This is an optimization exercise on Yosys and OpenROAD, whose aim is small area, not a production implementation. In this exercise RTL edits were held to simulation tests only and were not proved equivalent to the original. Not every run is shown, and edits may drop behaviour that the tests do not exercise. The clock cells of runs 3 to 10 come from the design's own scripts or RTL, not from TritonCTS. The clock input has no modelled driver; a real chip could not lean on it and would need a root buffer or a full tree.

==> flow/design.v <==
module keyboard_scan(
    input                clk,
    input                rstn,
    input        [3 :0]  col,
    output  reg  [3 :0]  row,
    output  reg  [15:0]  key  
);
reg [31:0] cnt;
reg scan_clk;
always@(posedge clk) begin
    if (!rstn) begin
        cnt <= 0;
        scan_clk <= 1'b0;
    end else begin
        if(cnt == 2499) begin
            cnt <= 0;
            scan_clk <= ~scan_clk;
        end else begin
            cnt <= cnt + 1;
        end         
    end
end
wire scan_rise = (cnt == 2499) & ~scan_clk;
wire scan_fall = (cnt == 2499) &  scan_clk;
always@(posedge clk) begin
    if (!rstn)
        row <= 4'b1110;
    else if (scan_rise)
        row <= {row[2:0],row[3]}; 
end
always@(posedge clk) begin
    if (!rstn)
        key <= 16'hffff;
    else if (scan_fall) begin
        case(row)
            4'b1110 : key[3:0] <= col;
            4'b1101 : key[7:4] <= col;
            4'b1011 : key[11:8] <= col;
            4'b0111 : key[15:12] <= col;
            default : key <= 0;
        endcase
    end
end
endmodule
module keyboard_filter(
    input           clk,
    input           rstn,
    input  [15: 0]  key_in,
    output [15: 0]  key_pulse  
);
wire [15: 0] key;
assign key = ~key_in;
reg  [19 : 0] treg0;
reg  [19 : 0] treg1;
reg  [19 : 0] treg2;
reg  [19 : 0] treg3;
reg  [19 : 0] treg4;
reg  [19 : 0] treg5;
reg  [19 : 0] treg6;
reg  [19 : 0] treg7;
reg  [19 : 0] treg8;
reg  [19 : 0] treg9;
reg  [19 : 0] treg10;
reg  [19 : 0] treg11;
reg  [19 : 0] treg12;
reg  [19 : 0] treg13;
reg  [19 : 0] treg14;
reg  [19 : 0] treg15;
wire [19 : 0] treg0_nxt = treg0 + 1'b1;
wire [19 : 0] treg1_nxt = treg1 + 1'b1;
wire [19 : 0] treg2_nxt = treg2 + 1'b1;
wire [19 : 0] treg3_nxt = treg3 + 1'b1;
wire [19 : 0] treg4_nxt = treg4 + 1'b1;
wire [19 : 0] treg5_nxt = treg5 + 1'b1;
wire [19 : 0] treg6_nxt = treg6 + 1'b1;
wire [19 : 0] treg7_nxt = treg7 + 1'b1;
wire [19 : 0] treg8_nxt = treg8 + 1'b1;
wire [19 : 0] treg9_nxt = treg9 + 1'b1;
wire [19 : 0] treg10_nxt = treg10 + 1'b1;
wire [19 : 0] treg11_nxt = treg11 + 1'b1;
wire [19 : 0] treg12_nxt = treg12 + 1'b1;
wire [19 : 0] treg13_nxt = treg13 + 1'b1;
wire [19 : 0] treg14_nxt = treg14 + 1'b1;
wire [19 : 0] treg15_nxt = treg15 + 1'b1;
always @ (posedge clk or negedge rstn) begin
    if (~rstn) begin
        treg0 <= 20'b0;
        treg1 <= 20'b0;
        treg2 <= 20'b0;
        treg3 <= 20'b0;
        treg4 <= 20'b0;
        treg5 <= 20'b0;
        treg6 <= 20'b0;
        treg7 <= 20'b0;
        treg8 <= 20'b0;
        treg9 <= 20'b0;
        treg10 <= 20'b0;
        treg11 <= 20'b0;
        treg12 <= 20'b0;
        treg13 <= 20'b0;
        treg14 <= 20'b0;
        treg15 <= 20'b0;        
    end
    else begin
        if (key[0]) begin 
            if (treg0 != 20'hfffff)
                treg0 <= treg0_nxt;
        end
        else begin
            treg0 <= 20'b0;
        end
        if (key[1]) begin
            if (treg1 != 20'hfffff)
                treg1 <= treg1_nxt;
        end
        else begin   
            treg1 <= 20'b0;
        end
        if (key[2]) begin
            if (treg2 != 20'hfffff)
                treg2 <= treg2_nxt;
        end
        else begin
            treg2 <= 20'b0;
        end
        if (key[3]) begin
            if (treg3 != 20'hfffff) 
                treg3 <= treg3_nxt;
        end
        else begin        
            treg3 <= 20'b0;
        end
        if (key[4]) begin 
            if (treg4 != 20'hfffff)
                treg4 <= treg4_nxt;
        end
        else begin
            treg4 <= 20'b0;
        end
        if (key[5]) begin 
            if (treg5 != 20'hfffff)
                treg5 <= treg5_nxt;
        end
        else begin
            treg5 <= 20'b0;
        end
        if (key[6]) begin 
            if (treg6 != 20'hfffff)
                treg6 <= treg6_nxt;
        end
        else begin
            treg6 <= 20'b0;
        end
        if (key[7]) begin 
            if (treg7 != 20'hfffff)
                treg7 <= treg7_nxt;
        end
        else begin
            treg7 <= 20'b0;
        end
        if (key[8]) begin 
            if (treg8 != 20'hfffff)
                treg8 <= treg8_nxt;
        end
        else begin
            treg8 <= 20'b0;
        end
        if (key[9]) begin
            if (treg9 != 20'hfffff)
                treg9 <= treg9_nxt;
        end
        else begin   
            treg9 <= 20'b0;
        end
        if (key[10]) begin
            if (treg10 != 20'hfffff)
                treg10 <= treg10_nxt;
        end
        else begin
            treg10 <= 20'b0;
        end
        if (key[11]) begin
            if (treg11 != 20'hfffff) 
                treg11 <= treg11_nxt;
        end
        else begin        
            treg11 <= 20'b0;
        end
        if (key[12]) begin 
            if (treg12 != 20'hfffff)
                treg12 <= treg12_nxt;
        end
        else begin
            treg12 <= 20'b0;
        end
        if (key[13]) begin 
            if (treg13 != 20'hfffff)
                treg13 <= treg13_nxt;
        end
        else begin
            treg13 <= 20'b0;
        end
        if (key[14]) begin 
            if (treg14 != 20'hfffff)
                treg14 <= treg14_nxt;
        end
        else begin
            treg14 <= 20'b0;
        end
        if (key[15]) begin 
            if (treg15 != 20'hfffff)
                treg15 <= treg15_nxt;
        end
        else begin
            treg15 <= 20'b0;
        end                
    end
end
assign key_pulse[15] = (treg15 != 20'hfffff) & (treg15_nxt == 20'hfffff); 
assign key_pulse[14] = (treg14 != 20'hfffff) & (treg14_nxt == 20'hfffff);
assign key_pulse[13] = (treg13 != 20'hfffff) & (treg13_nxt == 20'hfffff);
assign key_pulse[12] = (treg12 != 20'hfffff) & (treg12_nxt == 20'hfffff);
assign key_pulse[11] = (treg11 != 20'hfffff) & (treg11_nxt == 20'hfffff); 
assign key_pulse[10] = (treg10 != 20'hfffff) & (treg10_nxt == 20'hfffff);
assign key_pulse[9] = (treg9 != 20'hfffff) & (treg9_nxt == 20'hfffff);
assign key_pulse[8] = (treg8 != 20'hfffff) & (treg8_nxt == 20'hfffff);
assign key_pulse[7] = (treg7 != 20'hfffff) & (treg7_nxt == 20'hfffff); 
assign key_pulse[6] = (treg6 != 20'hfffff) & (treg6_nxt == 20'hfffff);
assign key_pulse[5] = (treg5 != 20'hfffff) & (treg5_nxt == 20'hfffff);
assign key_pulse[4] = (treg4 != 20'hfffff) & (treg4_nxt == 20'hfffff);
assign key_pulse[3] = (treg3 != 20'hfffff) & (treg3_nxt == 20'hfffff); 
assign key_pulse[2] = (treg2 != 20'hfffff) & (treg2_nxt == 20'hfffff);
assign key_pulse[1] = (treg1 != 20'hfffff) & (treg1_nxt == 20'hfffff);
assign key_pulse[0] = (treg0 != 20'hfffff) & (treg0_nxt == 20'hfffff);
endmodule         
module keyboard(
    input             clk,
    input             rstn,
    input    [3 :0]   col,
    output   [3 :0]   row,
    output   [15:0]   key_pulse
);
wire  [15:0]  key;
keyboard_scan keyboard_scan(
     .clk(clk)
    ,.rstn(rstn)
    ,.col(col)
    ,.row(row)
    ,.key(key)
);
keyboard_filter keyboard_filter(
     .clk(clk)
    ,.rstn(rstn)
    ,.key_in(key)
    ,.key_pulse(key_pulse)
);
endmodule
==> flow/run.sh <==
#!/bin/bash
# synth_recipe.tcl (not shown) runs the flow's synth.tcl, then flattens the netlist and writes it again
# the make line also repeats each setting of config.mk as NAME=value (left out here)
make -C /OpenROAD-flow-scripts/flow DESIGN_CONFIG=/design/flow/config.mk WORK_HOME=/design/flow/orfs CLKGATE_MAP_FILE= SYNTH_SCRIPT=/design/flow/synth_recipe.tcl finish
==> flow/config.mk <==
export PLATFORM = sky130hd
export DESIGN_NAME = keyboard
export DESIGN_NICKNAME = keyboard
export VERILOG_FILES = /design/flow/design.v
export SDC_FILE = /design/flow/constraint.sdc
export NUM_CORES = 4
export LEC_CHECK = 0
export CAP_MARGIN = 20
export CORE_MARGIN = 2
export CORE_UTILIZATION = 40
export PLACE_DENSITY = 0.6
export SLEW_MARGIN = 20
==> flow/constraint.sdc <==
create_clock -name core_clock -period 10.0 [get_ports {clk}]
set_input_delay 2.0000 -clock core_clock [delete_from_list [all_inputs] [get_ports {clk}]]
set_output_delay 2.0000 -clock core_clock [all_outputs]
set_load 0.01 [all_outputs]
==> results.sh, run 1 <==
export IMPL_post_route_min_period_ns=5.62
export IMPL_fin_nets=2467
export IMPL_cts_root_buf="clkbuf_16"
export IMPL_synth_top_family_by_area="simple AND/OR/NAND/NOR gates"
export IMPL_seq_cell_count=373
export IMPL_fill_cells=5298
export IMPL_sh_seq_area_pct=37.2
export IMPL_tns_ns=0
export IMPL_instances_no_fill=3169
export IMPL_highest_layer="met4"
export IMPL_cp_num_buf_inv=1
export IMPL_finalInstanceArea_mm2=0.0244
export IMPL_dominant_cells="multi-input combinational cells"
export IMPL_synth_compound_area_share_pct=15.6
export IMPL_grt_remaining_overflow=0
export IMPL_place_congestion=0.891
export IMPL_worst_path_largest_cell_delay_ns=0.61
export IMPL_routedWlPerCell_um=15.3
export IMPL_post_drt_via_cell_ratio=5.73
export IMPL_post_cts_buffers=0
export IMPL_crit_required_ns=8.00
export IMPL_multi_input_comb_area_mm2=0.0122
export IMPL_crit_start="keyboard_filter.treg7[0]"
export IMPL_place_area_mm2=0.0227
export IMPL_grt_pass1_wl_um=83400
export IMPL_syn_area_per_cell_um2=8.91
export IMPL_crit_path_max_fanout=10
export IMPL_fp_dieW_um=239
export IMPL_busiest_layer="met2"
export IMPL_nNonClkBuffers=30
export IMPL_multi_input_area_share_pct=50.1
export IMPL_muxShareOfSynthArea_pct=0.601
export IMPL_whs_endpoint="keyboard_scan.cnt[31]"
export IMPL_skew_ns=0.0141
export IMPL_syn_area_mm2=0.0221
export IMPL_outcome="timing/DRC/antenna clean"
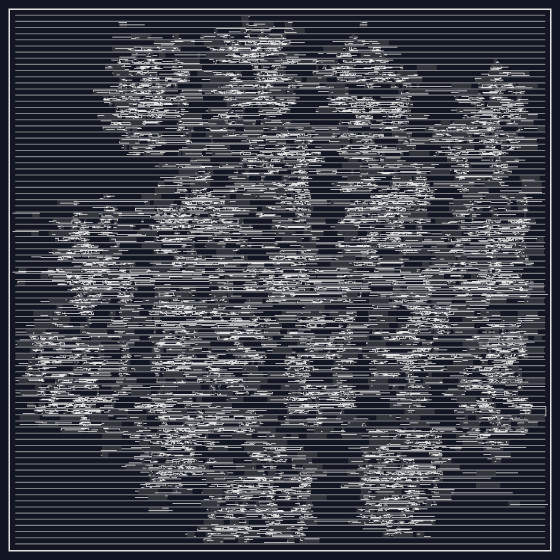
Figure 1: run 1, the metal 1 layer.
Supply wires on this layer in gray. Cells faint in the background.
- main direction: horizontal
- share of all routed wire: 48%
- wire length on this layer: 23.2 mm
met1 Use GR: 23.3%
via count: 18,169
WL final: 48,400 µm

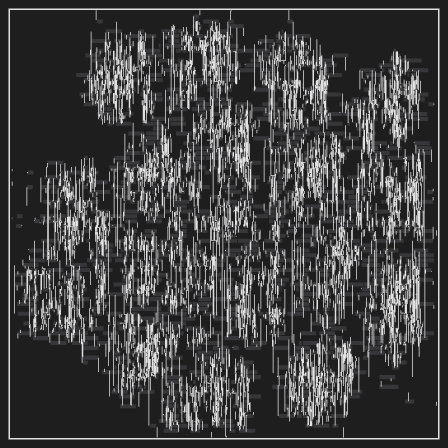
Figure 2: run 1, M2 wires.
Cells faint in the background.
- wire length on this layer: 22.3 mm
- main direction: vertical
- share of all routed wire: 46%
- longest straight run: 65.6 µm
- nets with wire on the layer: 2,031
grt met2 use: 27.6%

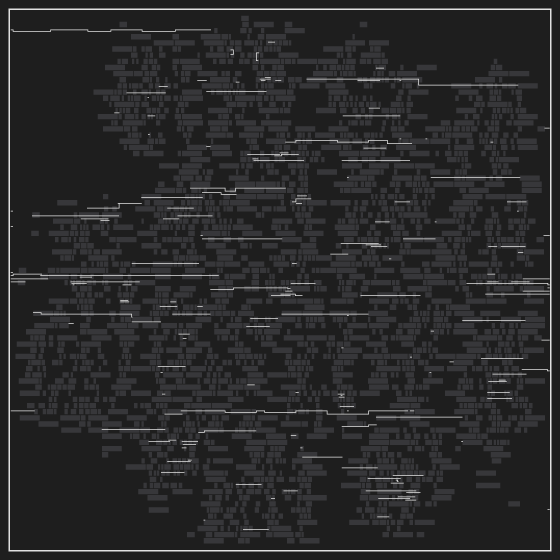
Figure 3: run 1, signal wires on met3.
Cells faint in the background.
- main direction: horizontal
- nets with wire on the layer: 121
- longest straight run: 78.7 µm
met3 Use GR: 2.98%

==> run 2: changes to the inputs <==
==> flow/design.v (replaced) <==
module keyboard_scan(
    input                clk,
    input                rstn,
    input        [3 :0]  col,
    output       [3 :0]  row,
    output reg   [3 :0]  cap,
    output reg           init,
    output               upd,
    output       [1 :0]  sel,
    output       [3 :0]  phase
);
reg [12:0] m;
reg [1:0]  ri;
wire smp = (m == 13'd4999);
wire rot = (m == 13'd2499);
wire pls = (m == 13'd3574);
always @(posedge clk) begin
    if (!rstn) begin
        m    <= 13'd0;
        ri   <= 2'd0;
        init <= 1'b1;
    end else begin
        m <= smp ? 13'd0 : m + 13'd1;
        if (rot) begin
            ri   <= ri + 2'd1;
            init <= 1'b0;
        end
    end
end
always @(posedge clk)
    if (smp) cap <= col;
assign upd   = (m[12:3] == 10'd0) & (m[2] == ri[1]);
assign sel   = m[1:0];
assign row   = ~(4'b0001 << ri);
wire [3:0] oh = 4'b0001 << ri;
assign phase = {4{pls}} & {oh[1:0], oh[3:2]};
endmodule
module keyboard_filter(
    input           clk,
    input  [3 : 0]  cap,
    input           init,
    input           upd,
    input  [1 : 0]  sel,
    input  [3 : 0]  phase,
    output [15: 0]  key_pulse
);
localparam [5:0] REL = 6'd0;
localparam [5:0] SAT = 6'd1;
localparam [5:0] TOP = 6'd56;
reg  [95:0] ring;    
wire [5:0] cur = ring[95:90];
wire       rel = cap[sel];
reg  [5:0] nxt;
always @(*) begin
    if (init | (upd & rel))
        nxt = REL;
    else if (upd)
        nxt = (cur == REL) ? 6'd4 : (cur == TOP || cur == SAT) ? SAT : cur + 6'd1;
    else
        nxt = cur;
end
always @(posedge clk)
    ring <= {ring[89:0], nxt};
genvar c;
generate
    for (c = 0; c < 4; c = c + 1) begin : g_pulse
        wire t01 = &ring[6*(13 - c) + 3 +: 3];
        wire t23 = &ring[6*(9 - c) + 3 +: 3];
        assign key_pulse[c]      = phase[0] & t01;
        assign key_pulse[4 + c]  = phase[1] & t01;
        assign key_pulse[8 + c]  = phase[2] & t23;
        assign key_pulse[12 + c] = phase[3] & t23;
    end
endgenerate
endmodule
module keyboard(
    input             clk,
    input             rstn,
    input    [3 :0]   col,
    output   [3 :0]   row,
    output   [15:0]   key_pulse
);
wire [3:0] cap;
wire       init;
wire       upd;
wire [1:0] sel;
wire [3:0] phase;
keyboard_scan keyboard_scan(
     .clk(clk)
    ,.rstn(rstn)
    ,.col(col)
    ,.row(row)
    ,.cap(cap)
    ,.init(init)
    ,.upd(upd)
    ,.sel(sel)
    ,.phase(phase)
);
keyboard_filter keyboard_filter(
     .clk(clk)
    ,.cap(cap)
    ,.init(init)
    ,.upd(upd)
    ,.sel(sel)
    ,.phase(phase)
    ,.key_pulse(key_pulse)
);
endmodule
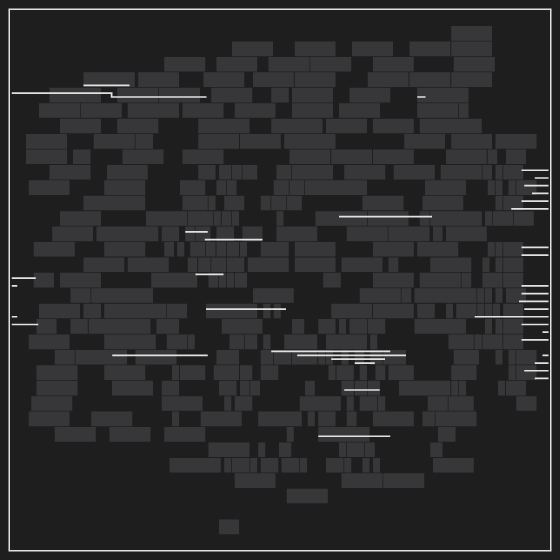
Figure 4: run 2, signal wires on met3.
Cells faint in the background.
- share of all routed wire: 5.3%
- nets with wire on the layer: 33
- wire length on this layer: 271 µm
WL final: 5090 µm
via count: 1,953
met3 Use GR: 6.01%

==> run 2 against run 1 <==
  * Still clean
  * Synthesized cell count fell by 89%
  * First-iteration DRC count fell by 94%
  * Sequential cell count fell by 257
  * Maximum frequency rose by 21%
  * Routed wire length fell by 89%
  * Register-to-register slack improved by 0.88 ns
  * Largest cell class is now flip-flops and latches
==> results.sh, run 2 <==
export IMPL_clk_latency_ns=0.50
export IMPL_post_drt_via_cell_ratio=4.56
export IMPL_final_layout_size_suffix_gt1_share_pct=13.9
export IMPL_sh_seq_area_pct=54.6
export IMPL_post_cts_buffers=0
export IMPL_yosysWarnings=2
export IMPL_wl_met1_um=2570
export IMPL_highest_layer="met4"
export IMPL_cts_root_buf="clkbuf_8"
export IMPL_cp_num_buf_inv=1
export IMPL_synth_common_cells="dfxtp_1 (112), nor2_1 (33), nand2_1 (16)"
export IMPL_syn_area_mm2=0.00333
export IMPL_multi_input_comb_area_um2=906
export IMPL_synth_async_sr_flop_share_pct=0
export IMPL_whs_endpoint="keyboard_filter.ring[85]"
export IMPL_place_area_mm2=0.00369
export IMPL_syn_area_per_cell_um2=12.3
export IMPL_fin_hold_ws_ns=0.321
export IMPL_busiest_layer="met2"
export IMPL_routedWlPerCell_um=11.9
export IMPL_grt_max_degree=17
export IMPL_worst_path_largest_cell_delay_ns=0.55
export IMPL_crit_required_ns=8.00
export IMPL_place_congestion=0.818
export IMPL_initial_core_util_pct=40.9
export IMPL_crit_path_max_fanout=4
export IMPL_finalInstanceArea_mm2=0.00433
export IMPL_fp_dieW_um=95.3
export IMPL_post_route_min_period_ns=4.66
export IMPL_cp_start_kind="flip-flop"
export IMPL_synth_top_family_by_area="simple AND/OR/NAND/NOR gates"
export IMPL_maxSlewViolCount=0
export IMPL_fill_cells=688
export IMPL_top_regs="keyboard_filter.ring: 96 flops, keyboard_scan.m: 13 flops, keyboard_scan.cap: 4 flops"
export IMPL_fin_nets=325
export IMPL_muxShareOfSynthArea_pct=1.92
export IMPL_outcome="timing/DRC/antenna clean"
export IMPL_utilization_pct=53.2
export IMPL_seq_cell_count=116
export IMPL_largest_reg_flops=96
export IMPL_final_common_cell="dfxtp_1"
export IMPL_grt_pass1_wl_um=8630
export IMPL_use_met2_pct=17.8
export IMPL_tns_ns=0
export IMPL_grt_setup_unrepaired="no"
export IMPL_multi_input_area_share_pct=20.9
export IMPL_skew_ns=0.00773
export IMPL_grt_met1_usage_pct=17.2
export IMPL_cts_made_buffers=17
export IMPL_instances_no_fill=428
export IMPL_dominant_cells="flip-flops and latches"
export IMPL_crit_start="keyboard_scan.m[11]"
export IMPL_clock_sinks=116
export IMPL_nNonClkBuffers=26
export IMPL_grt_remaining_overflow=0
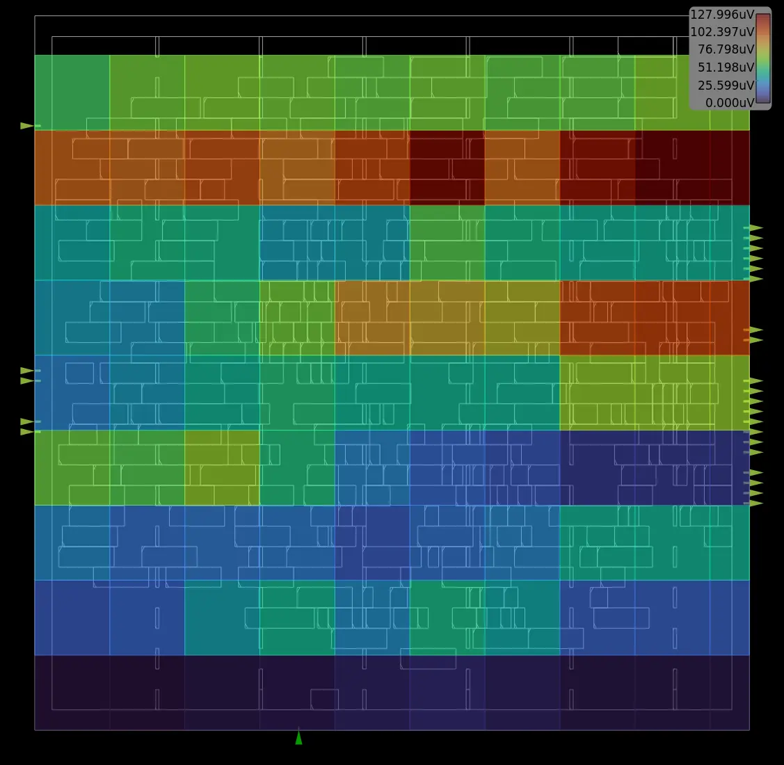
Figure 5: run 2, supply voltage drop heat map.

--- run 3 (changed files replaced; the others as in run 2) ---
removed: flow/run.sh
==> flow/design.v <==
module keyboard_scan(
    input                clk,
    input                rstn,
    input        [3 :0]  col,
    output       [3 :0]  row,
    output reg   [3 :0]  cap,
    output reg           init,
    output               upd,
    output       [1 :0]  sel,
    output       [3 :0]  phase
);
reg [11:0] v;
reg        hp;
reg [1:0]  ri;
wire wrap = &v;
wire rot  = wrap & hp;
always @(posedge clk) begin
    if (!rstn) begin
        v    <= 12'd1596;
        hp   <= 1'b1;
        ri   <= 2'd0;
        init <= 1'b1;
    end else begin
        v <= wrap ? 12'd1596 : v + 12'd1;
        {ri, hp} <= {ri, hp} + wrap;
        if (rot)
            init <= 1'b0;
    end
end
always @(posedge clk)
    if (!hp) cap <= col;
assign upd   = hp & (v[11:3] == 9'd200) & (v[2] == ri[1]);
assign sel   = v[1:0];
assign row   = ~(4'b0001 << ri);
wire       pls = ~hp & (v == 12'd2670);
wire [3:0] oh  = 4'b0001 << ri;
assign phase = {4{pls}} & {oh[1:0], oh[3:2]};
endmodule
module keyboard_filter(
    input           clk,
    input  [3 : 0]  cap,
    input           init,
    input           upd,
    input  [1 : 0]  sel,
    input  [3 : 0]  phase,
    output [15: 0]  key_pulse
);
localparam [5:0] REL = 6'd0;
localparam [5:0] SAT = 6'd1;
localparam [5:0] TOP = 6'd56;
reg  [95:0] ring;    
wire [5:0] cur = ring[95:90];
wire       rel = cap[sel];
reg  [5:0] nxt;
always @(*) begin
    if (init | (upd & rel))
        nxt = REL;
    else if (upd)
        nxt = (cur == REL) ? 6'd4 : (cur == TOP || cur == SAT) ? SAT : cur + 6'd1;
    else
        nxt = cur;
end
always @(posedge clk)
    ring <= {ring[89:0], nxt};
genvar c;
generate
    for (c = 0; c < 4; c = c + 1) begin : g_pulse
        wire t01 = &ring[6*((13 - 4 - c) % 16) + 3 +: 3];
        wire t23 = &ring[6*((13 - 4 - c - 4) % 16) + 3 +: 3];
        assign key_pulse[c]      = phase[0] & t01;
        assign key_pulse[4 + c]  = phase[1] & t01;
        assign key_pulse[8 + c]  = phase[2] & t23;
        assign key_pulse[12 + c] = phase[3] & t23;
    end
endgenerate
endmodule
module keyboard(
    input             clk,
    input             rstn,
    input    [3 :0]   col,
    output   [3 :0]   row,
    output   [15:0]   key_pulse
);
wire [3:0] cap;
wire       init;
wire       upd;
wire [1:0] sel;
wire [3:0] phase;
keyboard_scan keyboard_scan(
     .clk(clk)
    ,.rstn(rstn)
    ,.col(col)
    ,.row(row)
    ,.cap(cap)
    ,.init(init)
    ,.upd(upd)
    ,.sel(sel)
    ,.phase(phase)
);
keyboard_filter keyboard_filter(
     .clk(clk)
    ,.cap(cap)
    ,.init(init)
    ,.upd(upd)
    ,.sel(sel)
    ,.phase(phase)
    ,.key_pulse(key_pulse)
);
endmodule
==> flow/flow/run.sh <==
#!/bin/bash
# Standard ORFS layout with two changes: a hand-built clock tree
# (flow/clocktree.tcl: one root buffer and CLK_GROUPS leaf buffers) in place of
# TritonCTS, and sky130_fd_sc_hd__buf_1 as the port buffer.
set -euo pipefail
export CLK_GROUPS=6
export CLK_BUF=sky130_fd_sc_hd__clkbuf_8
export CLK_ROOT_BUF=sky130_fd_sc_hd__clkbuf_2
bash standard.sh PRE_CTS_TCL=$(pwd)/flow/clocktree.tcl "BUFFER_PORTS_ARGS=-buffer_cell sky130_fd_sc_hd__buf_1" finish > standard_flow.log 2>&1
==> flow/flow/clocktree.tcl <==
# Clock tree built by hand: the flip-flops are split into CLK_GROUPS groups by
# place (k-means), and each group gets one CLK_BUF buffer at the group's centre.
# The leaf buffers are driven by the clock port, or, if CLK_ROOT_BUF is set, by
# one CLK_ROOT_BUF buffer at the centre of all flip-flops. It replaces TritonCTS, which builds a 16-leaf
# H-tree with dummy loads for this small design.
proc manual_clock_tree {args} {
  set block [ord::get_db_block]
  set db [ord::get_db]
  set ngroups $::env(CLK_GROUPS)
  set master [$db findMaster $::env(CLK_BUF)]
  set clk_net [$block findNet clk]
  set sinks {}
  foreach it [$clk_net getITerms] {
    set inst [$it getInst]
    lappend sinks [list $it {*}[$inst getLocation]]
  }
  set n [llength $sinks]
  puts "manual clock tree: $n sinks, $ngroups groups of $::env(CLK_BUF)"
  # initial centres: sinks sorted by x, taken evenly
  set sorted [lsort -integer -index 1 $sinks]
  set centres {}
  for {set g 0} {$g < $ngroups} {incr g} {
    set s [lindex $sorted [expr {int(($g + 0.5) * $n / $ngroups)}]]
    lappend centres [list [lindex $s 1] [lindex $s 2]]
  }
  for {set iter 0} {$iter < 50} {incr iter} {
    set assign {}
    for {set g 0} {$g < $ngroups} {incr g} { set sx($g) 0; set sy($g) 0; set sc($g) 0 }
    foreach s $sinks {
      set best 0; set bd 1e30
      for {set g 0} {$g < $ngroups} {incr g} {
        lassign [lindex $centres $g] cx cy
        set d [expr {abs([lindex $s 1] - $cx) + abs([lindex $s 2] - $cy)}]
        if {$d < $bd} { set bd $d; set best $g }
      }
      lappend assign $best
      set sx($best) [expr {$sx($best) + [lindex $s 1]}]
      set sy($best) [expr {$sy($best) + [lindex $s 2]}]
      incr sc($best)
    }
    set centres {}
    for {set g 0} {$g < $ngroups} {incr g} {
      if {$sc($g) > 0} {
        lappend centres [list [expr {$sx($g) / $sc($g)}] [expr {$sy($g) / $sc($g)}]]
      } else {
        lappend centres [list 0 0]
      }
    }
  }
  set drv_net $clk_net
  if {[info exists ::env(CLK_ROOT_BUF)] && $::env(CLK_ROOT_BUF) ne ""} {
    set rx 0; set ry 0
    foreach s $sinks { set rx [expr {$rx + [lindex $s 1]}]; set ry [expr {$ry + [lindex $s 2]}] }
    set root [odb::dbInst_create $block [$db findMaster $::env(CLK_ROOT_BUF)] "clkbuf_manual_root"]
    set drv_net [odb::dbNet_create $block "clknet_manual_root"]
    $drv_net setSigType CLOCK
    $root setLocation [expr {int($rx / $n)}] [expr {int($ry / $n)}]
    $root setPlacementStatus PLACED
    [$root findITerm A] connect $clk_net
    [$root findITerm X] connect $drv_net
    puts "  root $::env(CLK_ROOT_BUF)"
  }
  for {set g 0} {$g < $ngroups} {incr g} {
    set inst [odb::dbInst_create $block $master "clkbuf_manual_$g"]
    set net [odb::dbNet_create $block "clknet_manual_$g"]
    $net setSigType CLOCK
    lassign [lindex $centres $g] cx cy
    $inst setLocation [expr {int($cx)}] [expr {int($cy)}]
    $inst setPlacementStatus PLACED
    [$inst findITerm A] connect $drv_net
    [$inst findITerm X] connect $net
    set nets($g) $net
    puts "  group $g: $sc($g) sinks at ($cx, $cy)"
  }
  foreach s $sinks g $assign {
    set it [lindex $s 0]
    $it disconnect
    $it connect $nets($g)
  }
  set_propagated_clock [all_clocks]
}
rename clock_tree_synthesis tritoncts_unused
proc clock_tree_synthesis {args} { manual_clock_tree }
==> flow/standard.sh <==
#!/bin/bash
# synth_recipe.tcl (not shown) runs the flow's synth.tcl, then flattens the netlist and writes it again
# the make line also repeats each setting of config.mk as NAME=value (left out here)
make -C /OpenROAD-flow-scripts/flow DESIGN_CONFIG=/design/flow/config.mk WORK_HOME=/design/flow/orfs CLKGATE_MAP_FILE= SYNTH_SCRIPT=/design/flow/synth_recipe.tcl "${@:-finish}"
==> flow/config.mk <==
export PLATFORM = sky130hd
export DESIGN_NAME = keyboard
export DESIGN_NICKNAME = keyboard
export VERILOG_FILES = /design/flow/design.v
export SDC_FILE = /design/flow/constraint.sdc
export NUM_CORES = 4
export LEC_CHECK = 0
export CAP_MARGIN = 20
export CORE_MARGIN = 2
export CORE_UTILIZATION = 70
export PLACE_DENSITY = 0.8
export SLEW_MARGIN = 20
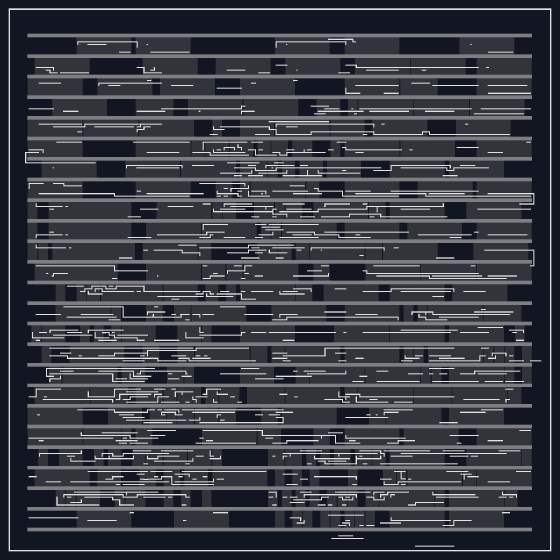
Figure 6: run 3, the metal 1 layer.
Supply wires on this layer in gray. Cells faint in the background.
- longest straight run: 18.9 µm
- wire length on this layer: 2,160 µm
met1 Use GR: 25.5%
WL final: 4780 µm
via count: 1,811

==> run 3 against run 2 <==
  * Synthesized cell count shrank 6.7%
  * Register-to-register slack got worse by 0.35 ns
  * Core utilization rose by 25 points
  * Via count is 7.3% lower
  * Global-route usage is 5.3 points higher
  * Hold slack better by 0.0039 ns
  * Critical path depth increased by 1
  * Sequential share of layout area grew 15 points
  * Highest routed layer unchanged
  * Routed wire length shrank 6.0%
  * Final area fell by 21%
==> results.sh, run 3 <==
export IMPL_wl_met1_um=2160
export IMPL_place_area_mm2=0.00332
export IMPL_top_regs="keyboard_filter.ring: 96 flops, keyboard_scan.v: 12 flops, keyboard_scan.cap: 4 flops"
export IMPL_finalInstanceArea_mm2=0.00341
export IMPL_grt_remaining_overflow=0
export IMPL_synth_top_family_by_area="simple AND/OR/NAND/NOR gates"
export IMPL_crit_start="keyboard_scan.v[1]"
export IMPL_routedWlPerCell_um=14.4
export IMPL_final_common_cell="dfxtp_1"
export IMPL_seq_cell_count=116
export IMPL_post_cts_buffers=0
export IMPL_fin_hold_ws_ns=0.325
export IMPL_crit_required_ns=8.00
export IMPL_nWellTaps=52
export IMPL_grt_met3_usage_pct=2.81
export IMPL_initial_core_util_pct=73.0
export IMPL_multi_input_area_share_pct=22.6
export IMPL_synth_async_sr_flop_share_pct=0
export IMPL_muxShareOfSynthArea_pct=0.709
export IMPL_crit_path_max_fanout=5
export IMPL_largest_reg_flops=96
export IMPL_place_congestion=0.933
export IMPL_ys_top_cells_by_area="dfxtp_1 (71%), edfxtp_1 (3.8%), ha_1 (2.8%)"
export IMPL_busiest_layer="met2"
export IMPL_clk_latency_ns=0.51
export IMPL_grt_max_degree=26
export IMPL_synth_common_cells="dfxtp_1 (112), nor2_1 (23), nand2_1 (17), nand3_1 (17)"
export IMPL_highest_layer="met4"
export IMPL_skew_ns=0.0355
export IMPL_yosysWarnings=2
export IMPL_final_layout_size_suffix_gt1_share_pct=4.27
export IMPL_post_drt_via_cell_ratio=5.44
export IMPL_syn_area_per_cell_um2=12.6
export IMPL_cp_num_buf_inv=1
export IMPL_grt_pass1_wl_um=7630
export IMPL_worst_path_largest_cell_delay_ns=0.65
export IMPL_instances_no_fill=333
export IMPL_multi_input_comb_area_um2=771
export IMPL_outcome="timing/DRC/antenna clean"
export IMPL_maxSlewViolCount=0
export IMPL_syn_area_mm2=0.00318
export IMPL_post_route_min_period_ns=4.82
export IMPL_cp_start_kind="flip-flop"
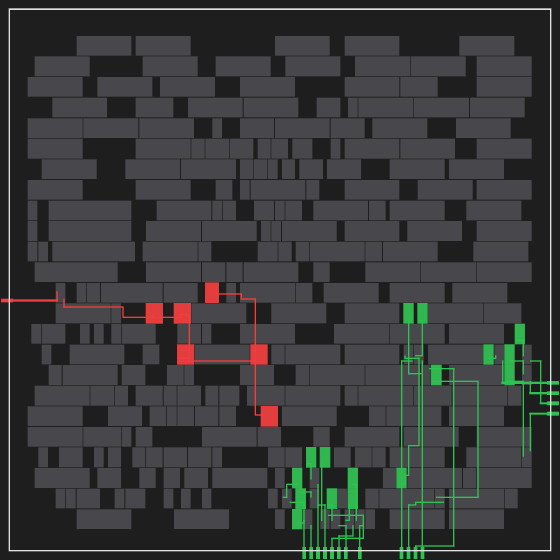
Figure 7: run 3, I/O nets highlighted.
- green: key_pulse (bits 16; direction output; end cells 16; wire 281 µm)
- red: rstn (bits 1; direction input; end cells 6; wire 64.8 µm)
# IOs: 26
I/O Buffers: 25

--- run 4 (changed files replaced; the others as in run 3) ---
==> flow/flow/run.sh <==
#!/bin/bash
# Standard ORFS layout with three changes:
#  - flow/restructure.tcl re-maps the synthesized logic for area (OpenROAD
#    restructure) after floorplanning;
#  - flow/clocktree.tcl builds the clock tree by hand in place of TritonCTS;
#  - the port buffers are sky130_fd_sc_hd__buf_1.
# ORFS keeps each step's log under orfs/logs; make's output goes to
# standard_flow.log.
set -euo pipefail
export CLK_SLEW_TARGET=0.12
export CLK_BUFS="sky130_fd_sc_hd__clkbuf_4 sky130_fd_sc_hd__clkbuf_8 sky130_fd_sc_hd__clkbuf_16"
export CLK_ROOT_BUFS="sky130_fd_sc_hd__clkbuf_2 sky130_fd_sc_hd__clkbuf_4"
export RMP_PASSES=1
bash standard.sh POST_FLOORPLAN_TCL=$(pwd)/flow/restructure.tcl PRE_CTS_TCL=$(pwd)/flow/clocktree.tcl \
  "BUFFER_PORTS_ARGS=-buffer_cell sky130_fd_sc_hd__buf_1" finish > standard_flow.log 2>&1
==> flow/flow/clocktree.tcl <==
# Clock tree built by hand, in place of TritonCTS (which builds a 16-leaf
# H-tree with dummy loads for this small design). The flip-flops are split
# into groups by place (k-means); each group gets one leaf buffer at its
# centre. With more than 4 groups, one root buffer (from CLK_ROOT_BUFS) at the centre of
# all flip-flops drives the leaf buffers from the clock port; otherwise the
# port drives them. For each leaf buffer type in CLK_BUFS the number of groups
# grows until the estimated slew at every flip-flop clock pin is at most
# CLK_SLEW_TARGET (ns); the smallest of these trees is kept.
# CLK_PORT_NET names the clock port's net (default clk).

proc ct_kmeans { sinks ngroups } {
  set n [llength $sinks]
  set sorted [lsort -integer -index 1 $sinks]
  set centres {}
  for {set g 0} {$g < $ngroups} {incr g} {
    set s [lindex $sorted [expr {int(($g + 0.5) * $n / $ngroups)}]]
    lappend centres [list [lindex $s 1] [lindex $s 2]]
  }
  for {set iter 0} {$iter < 50} {incr iter} {
    set assign {}
    for {set g 0} {$g < $ngroups} {incr g} { set sx($g) 0; set sy($g) 0; set sc($g) 0 }
    foreach s $sinks {
      set best 0; set bd 1e30
      for {set g 0} {$g < $ngroups} {incr g} {
        lassign [lindex $centres $g] cx cy
        set d [expr {abs([lindex $s 1] - $cx) + abs([lindex $s 2] - $cy)}]
        if {$d < $bd} { set bd $d; set best $g }
      }
      lappend assign $best
      set sx($best) [expr {$sx($best) + [lindex $s 1]}]
      set sy($best) [expr {$sy($best) + [lindex $s 2]}]
      incr sc($best)
    }
    set centres {}
    for {set g 0} {$g < $ngroups} {incr g} {
      if {$sc($g) > 0} {
        lappend centres [list [expr {$sx($g) / $sc($g)}] [expr {$sy($g) / $sc($g)}]]
      } else {
        lappend centres [list 0 0]
      }
    }
  }
  return [list $assign $centres]
}

proc ct_build { sinks ngroups buf rootbuf } {
  set block [ord::get_db_block]
  set db [ord::get_db]
  set clk_net [$block findNet $::env(CLK_PORT_NET)]
  set n [llength $sinks]
  lassign [ct_kmeans $sinks $ngroups] assign centres
  set made {}
  set rx 0; set ry 0
  foreach s $sinks { set rx [expr {$rx + [lindex $s 1]}]; set ry [expr {$ry + [lindex $s 2]}] }
  if {$ngroups <= 4} {
    set root_net $clk_net
  } else {
    set root [odb::dbInst_create $block [$db findMaster $rootbuf] "clkbuf_manual_root"]
    set root_net [odb::dbNet_create $block "clknet_manual_root"]
    $root_net setSigType CLOCK
    $root setLocation [expr {int($rx / $n)}] [expr {int($ry / $n)}]
    $root setPlacementStatus PLACED
    [$root findITerm A] connect $clk_net
    [$root findITerm X] connect $root_net
    lappend made $root $root_net
  }
  for {set g 0} {$g < $ngroups} {incr g} {
    set inst [odb::dbInst_create $block [$db findMaster $buf] "clkbuf_manual_$g"]
    set net [odb::dbNet_create $block "clknet_manual_$g"]
    $net setSigType CLOCK
    lassign [lindex $centres $g] cx cy
    $inst setLocation [expr {int($cx)}] [expr {int($cy)}]
    $inst setPlacementStatus PLACED
    [$inst findITerm A] connect $root_net
    [$inst findITerm X] connect $net
    set nets($g) $net
    lappend made $inst $net
  }
  foreach s $sinks g $assign {
    set it [lindex $s 0]
    $it disconnect
    $it connect $nets($g)
  }
  return $made
}

proc ct_unbuild { sinks made } {
  set block [ord::get_db_block]
  set clk_net [$block findNet $::env(CLK_PORT_NET)]
  foreach s $sinks {
    set it [lindex $s 0]
    $it disconnect
    $it connect $clk_net
  }
  foreach {inst net} $made {
    foreach it [$inst getITerms] { $it disconnect }
    odb::dbInst_destroy $inst
    odb::dbNet_destroy $net
  }
}

proc ct_worst_slew { } {
  estimate_parasitics -placement
  set worst 0
  foreach pin [get_pins -hierarchical */CLK] {
    set s [get_property $pin slew_max]
    if {$s > $worst} { set worst $s }
  }
  return $worst
}

proc manual_clock_tree { args } {
  if {![info exists ::env(CLK_PORT_NET)]} { set ::env(CLK_PORT_NET) clk }
  set block [ord::get_db_block]
  set clk_net [$block findNet $::env(CLK_PORT_NET)]
  set sinks {}
  foreach it [$clk_net getITerms] {
    lappend sinks [list $it {*}[[$it getInst] getLocation]]
  }
  set_propagated_clock [all_clocks]
  set db [ord::get_db]
  set best ""
  foreach rootbuf $::env(CLK_ROOT_BUFS) {
    set rarea [[$db findMaster $rootbuf] getArea]
    foreach buf $::env(CLK_BUFS) {
      set barea [[$db findMaster $buf] getArea]
      for {set ng 1} {$ng <= [llength $sinks] / 4} {incr ng} {
        set area [expr {$ng * $barea + ($ng > 4 ? $rarea : 0)}]
        if {$best ne "" && $area >= [lindex $best 0]} { break }
        set made [ct_build $sinks $ng $buf $rootbuf]
        set worst [ct_worst_slew]
        ct_unbuild $sinks $made
        puts "manual clock tree: [llength $sinks] sinks, $ng x $buf, root $rootbuf, area $area, estimated worst clock pin slew $worst"
        if {$worst <= $::env(CLK_SLEW_TARGET)} {
          set best [list $area $ng $buf $rootbuf]
          break
        }
      }
    }
  }
  lassign $best area ng buf rootbuf
  puts "manual clock tree: using $ng x $buf, root $rootbuf"
  ct_build $sinks $ng $buf $rootbuf
  estimate_parasitics -placement
}

rename clock_tree_synthesis tritoncts_unused
proc clock_tree_synthesis { args } { manual_clock_tree }
==> flow/flow/restructure.tcl <==
# Area recovery on the synthesized netlist before placement: OpenROAD's
# restructure re-maps the combinational logic with ABC for area.
proc tie_pin { var } {
  set cell [lindex $::env($var) 0]
  set lib [get_name [get_property [lindex [get_lib_cell $cell] 0] library]]
  return $lib/$cell/[lindex $::env($var) 1]
}
set rmp_dir $::env(OBJECTS_DIR)/rmp
file mkdir $rmp_dir
set passes 1
if {[info exists ::env(RMP_PASSES)]} { set passes $::env(RMP_PASSES) }
for {set i 0} {$i < $passes} {incr i} {
  report_design_area
  restructure -target area -liberty_file [lindex $::env(LIB_FILES) 0] \
    -tielo_port [tie_pin TIELO_CELL_AND_PORT] -tiehi_port [tie_pin TIEHI_CELL_AND_PORT] \
    -work_dir $rmp_dir -abc_logfile $rmp_dir/abc_$i.log
}
report_design_area
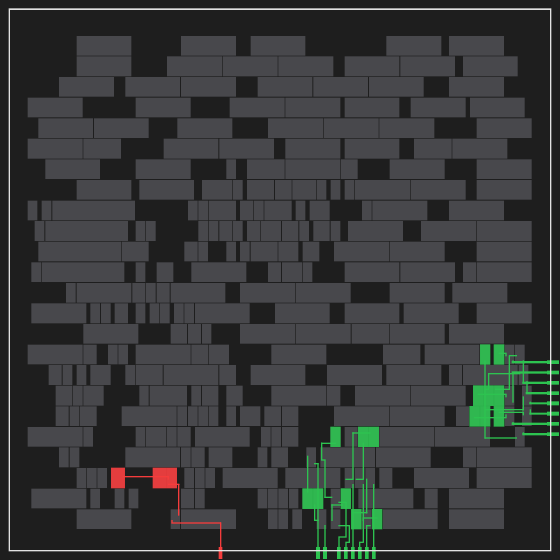
Figure 8: run 4, I/O nets highlighted.
- red: rstn (bits 1; direction input; end cells 3; wire 21.8 µm)
- green: key_pulse (bits 16; direction output; end cells 16; wire 185 µm)

==> run 4 against run 3 <==
  * Still clean on timing, DRC and antenna
  * Cell count is 3.3% higher
  * Hold slack worse by 0.0036 ns
  * Die area stayed put
  * Clock skew is 0.012 ns lower
  * Critical path depth is 1 lower
  * Global-route usage is 2.9 points lower
  * Sequential share of layout area is 2.0 points higher
  * Core utilization is 2.2 points lower
  * Final area is 2.8% lower
==> results.sh, run 4 <==
export IMPL_fin_hold_ws_ns=0.321
export IMPL_synth_common_cells="dfxtp_1 (112), nor2_1 (23), nand2_1 (17), nand3_1 (17)"
export IMPL_final_layout_size_suffix_gt1_share_pct=2.40
export IMPL_muxShareOfSynthArea_pct=0.709
export IMPL_vias=1777
export IMPL_post_drt_via_cell_ratio=5.17
export IMPL_crit_required_ns=8.00
export IMPL_numPortBuffers=25
export IMPL_cp_start_kind="flip-flop"
export IMPL_multi_input_area_share_pct=17.7
export IMPL_outcome="timing/DRC/antenna clean"
export IMPL_maxSlewViolCount=0
export IMPL_post_route_min_period_ns=4.34
export IMPL_seq_cell_count=116
export IMPL_pin_count=26
export IMPL_syn_area_per_cell_um2=12.6
export IMPL_nWellTaps=52
export IMPL_top_regs="keyboard_filter.ring: 96 flops, keyboard_scan.v: 12 flops, keyboard_scan.cap: 4 flops"
export IMPL_skew_ns=0.0231
export IMPL_post_cts_buffers=0
export IMPL_syn_area_mm2=0.00318
export IMPL_highest_layer="met4"
export IMPL_grt_met3_usage_pct=2.39
export IMPL_ys_top_cells_by_area="dfxtp_1 (71%), edfxtp_1 (3.8%), ha_1 (2.8%)"
export IMPL_grt_max_degree=24
export IMPL_synth_async_sr_flop_share_pct=0
export IMPL_finalInstanceArea_mm2=0.00331
export IMPL_routedWlPerCell_um=12.1
export IMPL_yosysWarnings=2
export IMPL_grt_pass1_wl_um=6710
export IMPL_instances_no_fill=344
export IMPL_busiest_layer="met2"
export IMPL_final_common_cell="dfxtp_1"
export IMPL_cp_num_buf_inv=1
export IMPL_crit_start="keyboard_scan.v[7]"
export IMPL_drt_wl_total_um=4180
export IMPL_crit_path_max_fanout=4
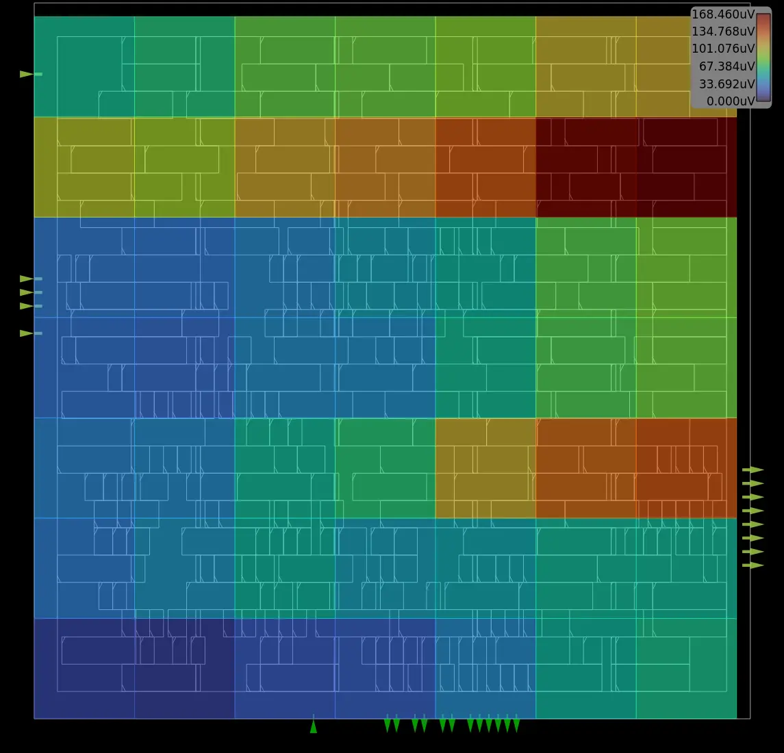
Figure 9: run 4, supply voltage drop heat map.

==> run 5: changes to the inputs <==
==> flow/flow/run.sh (replaced) <==
#!/bin/bash
# Standard ORFS layout with these changes:
#  - after the standard synthesis, flow/remap.tcl re-maps its combinational
#    logic for area with Yosys/ABC (flow/remap.abc); the flip-flops are kept as
#    the standard synthesis made them. The standard netlist is kept as
#    1_2_yosys_standard.v beside the re-mapped 1_2_yosys.v;
#  - optionally (RMP_PASSES > 0) flow/restructure.tcl re-maps the logic again
#    with OpenROAD's restructure after floorplanning;
#  - flow/clocktree.tcl builds the clock tree by hand in place of TritonCTS;
#  - the port buffers are sky130_fd_sc_hd__buf_1.
# Each tool's output goes to a log in this folder (ORFS also keeps its step
# logs under orfs/logs).
set -euo pipefail
here=$(pwd)
res=$here/orfs/results/$FLOW_PLATFORM/keyboard/base
lib=$FLOW_HOME/platforms/$FLOW_PLATFORM/lib/sky130_fd_sc_hd__tt_025C_1v80.lib

bash standard.sh synth > synth.log 2>&1

python3 flow/libmodels.py $lib cell_models.v > libmodels.log 2>&1
cp $res/1_2_yosys.v $res/1_2_yosys_standard.v
dont_use=$(sed -n '/^export DONT_USE_CELLS += /,/^$/p' $FLOW_HOME/platforms/$FLOW_PLATFORM/config.mk | tr -d '\\' | tr ' ' '\n' | grep '^sky130' | tr '\n' ' ')
REMAP_IN=$res/1_2_yosys_standard.v REMAP_OUT=$res/1_2_yosys.v REMAP_CELLS=$here/cell_models.v \
  REMAP_ABC=$here/flow/remap.abc REMAP_LIB=$lib REMAP_DONT_USE="$dont_use" \
  yosys -c flow/remap.tcl > remap.log 2>&1

export CLK_SLEW_TARGET=0.12
export CLK_BUFS="sky130_fd_sc_hd__clkbuf_4 sky130_fd_sc_hd__clkbuf_8 sky130_fd_sc_hd__clkbuf_16"
export CLK_ROOT_BUFS="sky130_fd_sc_hd__clkbuf_2 sky130_fd_sc_hd__clkbuf_4"
export RMP_PASSES=${RMP_PASSES:-0}
hooks="PRE_CTS_TCL=$here/flow/clocktree.tcl"
if [ "$RMP_PASSES" -gt 0 ]; then hooks="$hooks POST_FLOORPLAN_TCL=$here/flow/restructure.tcl"; fi
bash standard.sh $hooks "BUFFER_PORTS_ARGS=-buffer_cell sky130_fd_sc_hd__buf_1" finish > standard_flow.log 2>&1
==> flow/flow/libmodels.py (new file) <==
#!/usr/bin/env python3
# Writes Verilog models of the liberty's combinational cells (from their
# "function" attributes), for re-mapping a netlist's logic with Yosys/ABC.
# Cells with ff/latch groups, or without a function, are written as blackboxes.
import re, sys
lib = open(sys.argv[1]).read()
out = []
def conv(f):
    f = f.replace('!', '~').replace('+', '|').replace('*', '&')
    f = re.sub(r'\)\s*\(', ') & (', f)
    # implicit AND by whitespace between operands
    f = re.sub(r'([A-Za-z0-9_\)])\s+([A-Za-z0-9_~\(])', r'\1 & \2', f)
    return f
for m in re.finditer(r'\n\s*cell\s*\(\s*"?([A-Za-z0-9_]+)"?\s*\)\s*\{', lib):
    name = m.group(1)
    start = m.end(); depth = 1; i = start
    while depth:
        c = lib[i]
        if c == '{': depth += 1
        elif c == '}': depth -= 1
        i += 1
    body = lib[start:i]
    seq = re.search(r'\n\s*(ff|latch|statetable)\s*\(', body) is not None
    pins = []
    for pm in re.finditer(r'\n\s*pin\s*\(\s*"?([A-Za-z0-9_]+)"?\s*\)\s*\{', body):
        pstart = pm.end(); d = 1; j = pstart
        while d:
            c = body[j]
            if c == '{': d += 1
            elif c == '}': d -= 1
            j += 1
        pb = body[pstart:j]
        direction = re.search(r'direction\s*:\s*"?(\w+)"?', pb)
        func = re.search(r'\bfunction\s*:\s*"([^"]*)"', pb)
        pins.append((pm.group(1), direction.group(1) if direction else None, func.group(1) if func else None))
    seen = set(); uniq = []
    for p in pins:
        if p[0] not in seen: seen.add(p[0]); uniq.append(p)
    pins = uniq
    ins = [p for p in pins if p[1] == 'input']
    outs = [p for p in pins if p[1] == 'output']
    ports = [p[0] for p in ins] + [p[0] for p in outs]
    if seq or not outs or any(o[2] is None for o in outs):
        out.append('(* blackbox *)\nmodule %s(%s);\n%s\nendmodule\n' % (name, ', '.join(ports),
            '\n'.join(['  input %s;' % p[0] for p in ins] + ['  output %s;' % p[0] for p in outs])))
        continue
    lines = ['  input %s;' % p[0] for p in ins] + ['  output %s;' % p[0] for p in outs]
    for o in outs:
        lines.append('  assign %s = %s;' % (o[0], conv(o[2])))
    out.append('module %s(%s);\n%s\nendmodule\n' % (name, ', '.join(ports), '\n'.join(lines)))
open(sys.argv[2], 'w').write('\n'.join(out))
==> flow/flow/remap.abc (new file) <==
strash
ifraig
scorr
dc2
strash
&get -n
&deepsyn -T 60
&put
&get -n
&dch -f
&nf -a -R 1000
&put
==> flow/flow/remap.tcl (new file) <==
# Re-maps the combinational logic of the standard synthesis netlist for area
# with ABC; the flip-flops stay as they are (same instances, names and cells).
# env: REMAP_IN, REMAP_OUT, REMAP_CELLS (cell models), REMAP_ABC (script),
#      REMAP_LIB, REMAP_DONT_USE
yosys -import
read_verilog $::env(REMAP_CELLS)
read_verilog $::env(REMAP_IN)
hierarchy -top keyboard
flatten
techmap
opt -fast
set du {}
foreach c $::env(REMAP_DONT_USE) { lappend du -dont_use $c }
abc -liberty $::env(REMAP_LIB) {*}$du -script $::env(REMAP_ABC)
setundef -zero
splitnets
opt_clean -purge
hilomap -singleton -hicell sky130_fd_sc_hd__conb_1 HI -locell sky130_fd_sc_hd__conb_1 LO
insbuf -buf sky130_fd_sc_hd__buf_4 A X
opt_clean -purge
stat -liberty $::env(REMAP_LIB)
write_verilog -noattr -nohex -nodec $::env(REMAP_OUT)
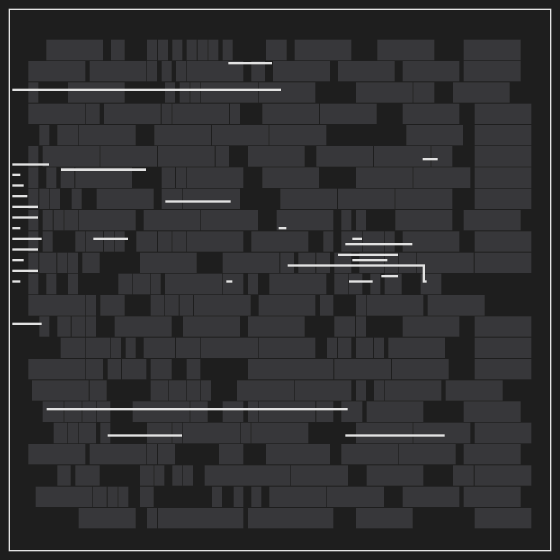
Figure 10: run 5, signal wires on met3.
Cells faint in the background.
- wire length on this layer: 199 µm
- longest straight run: 38.2 µm
- main direction: horizontal
met3 Use GR: 2.92%
WL final: 3920 µm
via count: 1,621

==> run 5 against run 4 <==
  * Register-to-register slack better by 0.78 ns
  * Synthesized cell count fell by 9.1%
  * Hold slack gained 0.0060 ns
  * Area after synthesis fell by 6.8%
  * Core utilization is 3.5 points higher
  * Via count down 8.8%
  * Largest cell class unchanged
==> results.sh, run 5 <==
export IMPL_outcome="timing/DRC/antenna clean"
export IMPL_grt_max_degree=14
export IMPL_yosysWarnings=2
export IMPL_cp_num_buf_inv=1
export IMPL_routedWlPerCell_um=12.4
export IMPL_final_common_cell="dfxtp_1"
export IMPL_post_drt_via_cell_ratio=5.13
export IMPL_final_layout_size_suffix_gt1_share_pct=4.89
export IMPL_busiest_layer="met2"
export IMPL_cp_start_kind="flip-flop"
export IMPL_syn_area_per_cell_um2=12.9
export IMPL_post_route_min_period_ns=4.57
export IMPL_crit_required_ns=8.00
export IMPL_crit_path_max_fanout=4
export IMPL_instances_no_fill=316
export IMPL_grt_pass1_wl_um=6820
export IMPL_highest_layer="met4"
export IMPL_top_regs="keyboard_filter.ring: 96 flops, keyboard_scan.v: 12 flops, keyboard_scan.cap: 4 flops"
export IMPL_fin_hold_ws_ns=0.327
export IMPL_multi_input_area_share_pct=18.1
export IMPL_numPortBuffers=25
export IMPL_finalInstanceArea_mm2=0.00320
export IMPL_crit_start="keyboard_scan.v[9]"
export IMPL_pin_count=26
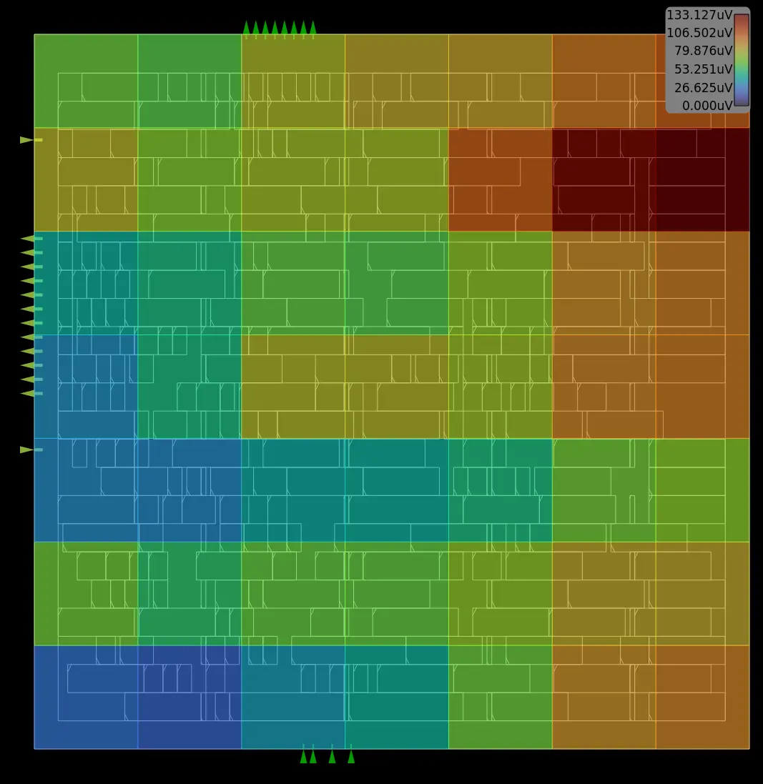
Figure 11: run 5, supply voltage drop heat map.

==> run 6: changes to the inputs <==
--- a/flow/design.v
+++ b/flow/design.v
@@ -30,8 +30,8 @@
 always @(posedge clk)
     if (!hp) cap <= col;
-assign upd   = hp & (v[11:3] == 9'd200) & (v[2] == ri[1]);
+assign upd   = hp & ~(v[11] | v[8] | v[7] | v[5] | v[4] | v[3]) & (v[2] == ri[1]);
 assign sel   = v[1:0];
 assign row   = ~(4'b0001 << ri);
-wire       pls = ~hp & (v == 12'd2670);
+wire       pls = ~hp & (v[10:0] == 11'd622);
 wire [3:0] oh  = 4'b0001 << ri;
 assign phase = {4{pls}} & {oh[1:0], oh[3:2]};
@@ -47,6 +47,4 @@
 );
 localparam [5:0] REL = 6'd0;
-localparam [5:0] SAT = 6'd1;
-localparam [5:0] TOP = 6'd56;
 reg  [95:0] ring;    
 wire [5:0] cur = ring[95:90];
@@ -57,5 +55,5 @@
         nxt = REL;
     else if (upd)
-        nxt = (cur == REL) ? 6'd4 : (cur == TOP || cur == SAT) ? SAT : cur + 6'd1;
+        nxt = (cur[5] & cur[4] & cur[2] & cur[1]) ? cur : cur + 6'd1;
     else
         nxt = cur;
@@ -66,6 +64,8 @@
 generate
     for (c = 0; c < 4; c = c + 1) begin : g_pulse
-        wire t01 = &ring[6*((13 - 4 - c) % 16) + 3 +: 3];
-        wire t23 = &ring[6*((13 - 4 - c - 4) % 16) + 3 +: 3];
+        wire [5:0] k01 = ring[6*((13 - 4 - c) % 16) +: 6];
+        wire [5:0] k23 = ring[6*((13 - 4 - c - 4) % 16) +: 6];
+        wire t01 = k01[5] & k01[4] & k01[2] & k01[0];
+        wire t23 = k23[5] & k23[4] & k23[2] & k23[0];
         assign key_pulse[c]      = phase[0] & t01;
         assign key_pulse[4 + c]  = phase[1] & t01;
--- a/flow/flow/run.sh
+++ b/flow/flow/run.sh
@@ -26,6 +26,6 @@
 
 export CLK_SLEW_TARGET=0.12
-export CLK_BUFS="sky130_fd_sc_hd__clkbuf_4 sky130_fd_sc_hd__clkbuf_8 sky130_fd_sc_hd__clkbuf_16"
-export CLK_ROOT_BUFS="sky130_fd_sc_hd__clkbuf_2 sky130_fd_sc_hd__clkbuf_4"
+export CLK_BUFS="sky130_fd_sc_hd__clkbuf_2 sky130_fd_sc_hd__clkbuf_4 sky130_fd_sc_hd__clkbuf_8 sky130_fd_sc_hd__clkbuf_16"
+export CLK_ROOT_BUFS="sky130_fd_sc_hd__clkbuf_2 sky130_fd_sc_hd__clkbuf_4 sky130_fd_sc_hd__clkbuf_8"
 export RMP_PASSES=${RMP_PASSES:-0}
 hooks="PRE_CTS_TCL=$here/flow/clocktree.tcl"
==> flow/flow/clocktree.tcl (replaced) <==
# Clock tree built by hand, in place of TritonCTS (which builds a 16-leaf
# H-tree with dummy loads for this small design). The flip-flops are split
# into groups of equal size by recursive bisection of their places; each
# group gets one leaf buffer at its centre, sized to the smallest of
# CLK_BUFS that keeps the estimated slew at each of its clock pins at most
# CLK_SLEW_TARGET (ns). With more than 4 groups, one root buffer (the smallest
# of CLK_ROOT_BUFS that keeps the target) at the centre of all flip-flops
# drives the leaf buffers from the clock port; otherwise the port drives them.
# The number of groups giving the least buffer area is kept.
# CLK_PORT_NET names the clock port's net (default clk).

proc ct_bisect { sinks k } {
  if {$k == 1} { return [list $sinks] }
  set k1 [expr {$k / 2}]
  set xs {}; set ys {}
  foreach s $sinks { lappend xs [lindex $s 1]; lappend ys [lindex $s 2] }
  set xs [lsort -integer $xs]; set ys [lsort -integer $ys]
  set w [expr {[lindex $xs end] - [lindex $xs 0]}]
  set h [expr {[lindex $ys end] - [lindex $ys 0]}]
  set idx [expr {$w >= $h ? 1 : 2}]
  set sorted [lsort -integer -index $idx $sinks]
  set cut [expr {int(round(double([llength $sinks]) * $k1 / $k))}]
  return [concat [ct_bisect [lrange $sorted 0 [expr {$cut - 1}]] $k1] \
                 [ct_bisect [lrange $sorted $cut end] [expr {$k - $k1}]]]
}

proc ct_centre { sinks } {
  set x 0; set y 0
  foreach s $sinks { set x [expr {$x + [lindex $s 1]}]; set y [expr {$y + [lindex $s 2]}] }
  set n [llength $sinks]
  return [list [expr {int($x / $n)}] [expr {int($y / $n)}]]
}

proc ct_add_buf { master name in_net x y } {
  set block [ord::get_db_block]
  set inst [odb::dbInst_create $block $master $name]
  set net [odb::dbNet_create $block "clknet_$name"]
  $net setSigType CLOCK
  $inst setLocation $x $y
  $inst setPlacementStatus PLACED
  [$inst findITerm A] connect $in_net
  [$inst findITerm X] connect $net
  return [list $inst $net]
}

# builds the tree for the given groups with the given buffers; returns
# {root_inst root_net leaf_insts leaf_nets}
proc ct_build { groups bufs rootbuf all } {
  set db [ord::get_db]
  set block [ord::get_db_block]
  set clk_net [$block findNet $::env(CLK_PORT_NET)]
  set root ""; set root_net $clk_net
  if {[llength $groups] > 4} {
    lassign [ct_centre $all] x y
    lassign [ct_add_buf [$db findMaster $rootbuf] clkbuf_manual_root $clk_net $x $y] root root_net
  }
  set insts {}; set nets {}
  set g 0
  foreach grp $groups buf $bufs {
    lassign [ct_centre $grp] x y
    lassign [ct_add_buf [$db findMaster $buf] clkbuf_manual_$g $root_net $x $y] inst net
    foreach s $grp {
      set it [lindex $s 0]
      $it disconnect
      $it connect $net
    }
    lappend insts $inst; lappend nets $net
    incr g
  }
  return [list $root $root_net $insts $nets]
}

proc ct_unbuild { all tree } {
  set block [ord::get_db_block]
  set clk_net [$block findNet $::env(CLK_PORT_NET)]
  lassign $tree root root_net insts nets
  foreach s $all {
    set it [lindex $s 0]
    $it disconnect
    $it connect $clk_net
  }
  foreach inst $insts net $nets {
    foreach it [$inst getITerms] { $it disconnect }
    odb::dbInst_destroy $inst
    odb::dbNet_destroy $net
  }
  if {$root ne ""} {
    foreach it [$root getITerms] { $it disconnect }
    odb::dbInst_destroy $root
    odb::dbNet_destroy $root_net
  }
}

# worst estimated slew over the clock pins of the sinks in each group
proc ct_group_slews { groups } {
  estimate_parasitics -placement
  set res {}
  foreach grp $groups {
    set worst 0
    foreach s $grp {
      set it [lindex $s 0]
      set pin [get_pins [[$it getInst] getName]/[[$it getMTerm] getName]]
      set sl [get_property $pin slew_max]
      if {$sl > $worst} { set worst $sl }
    }
    lappend res $worst
  }
  return $res
}

proc manual_clock_tree { args } {
  if {![info exists ::env(CLK_PORT_NET)]} { set ::env(CLK_PORT_NET) clk }
  set db [ord::get_db]
  set block [ord::get_db_block]
  set clk_net [$block findNet $::env(CLK_PORT_NET)]
  set all {}
  foreach it [$clk_net getITerms] {
    lappend all [list $it {*}[[$it getInst] getLocation]]
  }
  set_propagated_clock [all_clocks]
  set target $::env(CLK_SLEW_TARGET)
  set bufs $::env(CLK_BUFS)
  set big [lindex $bufs end]
  set best ""
  for {set ng 1} {$ng <= [llength $all] / 4} {incr ng} {
    set groups [ct_bisect $all $ng]
    # size each leaf: try each buffer type for all leaves at once, keep per
    # group the smallest that meets the target
    set choice {}
    foreach grp $groups { lappend choice "" }
    set rootbuf [lindex $::env(CLK_ROOT_BUFS) end]
    foreach buf $bufs {
      set tree [ct_build $groups [lrepeat $ng $buf] $rootbuf $all]
      set slews [ct_group_slews $groups]
      ct_unbuild $all $tree
      set new {}
      foreach c $choice sl $slews {
        if {$c eq "" && $sl <= $target} { lappend new $buf } else { lappend new $c }
      }
      set choice $new
    }
    if {[lsearch -exact $choice ""] >= 0} {
      puts "manual clock tree: $ng groups: no leaf buffer meets the target"
      continue
    }
    # smallest root that keeps the target
    set ok 0
    foreach rb $::env(CLK_ROOT_BUFS) {
      set tree [ct_build $groups $choice $rb $all]
      set slews [ct_group_slews $groups]
      ct_unbuild $all $tree
      set worst [tcl::mathfunc::max {*}$slews]
      if {$worst <= $target} { set ok 1; set rootbuf $rb; break }
    }
    if {!$ok} { continue }
    set area 0
    foreach c $choice { set area [expr {$area + [[$db findMaster $c] getArea]}] }
    if {$ng > 4} { set area [expr {$area + [[$db findMaster $rootbuf] getArea]}] }
    puts "manual clock tree: $ng groups, area [expr {$area / 1e6}], leaves $choice, root $rootbuf, worst slew $worst"
    if {$best eq "" || $area < [lindex $best 0]} { set best [list $area $groups $choice $rootbuf] }
  }
  lassign $best area groups choice rootbuf
  puts "manual clock tree: using [llength $groups] groups, area [expr {$area / 1e6}], leaves $choice, root $rootbuf"
  ct_build $groups $choice $rootbuf $all
  estimate_parasitics -placement
}

rename clock_tree_synthesis tritoncts_unused
proc clock_tree_synthesis { args } { manual_clock_tree }
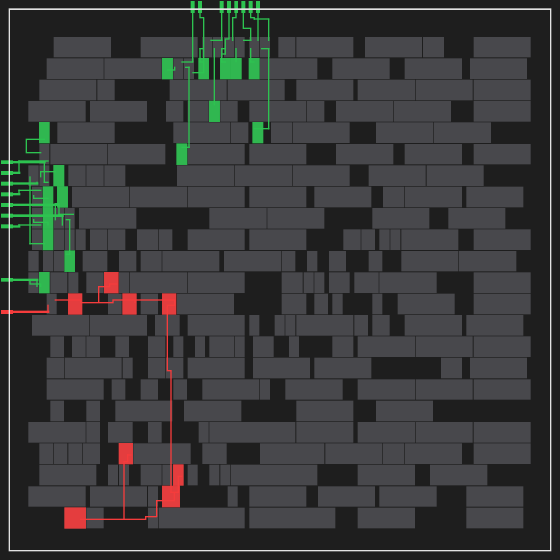
Figure 12: run 6, I/O nets highlighted.
- red: rstn (bits 1; direction input; end cells 8; wire 79.8 µm)
- green: key_pulse (bits 16; direction output; end cells 16; wire 166 µm)

==> run 6 against run 5 <==
  * Still clean on timing, DRC and antenna
  * Sequential cell count is the same
  * Register-to-register slack lost 0.07 ns
  * Die area shrank 1.1%
  * Routed wire length grew 6.4%
==> results.sh, run 6 <==
export IMPL_post_route_min_period_ns=4.42
export IMPL_core_mm2=0.00400
export IMPL_post_drt_via_cell_ratio=5.13
export IMPL_maxSlewViolCount=0
export IMPL_cp_start_kind="flip-flop"
export IMPL_syn_nets=228
export IMPL_nWellTaps=50
export IMPL_outcome="timing/DRC/antenna clean"
export IMPL_syn_area_per_cell_um2=13.2
export IMPL_cp_num_buf_inv=1
export IMPL_numPortBuffers=25
export IMPL_final_layout_size_suffix_gt1_share_pct=4.65
export IMPL_fmax_mhz=226
export IMPL_grt_pass1_wl_um=6600
export IMPL_crit_required_ns=8.00
export IMPL_finalInstanceArea_mm2=0.00316
export IMPL_grt_pass1_vias=1492
export IMPL_hold_violations=0
export IMPL_highest_layer="met4"
export IMPL_crit_path_max_fanout=4
export IMPL_busiest_layer="met2"
export IMPL_fin_hold_ws_ns=0.331
export IMPL_grt_met3_usage_pct=2.27
export IMPL_rows=23
export IMPL_cp_endpoint="key_pulse[7]"
export IMPL_grt_remaining_overflow=0
export IMPL_routedWlPerCell_um=13.5
export IMPL_setup_violations=0
export IMPL_grt_max_degree=13
export IMPL_cp_depth=6
export IMPL_instances_no_fill=308
export IMPL_final_common_cell="dfxtp_1"
export IMPL_top_regs="keyboard_filter.ring: 96 flops, keyboard_scan.v: 12 flops, keyboard_scan.cap: 4 flops"
export IMPL_multi_input_area_share_pct=17.3
export IMPL_crit_start="keyboard_scan.v[4]"
export IMPL_yosysWarnings=2
export IMPL_globalRouteTotalUtil_pct=18.3
export IMPL_grt_setup_unrepaired="no"
export IMPL_wl_met1_um=2070
export IMPL_cts_resized_gates=0
export IMPL_multi_input_comb_area_um2=548
export IMPL_pin_count=26
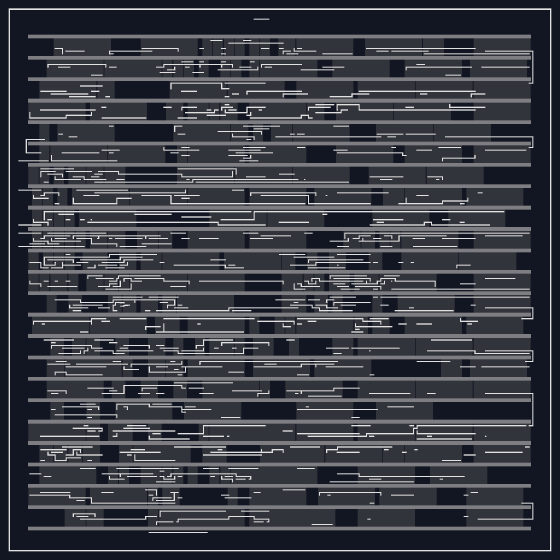
Figure 13: run 6, the metal 1 layer.
Supply wires on this layer in gray. Cells faint in the background.
- longest straight run: 31.7 µm
- wire length on this layer: 2,070 µm
- nets with wire on the layer: 252
- share of all routed wire: 50%
via count: 1,580
met1 Use GR: 25.7%
WL final: 4170 µm

==> run 7: changes to the inputs <==
--- a/flow/design.v
+++ b/flow/design.v
@@ -10,17 +10,24 @@
     output       [3 :0]  phase
 );
-reg [11:0] v;
-reg        hp;
-reg [1:0]  ri;
-wire wrap = &v;
+reg [1:0] l;
+reg [9:0] h;
+reg       hp;
+reg [1:0] ri;
+wire h_end = h[7] & h[6] & h[4] & h[3] & ~h[2] & h[0];                  
+wire h_pls = ~h[9] & h[8] & ~h[7] & ~h[4] & ~h[3] & h[2] & ~h[1] & h[0];  
+wire h_wa  = h[9] & h[8] & h[7] & h[5] & h[4] & h[1];                    
+wire h_wb  = h[9] & h[7] & h[4] & h[3] & h[1] & h[0];                    
+wire wrap = h_end & (l == 2'd3);
 wire rot  = wrap & hp;
 always @(posedge clk) begin
     if (!rstn) begin
-        v    <= 12'd1596;
+        l    <= 2'd0;
+        h    <= 10'd0;
         hp   <= 1'b1;
         ri   <= 2'd0;
         init <= 1'b1;
     end else begin
-        v <= wrap ? 12'd1596 : v + 12'd1;
+        l <= l + 2'd1;
+        h <= h_end ? 10'd0 : {h[8:0], ~(h[9] ^ h[2])};
         {ri, hp} <= {ri, hp} + wrap;
         if (rot)
@@ -30,8 +37,8 @@
 always @(posedge clk)
     if (!hp) cap <= col;
-assign upd   = hp & ~(v[11] | v[8] | v[7] | v[5] | v[4] | v[3]) & (v[2] == ri[1]);
-assign sel   = v[1:0];
+assign upd   = hp & (ri[1] ? h_wb : h_wa);
+assign sel   = l;
 assign row   = ~(4'b0001 << ri);
-wire       pls = ~hp & (v[10:0] == 11'd622);
+wire       pls = ~hp & (l == 2'd2) & h_pls;
 wire [3:0] oh  = 4'b0001 << ri;
 assign phase = {4{pls}} & {oh[1:0], oh[3:2]};
@@ -61,9 +68,15 @@
 always @(posedge clk)
     ring <= {ring[89:0], nxt};
+localparam integer M01 = 299;
+localparam integer M23 = 327;
 genvar c;
 generate
     for (c = 0; c < 4; c = c + 1) begin : g_pulse
-        wire [5:0] k01 = ring[6*((13 - 4 - c) % 16) +: 6];
-        wire [5:0] k23 = ring[6*((13 - 4 - c - 4) % 16) +: 6];
+        localparam integer Q01 = (c + 4 - M01 % 4) % 4;
+        localparam integer Q23 = (c + 4 - M23 % 4) % 4;
+        localparam integer P01 = (13 + 32 - M01 % 16 - Q01) % 16;
+        localparam integer P23 = (13 + 32 - M23 % 16 - Q23) % 16;
+        wire [5:0] k01 = ring[6*P01 +: 6];
+        wire [5:0] k23 = ring[6*P23 +: 6];
         wire t01 = k01[5] & k01[4] & k01[2] & k01[0];
         wire t23 = k23[5] & k23[4] & k23[2] & k23[0];
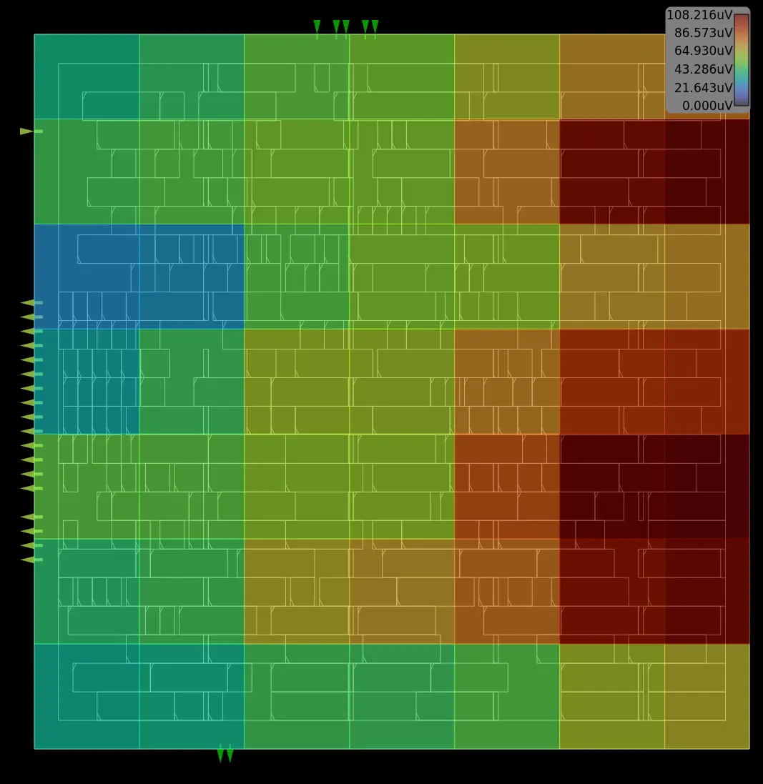
Figure 14: run 7, supply voltage drop heat map.

==> run 7 against run 6 <==
  * Still clean on timing, DRC and antenna
  * Critical path depth did not move
  * Final area shrank 1.4%
==> results.sh, run 7 <==
export IMPL_outcome="timing/DRC/antenna clean"
export IMPL_syn_nets=217
export IMPL_cp_start_kind="flip-flop"
export IMPL_cp_num_buf_inv=1
export IMPL_wl_met1_um=2030
export IMPL_globalRouteTotalUtil_pct=18.1
export IMPL_top_regs="keyboard_filter.ring: 96 flops, keyboard_scan.h: 10 flops, keyboard_scan.cap: 4 flops"
export IMPL_drt_first_pass_iters=4
export IMPL_vias=1558
export IMPL_highest_layer="met4"
export IMPL_crit_arrival_ns=2.47
export IMPL_cp_depth=6
export IMPL_cp_endpoint="key_pulse[11]"
export IMPL_post_route_min_period_ns=4.47
export IMPL_numPortBuffers=25
export IMPL_nWellTaps=50
export IMPL_pin_count=26
export IMPL_crit_required_ns=8.00
export IMPL_hold_buffers=0
export IMPL_multi_input_area_share_pct=15.8
export IMPL_worst_pin_slew_ns=0.613
export IMPL_setup_violations=0
export IMPL_fin_nets=256
export IMPL_instances_no_fill=298
export IMPL_crit_path_max_fanout=4
export IMPL_hold_violations=0
export IMPL_maxSlewViolCount=0
export IMPL_post_drt_via_cell_ratio=5.23
export IMPL_dpl_hpwl_um=2770
export IMPL_grt_pass1_vias=1455
export IMPL_crit_start="keyboard_scan.hp"
export IMPL_grt_max_degree=13
export IMPL_fmax_mhz=224
export IMPL_grt_pass1_wl_um=6440
export IMPL_final_common_cell="dfxtp_1"
export IMPL_hold_depth=0
export IMPL_syn_area_per_cell_um2=13.6
export IMPL_fin_hold_ws_ns=0.321
export IMPL_finalInstanceArea_mm2=0.00312
export IMPL_timing_final_ws_setup_ns=5.53
export IMPL_yosysWarnings=2
export IMPL_use_met2_pct=30.0
export IMPL_rows=23
export IMPL_multi_input_comb_area_um2=492
export IMPL_final_layout_size_suffix_gt1_share_pct=5.24
export IMPL_grt_remaining_overflow=0
export IMPL_routedWlPerCell_um=14.1
export IMPL_grt_met3_usage_pct=1.81
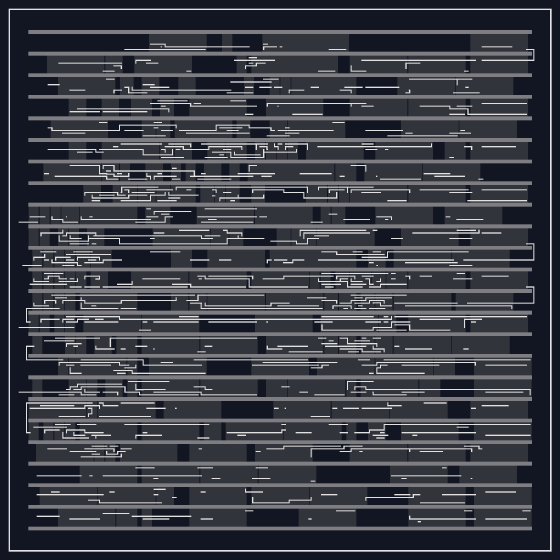
Figure 15: run 7, the metal 1 layer.
Supply wires on this layer in gray. Cells faint in the background.
WL final: 4200 µm
met1 Use GR: 25.5%

==> run 8: changes to the inputs <==
--- a/flow/design.v
+++ b/flow/design.v
@@ -62,5 +62,5 @@
         nxt = REL;
     else if (upd)
-        nxt = (cur[5] & cur[4] & cur[2] & cur[1]) ? cur : cur + 6'd1;
+        nxt = (cur[5] & cur[4] & cur[3] & cur[1] & cur[0]) ? cur : {cur[4:0], ~(cur[5] ^ cur[0])};
     else
         nxt = cur;
@@ -79,6 +79,6 @@
         wire [5:0] k01 = ring[6*P01 +: 6];
         wire [5:0] k23 = ring[6*P23 +: 6];
-        wire t01 = k01[5] & k01[4] & k01[2] & k01[0];
-        wire t23 = k23[5] & k23[4] & k23[2] & k23[0];
+        wire t01 = k01[5] & k01[4] & k01[3] & k01[2];
+        wire t23 = k23[5] & k23[4] & k23[3] & k23[2];
         assign key_pulse[c]      = phase[0] & t01;
         assign key_pulse[4 + c]  = phase[1] & t01;
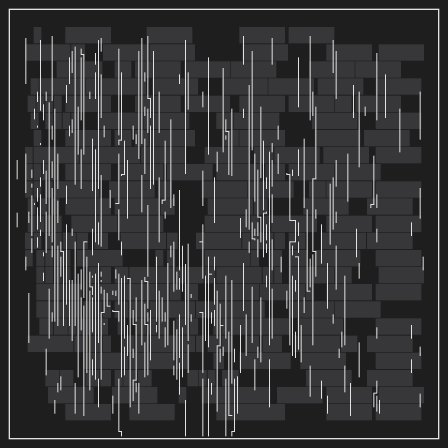
Figure 16: run 8, M2 wires.
Cells faint in the background.
- nets with wire on the layer: 217
- longest straight run: 33.7 µm
- main direction: vertical
- share of all routed wire: 48%
- wire length on this layer: 1,970 µm
via count: 1,498
WL final: 4090 µm
grt met2 use: 30.9%

==> run 8 against run 7 <==
  * First-iteration DRC count is 26% lower
  * Cell count decreased by 2.0%
  * Die area down 0.41%
  * Clock skew is 0.017 ns higher
  * Sequential share of layout area rose by 0.46 points
  * Hold slack improved by 0.0090 ns
  * Critical path depth is the same
==> results.sh, run 8 <==
export IMPL_outcome="timing/DRC/antenna clean"
export IMPL_post_drt_via_cell_ratio=5.13
export IMPL_syn_area_per_cell_um2=13.8
export IMPL_final_layout_size_suffix_gt1_share_pct=4.55
export IMPL_crit_required_ns=8.00
export IMPL_grt_met1_usage_pct=25.7
export IMPL_dpl_hpwl_um=2720
export IMPL_crit_arrival_ns=2.32
export IMPL_post_route_min_period_ns=4.32
export IMPL_fin_nets=250
export IMPL_instances_no_fill=292
export IMPL_routedWlPerCell_um=14.0
export IMPL_setup_violations=0
export IMPL_timing_final_ws_setup_ns=5.68
export IMPL_crit_path_max_fanout=4
export IMPL_yosysWarnings=2
export IMPL_highest_layer="met4"
export IMPL_multi_input_area_share_pct=15.5
export IMPL_grt_max_degree=14
export IMPL_nWellTaps=50
export IMPL_maxSlewViolCount=0
export IMPL_wl_met1_um=1890
export IMPL_grt_pass1_wl_um=6560
export IMPL_pin_count=26
export IMPL_cp_num_buf_inv=1
export IMPL_globalRouteTotalUtil_pct=18.4
export IMPL_drt_first_pass_iters=4
export IMPL_top_regs="keyboard_filter.ring: 96 flops, keyboard_scan.h: 10 flops, keyboard_scan.cap: 4 flops"
export IMPL_hold_depth=0
export IMPL_multi_input_comb_area_um2=479
export IMPL_finalInstanceArea_mm2=0.00310
export IMPL_crit_start="keyboard_scan.hp"
export IMPL_grt_remaining_overflow=0
export IMPL_syn_nets=213
export IMPL_hold_violations=0
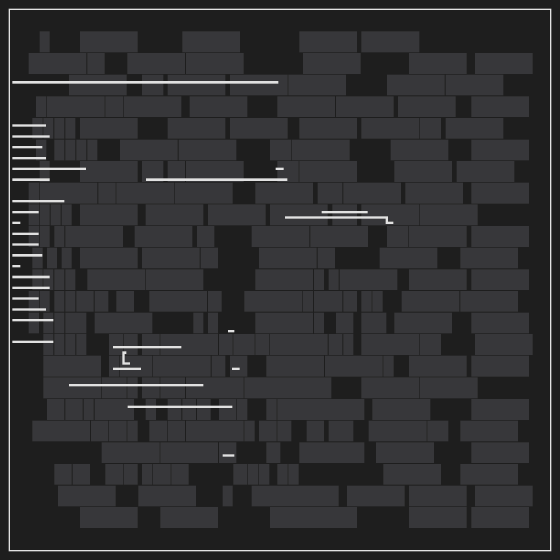
Figure 17: run 8, signal wires on met3.
Cells faint in the background.
- nets with wire on the layer: 27
- main direction: horizontal
met3 Use GR: 2.47%

==> run 9: changes to the inputs <==
--- a/flow/design.v
+++ b/flow/design.v
@@ -11,11 +11,11 @@
 );
 reg [1:0] l;
-reg [9:0] h;
+reg [9:0] hs;                        
+wire [9:0] h = hs ^ 10'b1010101010;
 reg       hp;
 reg [1:0] ri;
 wire h_end = h[7] & h[6] & h[4] & h[3] & ~h[2] & h[0];                  
 wire h_pls = ~h[9] & h[8] & ~h[7] & ~h[4] & ~h[3] & h[2] & ~h[1] & h[0];  
-wire h_wa  = h[9] & h[8] & h[7] & h[5] & h[4] & h[1];                    
-wire h_wb  = h[9] & h[7] & h[4] & h[3] & h[1] & h[0];                    
+wire h_w   = h[9] & h[7] & h[6] & h[4] & ~h[2] & ~h[1] & h[0];           
 wire wrap = h_end & (l == 2'd3);
 wire rot  = wrap & hp;
@@ -23,5 +23,5 @@
     if (!rstn) begin
         l    <= 2'd0;
-        h    <= 10'd0;
+        hs   <= 10'b1010101010;      
         hp   <= 1'b1;
         ri   <= 2'd0;
@@ -29,5 +29,5 @@
     end else begin
         l <= l + 2'd1;
-        h <= h_end ? 10'd0 : {h[8:0], ~(h[9] ^ h[2])};
+        hs <= (h_end ? 10'd0 : {h[8:0], ~(h[9] ^ h[2])}) ^ 10'b1010101010;
         {ri, hp} <= {ri, hp} + wrap;
         if (rot)
@@ -37,5 +37,5 @@
 always @(posedge clk)
     if (!hp) cap <= col;
-assign upd   = hp & (ri[1] ? h_wb : h_wa);
+assign upd   = hp & h_w & (h[5] ^ ri[1]);    
 assign sel   = l;
 assign row   = ~(4'b0001 << ri);
@@ -68,6 +68,6 @@
 always @(posedge clk)
     ring <= {ring[89:0], nxt};
-localparam integer M01 = 299;
-localparam integer M23 = 327;
+localparam integer M01 = 90;
+localparam integer M23 = 310;
 genvar c;
 generate
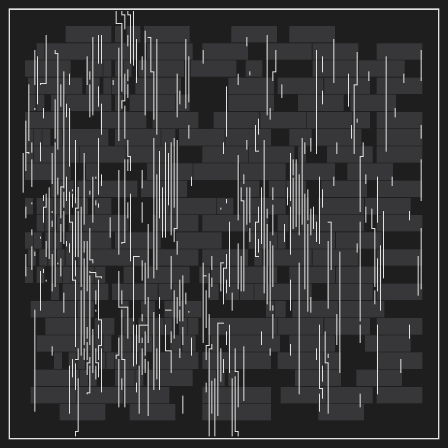
Figure 18: run 9, M2 wires.
Cells faint in the background.
grt met2 use: 30.6%
via count: 1,497
WL final: 4050 µm

==> run 9 against run 8 <==
  * Still clean
  * First-iteration DRC count fell by 15%
  * Die area is 0.49% lower
==> results.sh, run 9 <==
export IMPL_sh_seq_area_pct=76.8
export IMPL_grt_max_degree=14
export IMPL_grt_setup_unrepaired="no"
export IMPL_busiest_layer="met2"
export IMPL_grt_pass1_wl_um=6700
export IMPL_place_area_mm2=0.00300
export IMPL_syn_area_per_cell_um2=13.7
export IMPL_crit_arrival_ns=1.92
export IMPL_timing_final_ws_setup_ns=6.08
export IMPL_grt_met1_usage_pct=27.2
export IMPL_instances_no_fill=292
export IMPL_dpl_hpwl_um=2750
export IMPL_crit_start="keyboard_scan.l[0]"
export IMPL_rows=23
export IMPL_maxSlewViolCount=0
export IMPL_post_drt_via_cell_ratio=5.13
export IMPL_dpl_cell_count=282
export IMPL_crit_path_max_fanout=7
export IMPL_hold_violations=0
export IMPL_post_route_min_period_ns=3.92
export IMPL_top_regs="keyboard_filter.ring: 96 flops, keyboard_scan.hs: 10 flops, keyboard_scan.cap: 4 flops"
export IMPL_globalRouteTotalUtil_pct=19.0
export IMPL_drt_first_pass_iters=4
export IMPL_finalInstanceArea_mm2=0.00308
export IMPL_hold_depth=0
export IMPL_worst_path_largest_cell_delay_ns=0.58
export IMPL_wl_met1_um=1960
export IMPL_seq_area_mm2=0.00236
export IMPL_dp_worst_setup_slack_ns=6.55
export IMPL_syn_nets=213
export IMPL_final_layout_size_suffix_gt1_share_pct=4.55
export IMPL_multi_input_comb_area_um2=468
export IMPL_highest_layer="met4"
export IMPL_yosysWarnings=2
export IMPL_outcome="timing/DRC/antenna clean"
export IMPL_crit_required_ns=8.00
export IMPL_setup_violations=0
export IMPL_nWellTaps=50
export IMPL_cp_num_buf_inv=1
export IMPL_syn_inst=207
export IMPL_routedWlPerCell_um=13.9
export IMPL_fin_nets=250
export IMPL_pin_count=26
export IMPL_grt_met3_usage_pct=2.83
export IMPL_grt_remaining_overflow=0
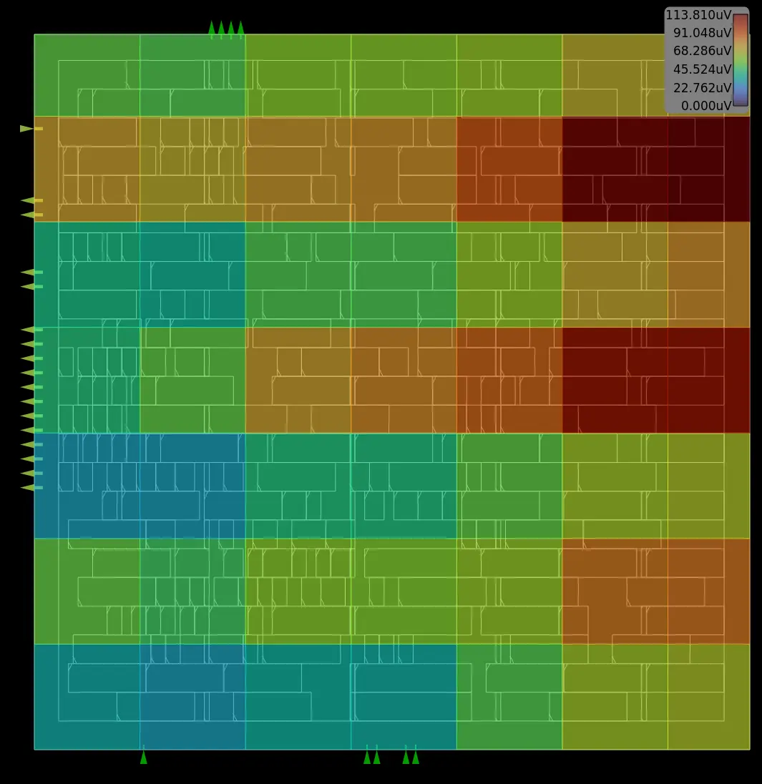
Figure 19: run 9, supply voltage drop heat map.

==> run 10: changes to the inputs <==
--- a/flow/design.v
+++ b/flow/design.v
@@ -40,5 +40,5 @@
 assign sel   = l;
 assign row   = ~(4'b0001 << ri);
-wire       pls = ~hp & (l == 2'd2) & h_pls;
+wire       pls = ~hp & (l == 2'd2) & h_pls & rstn;
 wire [3:0] oh  = 4'b0001 << ri;
 assign phase = {4{pls}} & {oh[1:0], oh[3:2]};
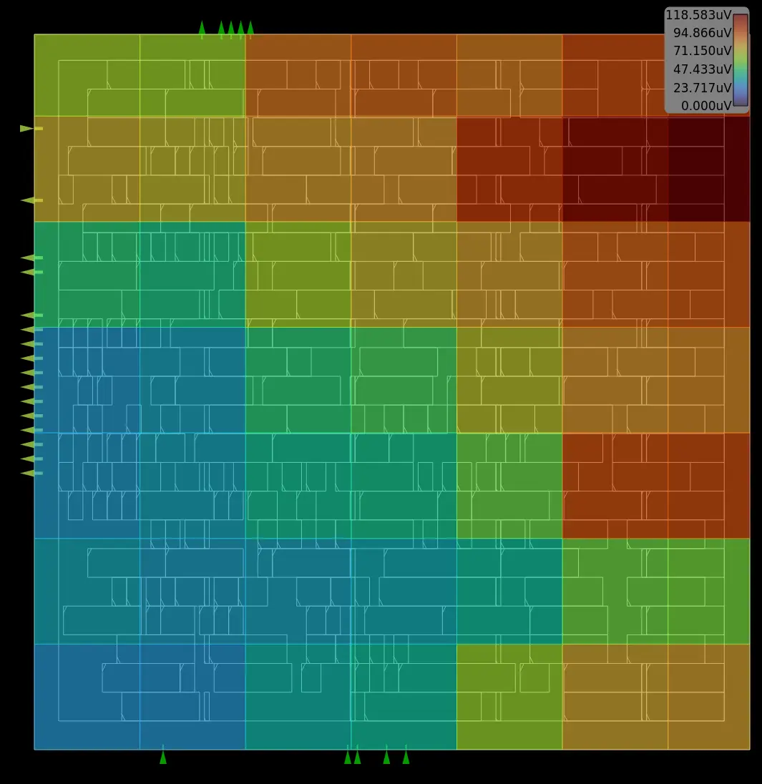
Figure 20: run 10, supply voltage drop heat map.

==> run 10 against run 9 <==
  * Still clean
  * Die area about the same
  * Synthesized cell count unchanged
  * Sequential share of layout area down 0.16 points
  * Register-to-register slack better by 0.38 ns
  * Critical endpoint is now key_pulse[0]
==> results.sh, run 10 <==
export IMPL_holdCritPathClass="flip-flop to flip-flop"
export IMPL_crit_path_max_fanout=10
export IMPL_timing_final_ws_setup_ns=4.66
export IMPL_criticalPathCategory="input pin to primary output"
export IMPL_post_route_min_period_ns=5.34
export IMPL_crit_start="rstn"
export IMPL_multi_input_comb_area_um2=470
export IMPL_syn_inst=207
export IMPL_grt_remaining_overflow=0
export IMPL_hold_depth=0
export IMPL_dpl_cell_count=282
export IMPL_hold_violations=0
export IMPL_critPathCaptureType="primary output"
export IMPL_final_layout_size_suffix_gt1_share_pct=4.94
export IMPL_pin_count=26
export IMPL_nWellTaps=50
export IMPL_syn_nets=213
export IMPL_cp_num_buf_inv=2
export IMPL_rows=23
export IMPL_busiest_layer="met2"
export IMPL_seq_area_mm2=0.00236
export IMPL_place_area_mm2=0.00300
export IMPL_dpl_hpwl_um=2830
export IMPL_top_regs="keyboard_filter.ring: 96 flops, keyboard_scan.hs: 10 flops, keyboard_scan.cap: 4 flops"
export IMPL_finalInstanceArea_mm2=0.00308
export IMPL_highest_layer="met4"
export IMPL_drt_wl_total_um=4090
export IMPL_setup_violations=0
export IMPL_yosysWarnings=2
export IMPL_routedWlPerCell_um=14.0
export IMPL_drt_first_pass_iters=4
export IMPL_maxSlewViolCount=0
export IMPL_outcome="timing/DRC/antenna clean"
export IMPL_grt_met1_usage_pct=26.2
export IMPL_dr_wl_met2_um=1950
export IMPL_syn_area_per_cell_um2=13.7
export IMPL_fin_nets=251
export IMPL_vias=1504
export IMPL_globalRouteTotalUtil_pct=19.3
export IMPL_sh_seq_area_pct=76.6
export IMPL_use_met2_pct=32.8
export IMPL_grt_setup_unrepaired="no"
export IMPL_utilization_pct=78.2
export IMPL_crit_required_ns=8.00
export IMPL_post_drt_via_cell_ratio=5.13
export IMPL_fp_dieW_um=67.7
export IMPL_crit_arrival_ns=3.34
export IMPL_grt_max_degree=13
export IMPL_cp_endpoint="key_pulse[0]"
export IMPL_wl_met1_um=1900
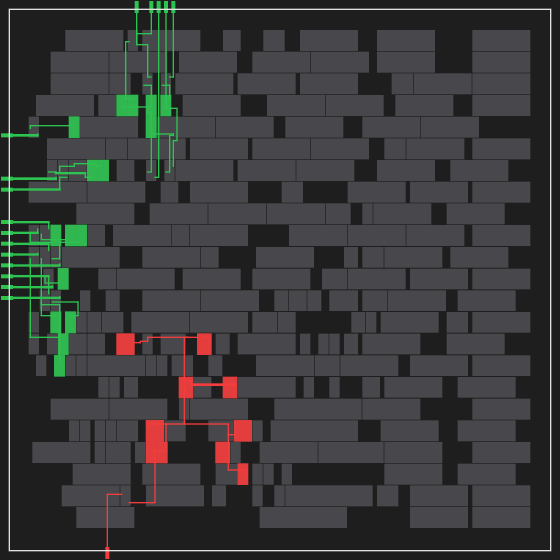
Figure 21: run 10, I/O nets highlighted.
- red: rstn (bits 1; direction input; end cells 10; wire 72.8 µm)
- green: key_pulse (bits 16; direction output; end cells 16; wire 231 µm)


==> screenshots <==
The metal 1 layer.
Supply wires on this layer in gray. Cells faint in the background.
(a)
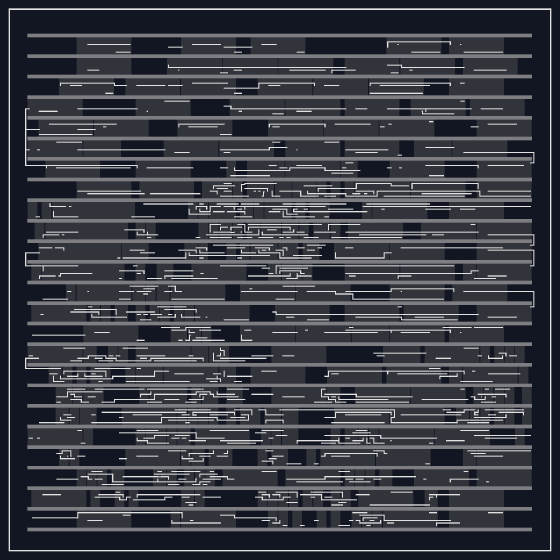
(b)
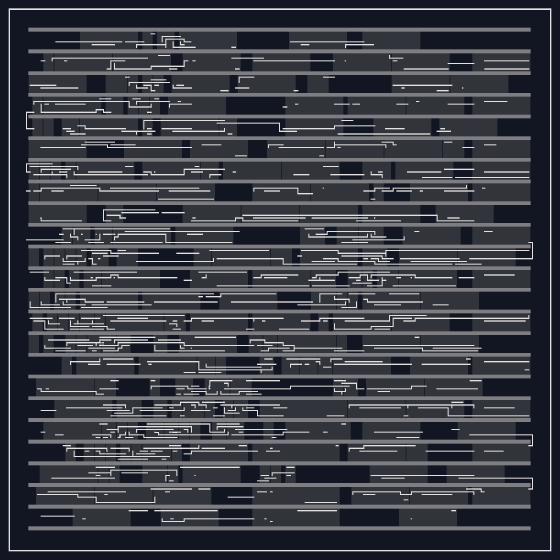
(c)
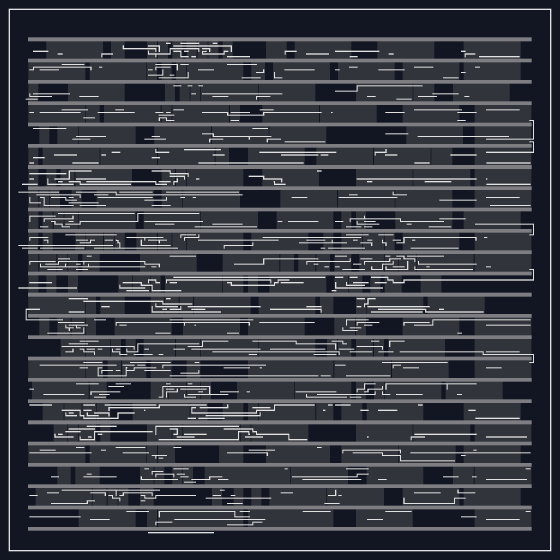
(d)
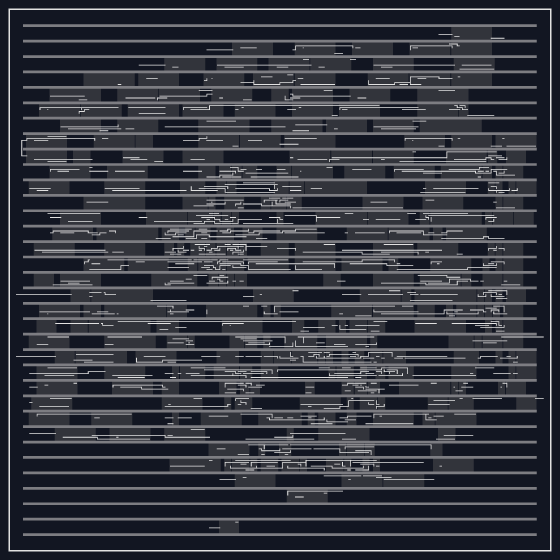
- run 9 = (b)
- run 5 = (c)
- run 4 = (a)
- run 2 = (d)

Key to (a):
- wire length on this layer: 2,110 µm
- main direction: horizontal
- share of all routed wire: 50%
- nets with wire on the layer: 275
- longest straight run: 26.7 µm


==> layout pictures side by side <==
M2 wires.
Cells faint in the background.
picture 1
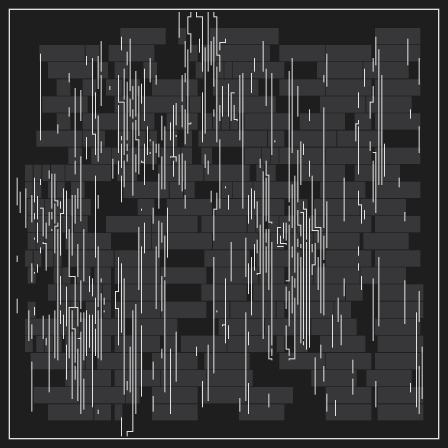
picture 2
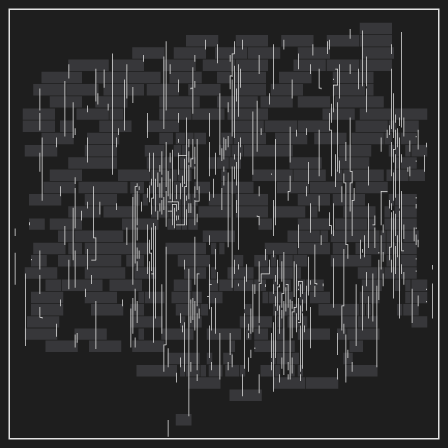
picture 3
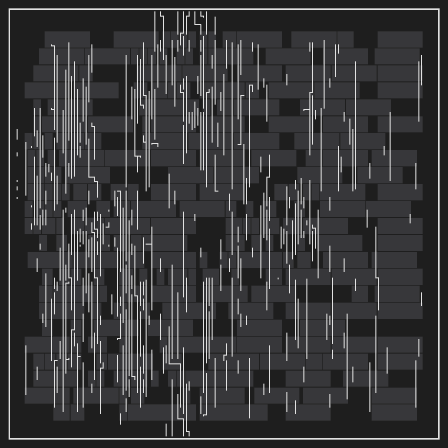
picture 4
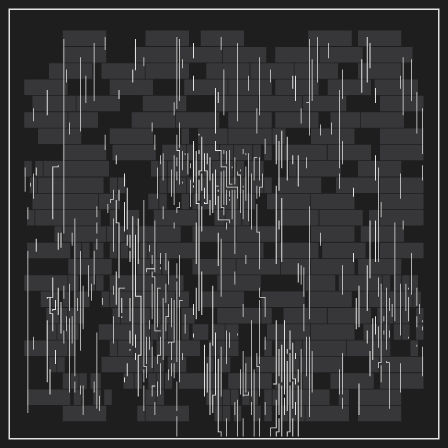
picture 5
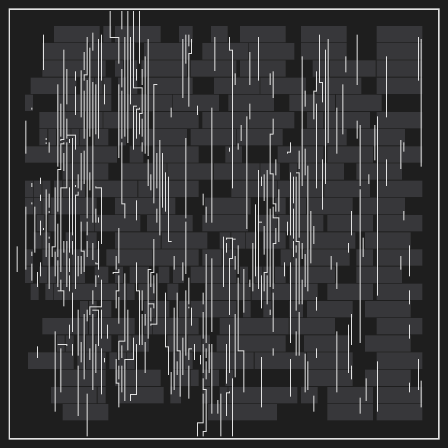
picture 6
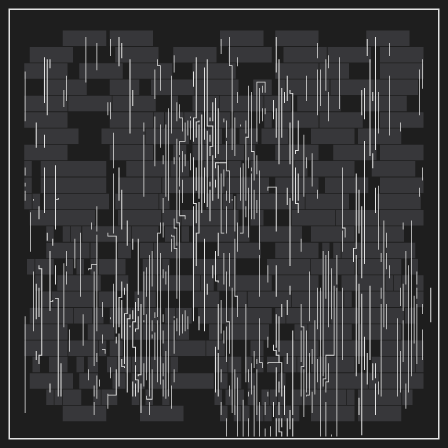
picture 5: run 10
picture 1: run 7
picture 4: run 4
picture 2: run 2
picture 6: run 3
picture 3: run 6

port drivers added, routing unchanged:
Ports are ideal in the flow. The routed layouts listed here were re-timed in OpenROAD.
Step 1: set_driving_cell puts a clkbuf_16 on clk and a buf_2 on each other input, an assumption about the parent block.
Step 2 also shifts input and output timing later by t, the mid clock arrival at the registers, as if the neighbouring blocks saw the same clock.
Three values: no drivers, after step 1, after step 2; two values: the first two.
run	shift t [ns]	slack for setup (ns)	slew at the worst register clock pin (ns)
run 1	0.625	4.377 / 4.317 / 4.943	0.06 / 0.06
run 2	0.526	5.335 / 5.306 / 5.833	0.06 / 0.06
run 3	0.513	5.176 / 5.152 / 5.665	0.12 / 0.12
run 4	0.419	5.657 / 5.632 / 6.051	0.12 / 0.12
run 5	0.548	5.425 / 5.402 / 5.950	0.11 / 0.11
run 6	0.524	5.584 / 5.561 / 6.085	0.12 / 0.12
run 7	0.532	5.532 / 5.509 / 6.040	0.11 / 0.11
run 8	0.425	5.679 / 5.657 / 6.082	0.12 / 0.12
run 9	0.443	6.083 / 6.059 / 6.502	0.12 / 0.12
run 10	0.452	4.656 / 4.632 / 4.632	0.11 / 0.11
After both steps every run listed still meets setup and hold. The setup slack of run 10, which loses most, moves by -0.024 ns with the drivers and by -0.024 ns with both steps.
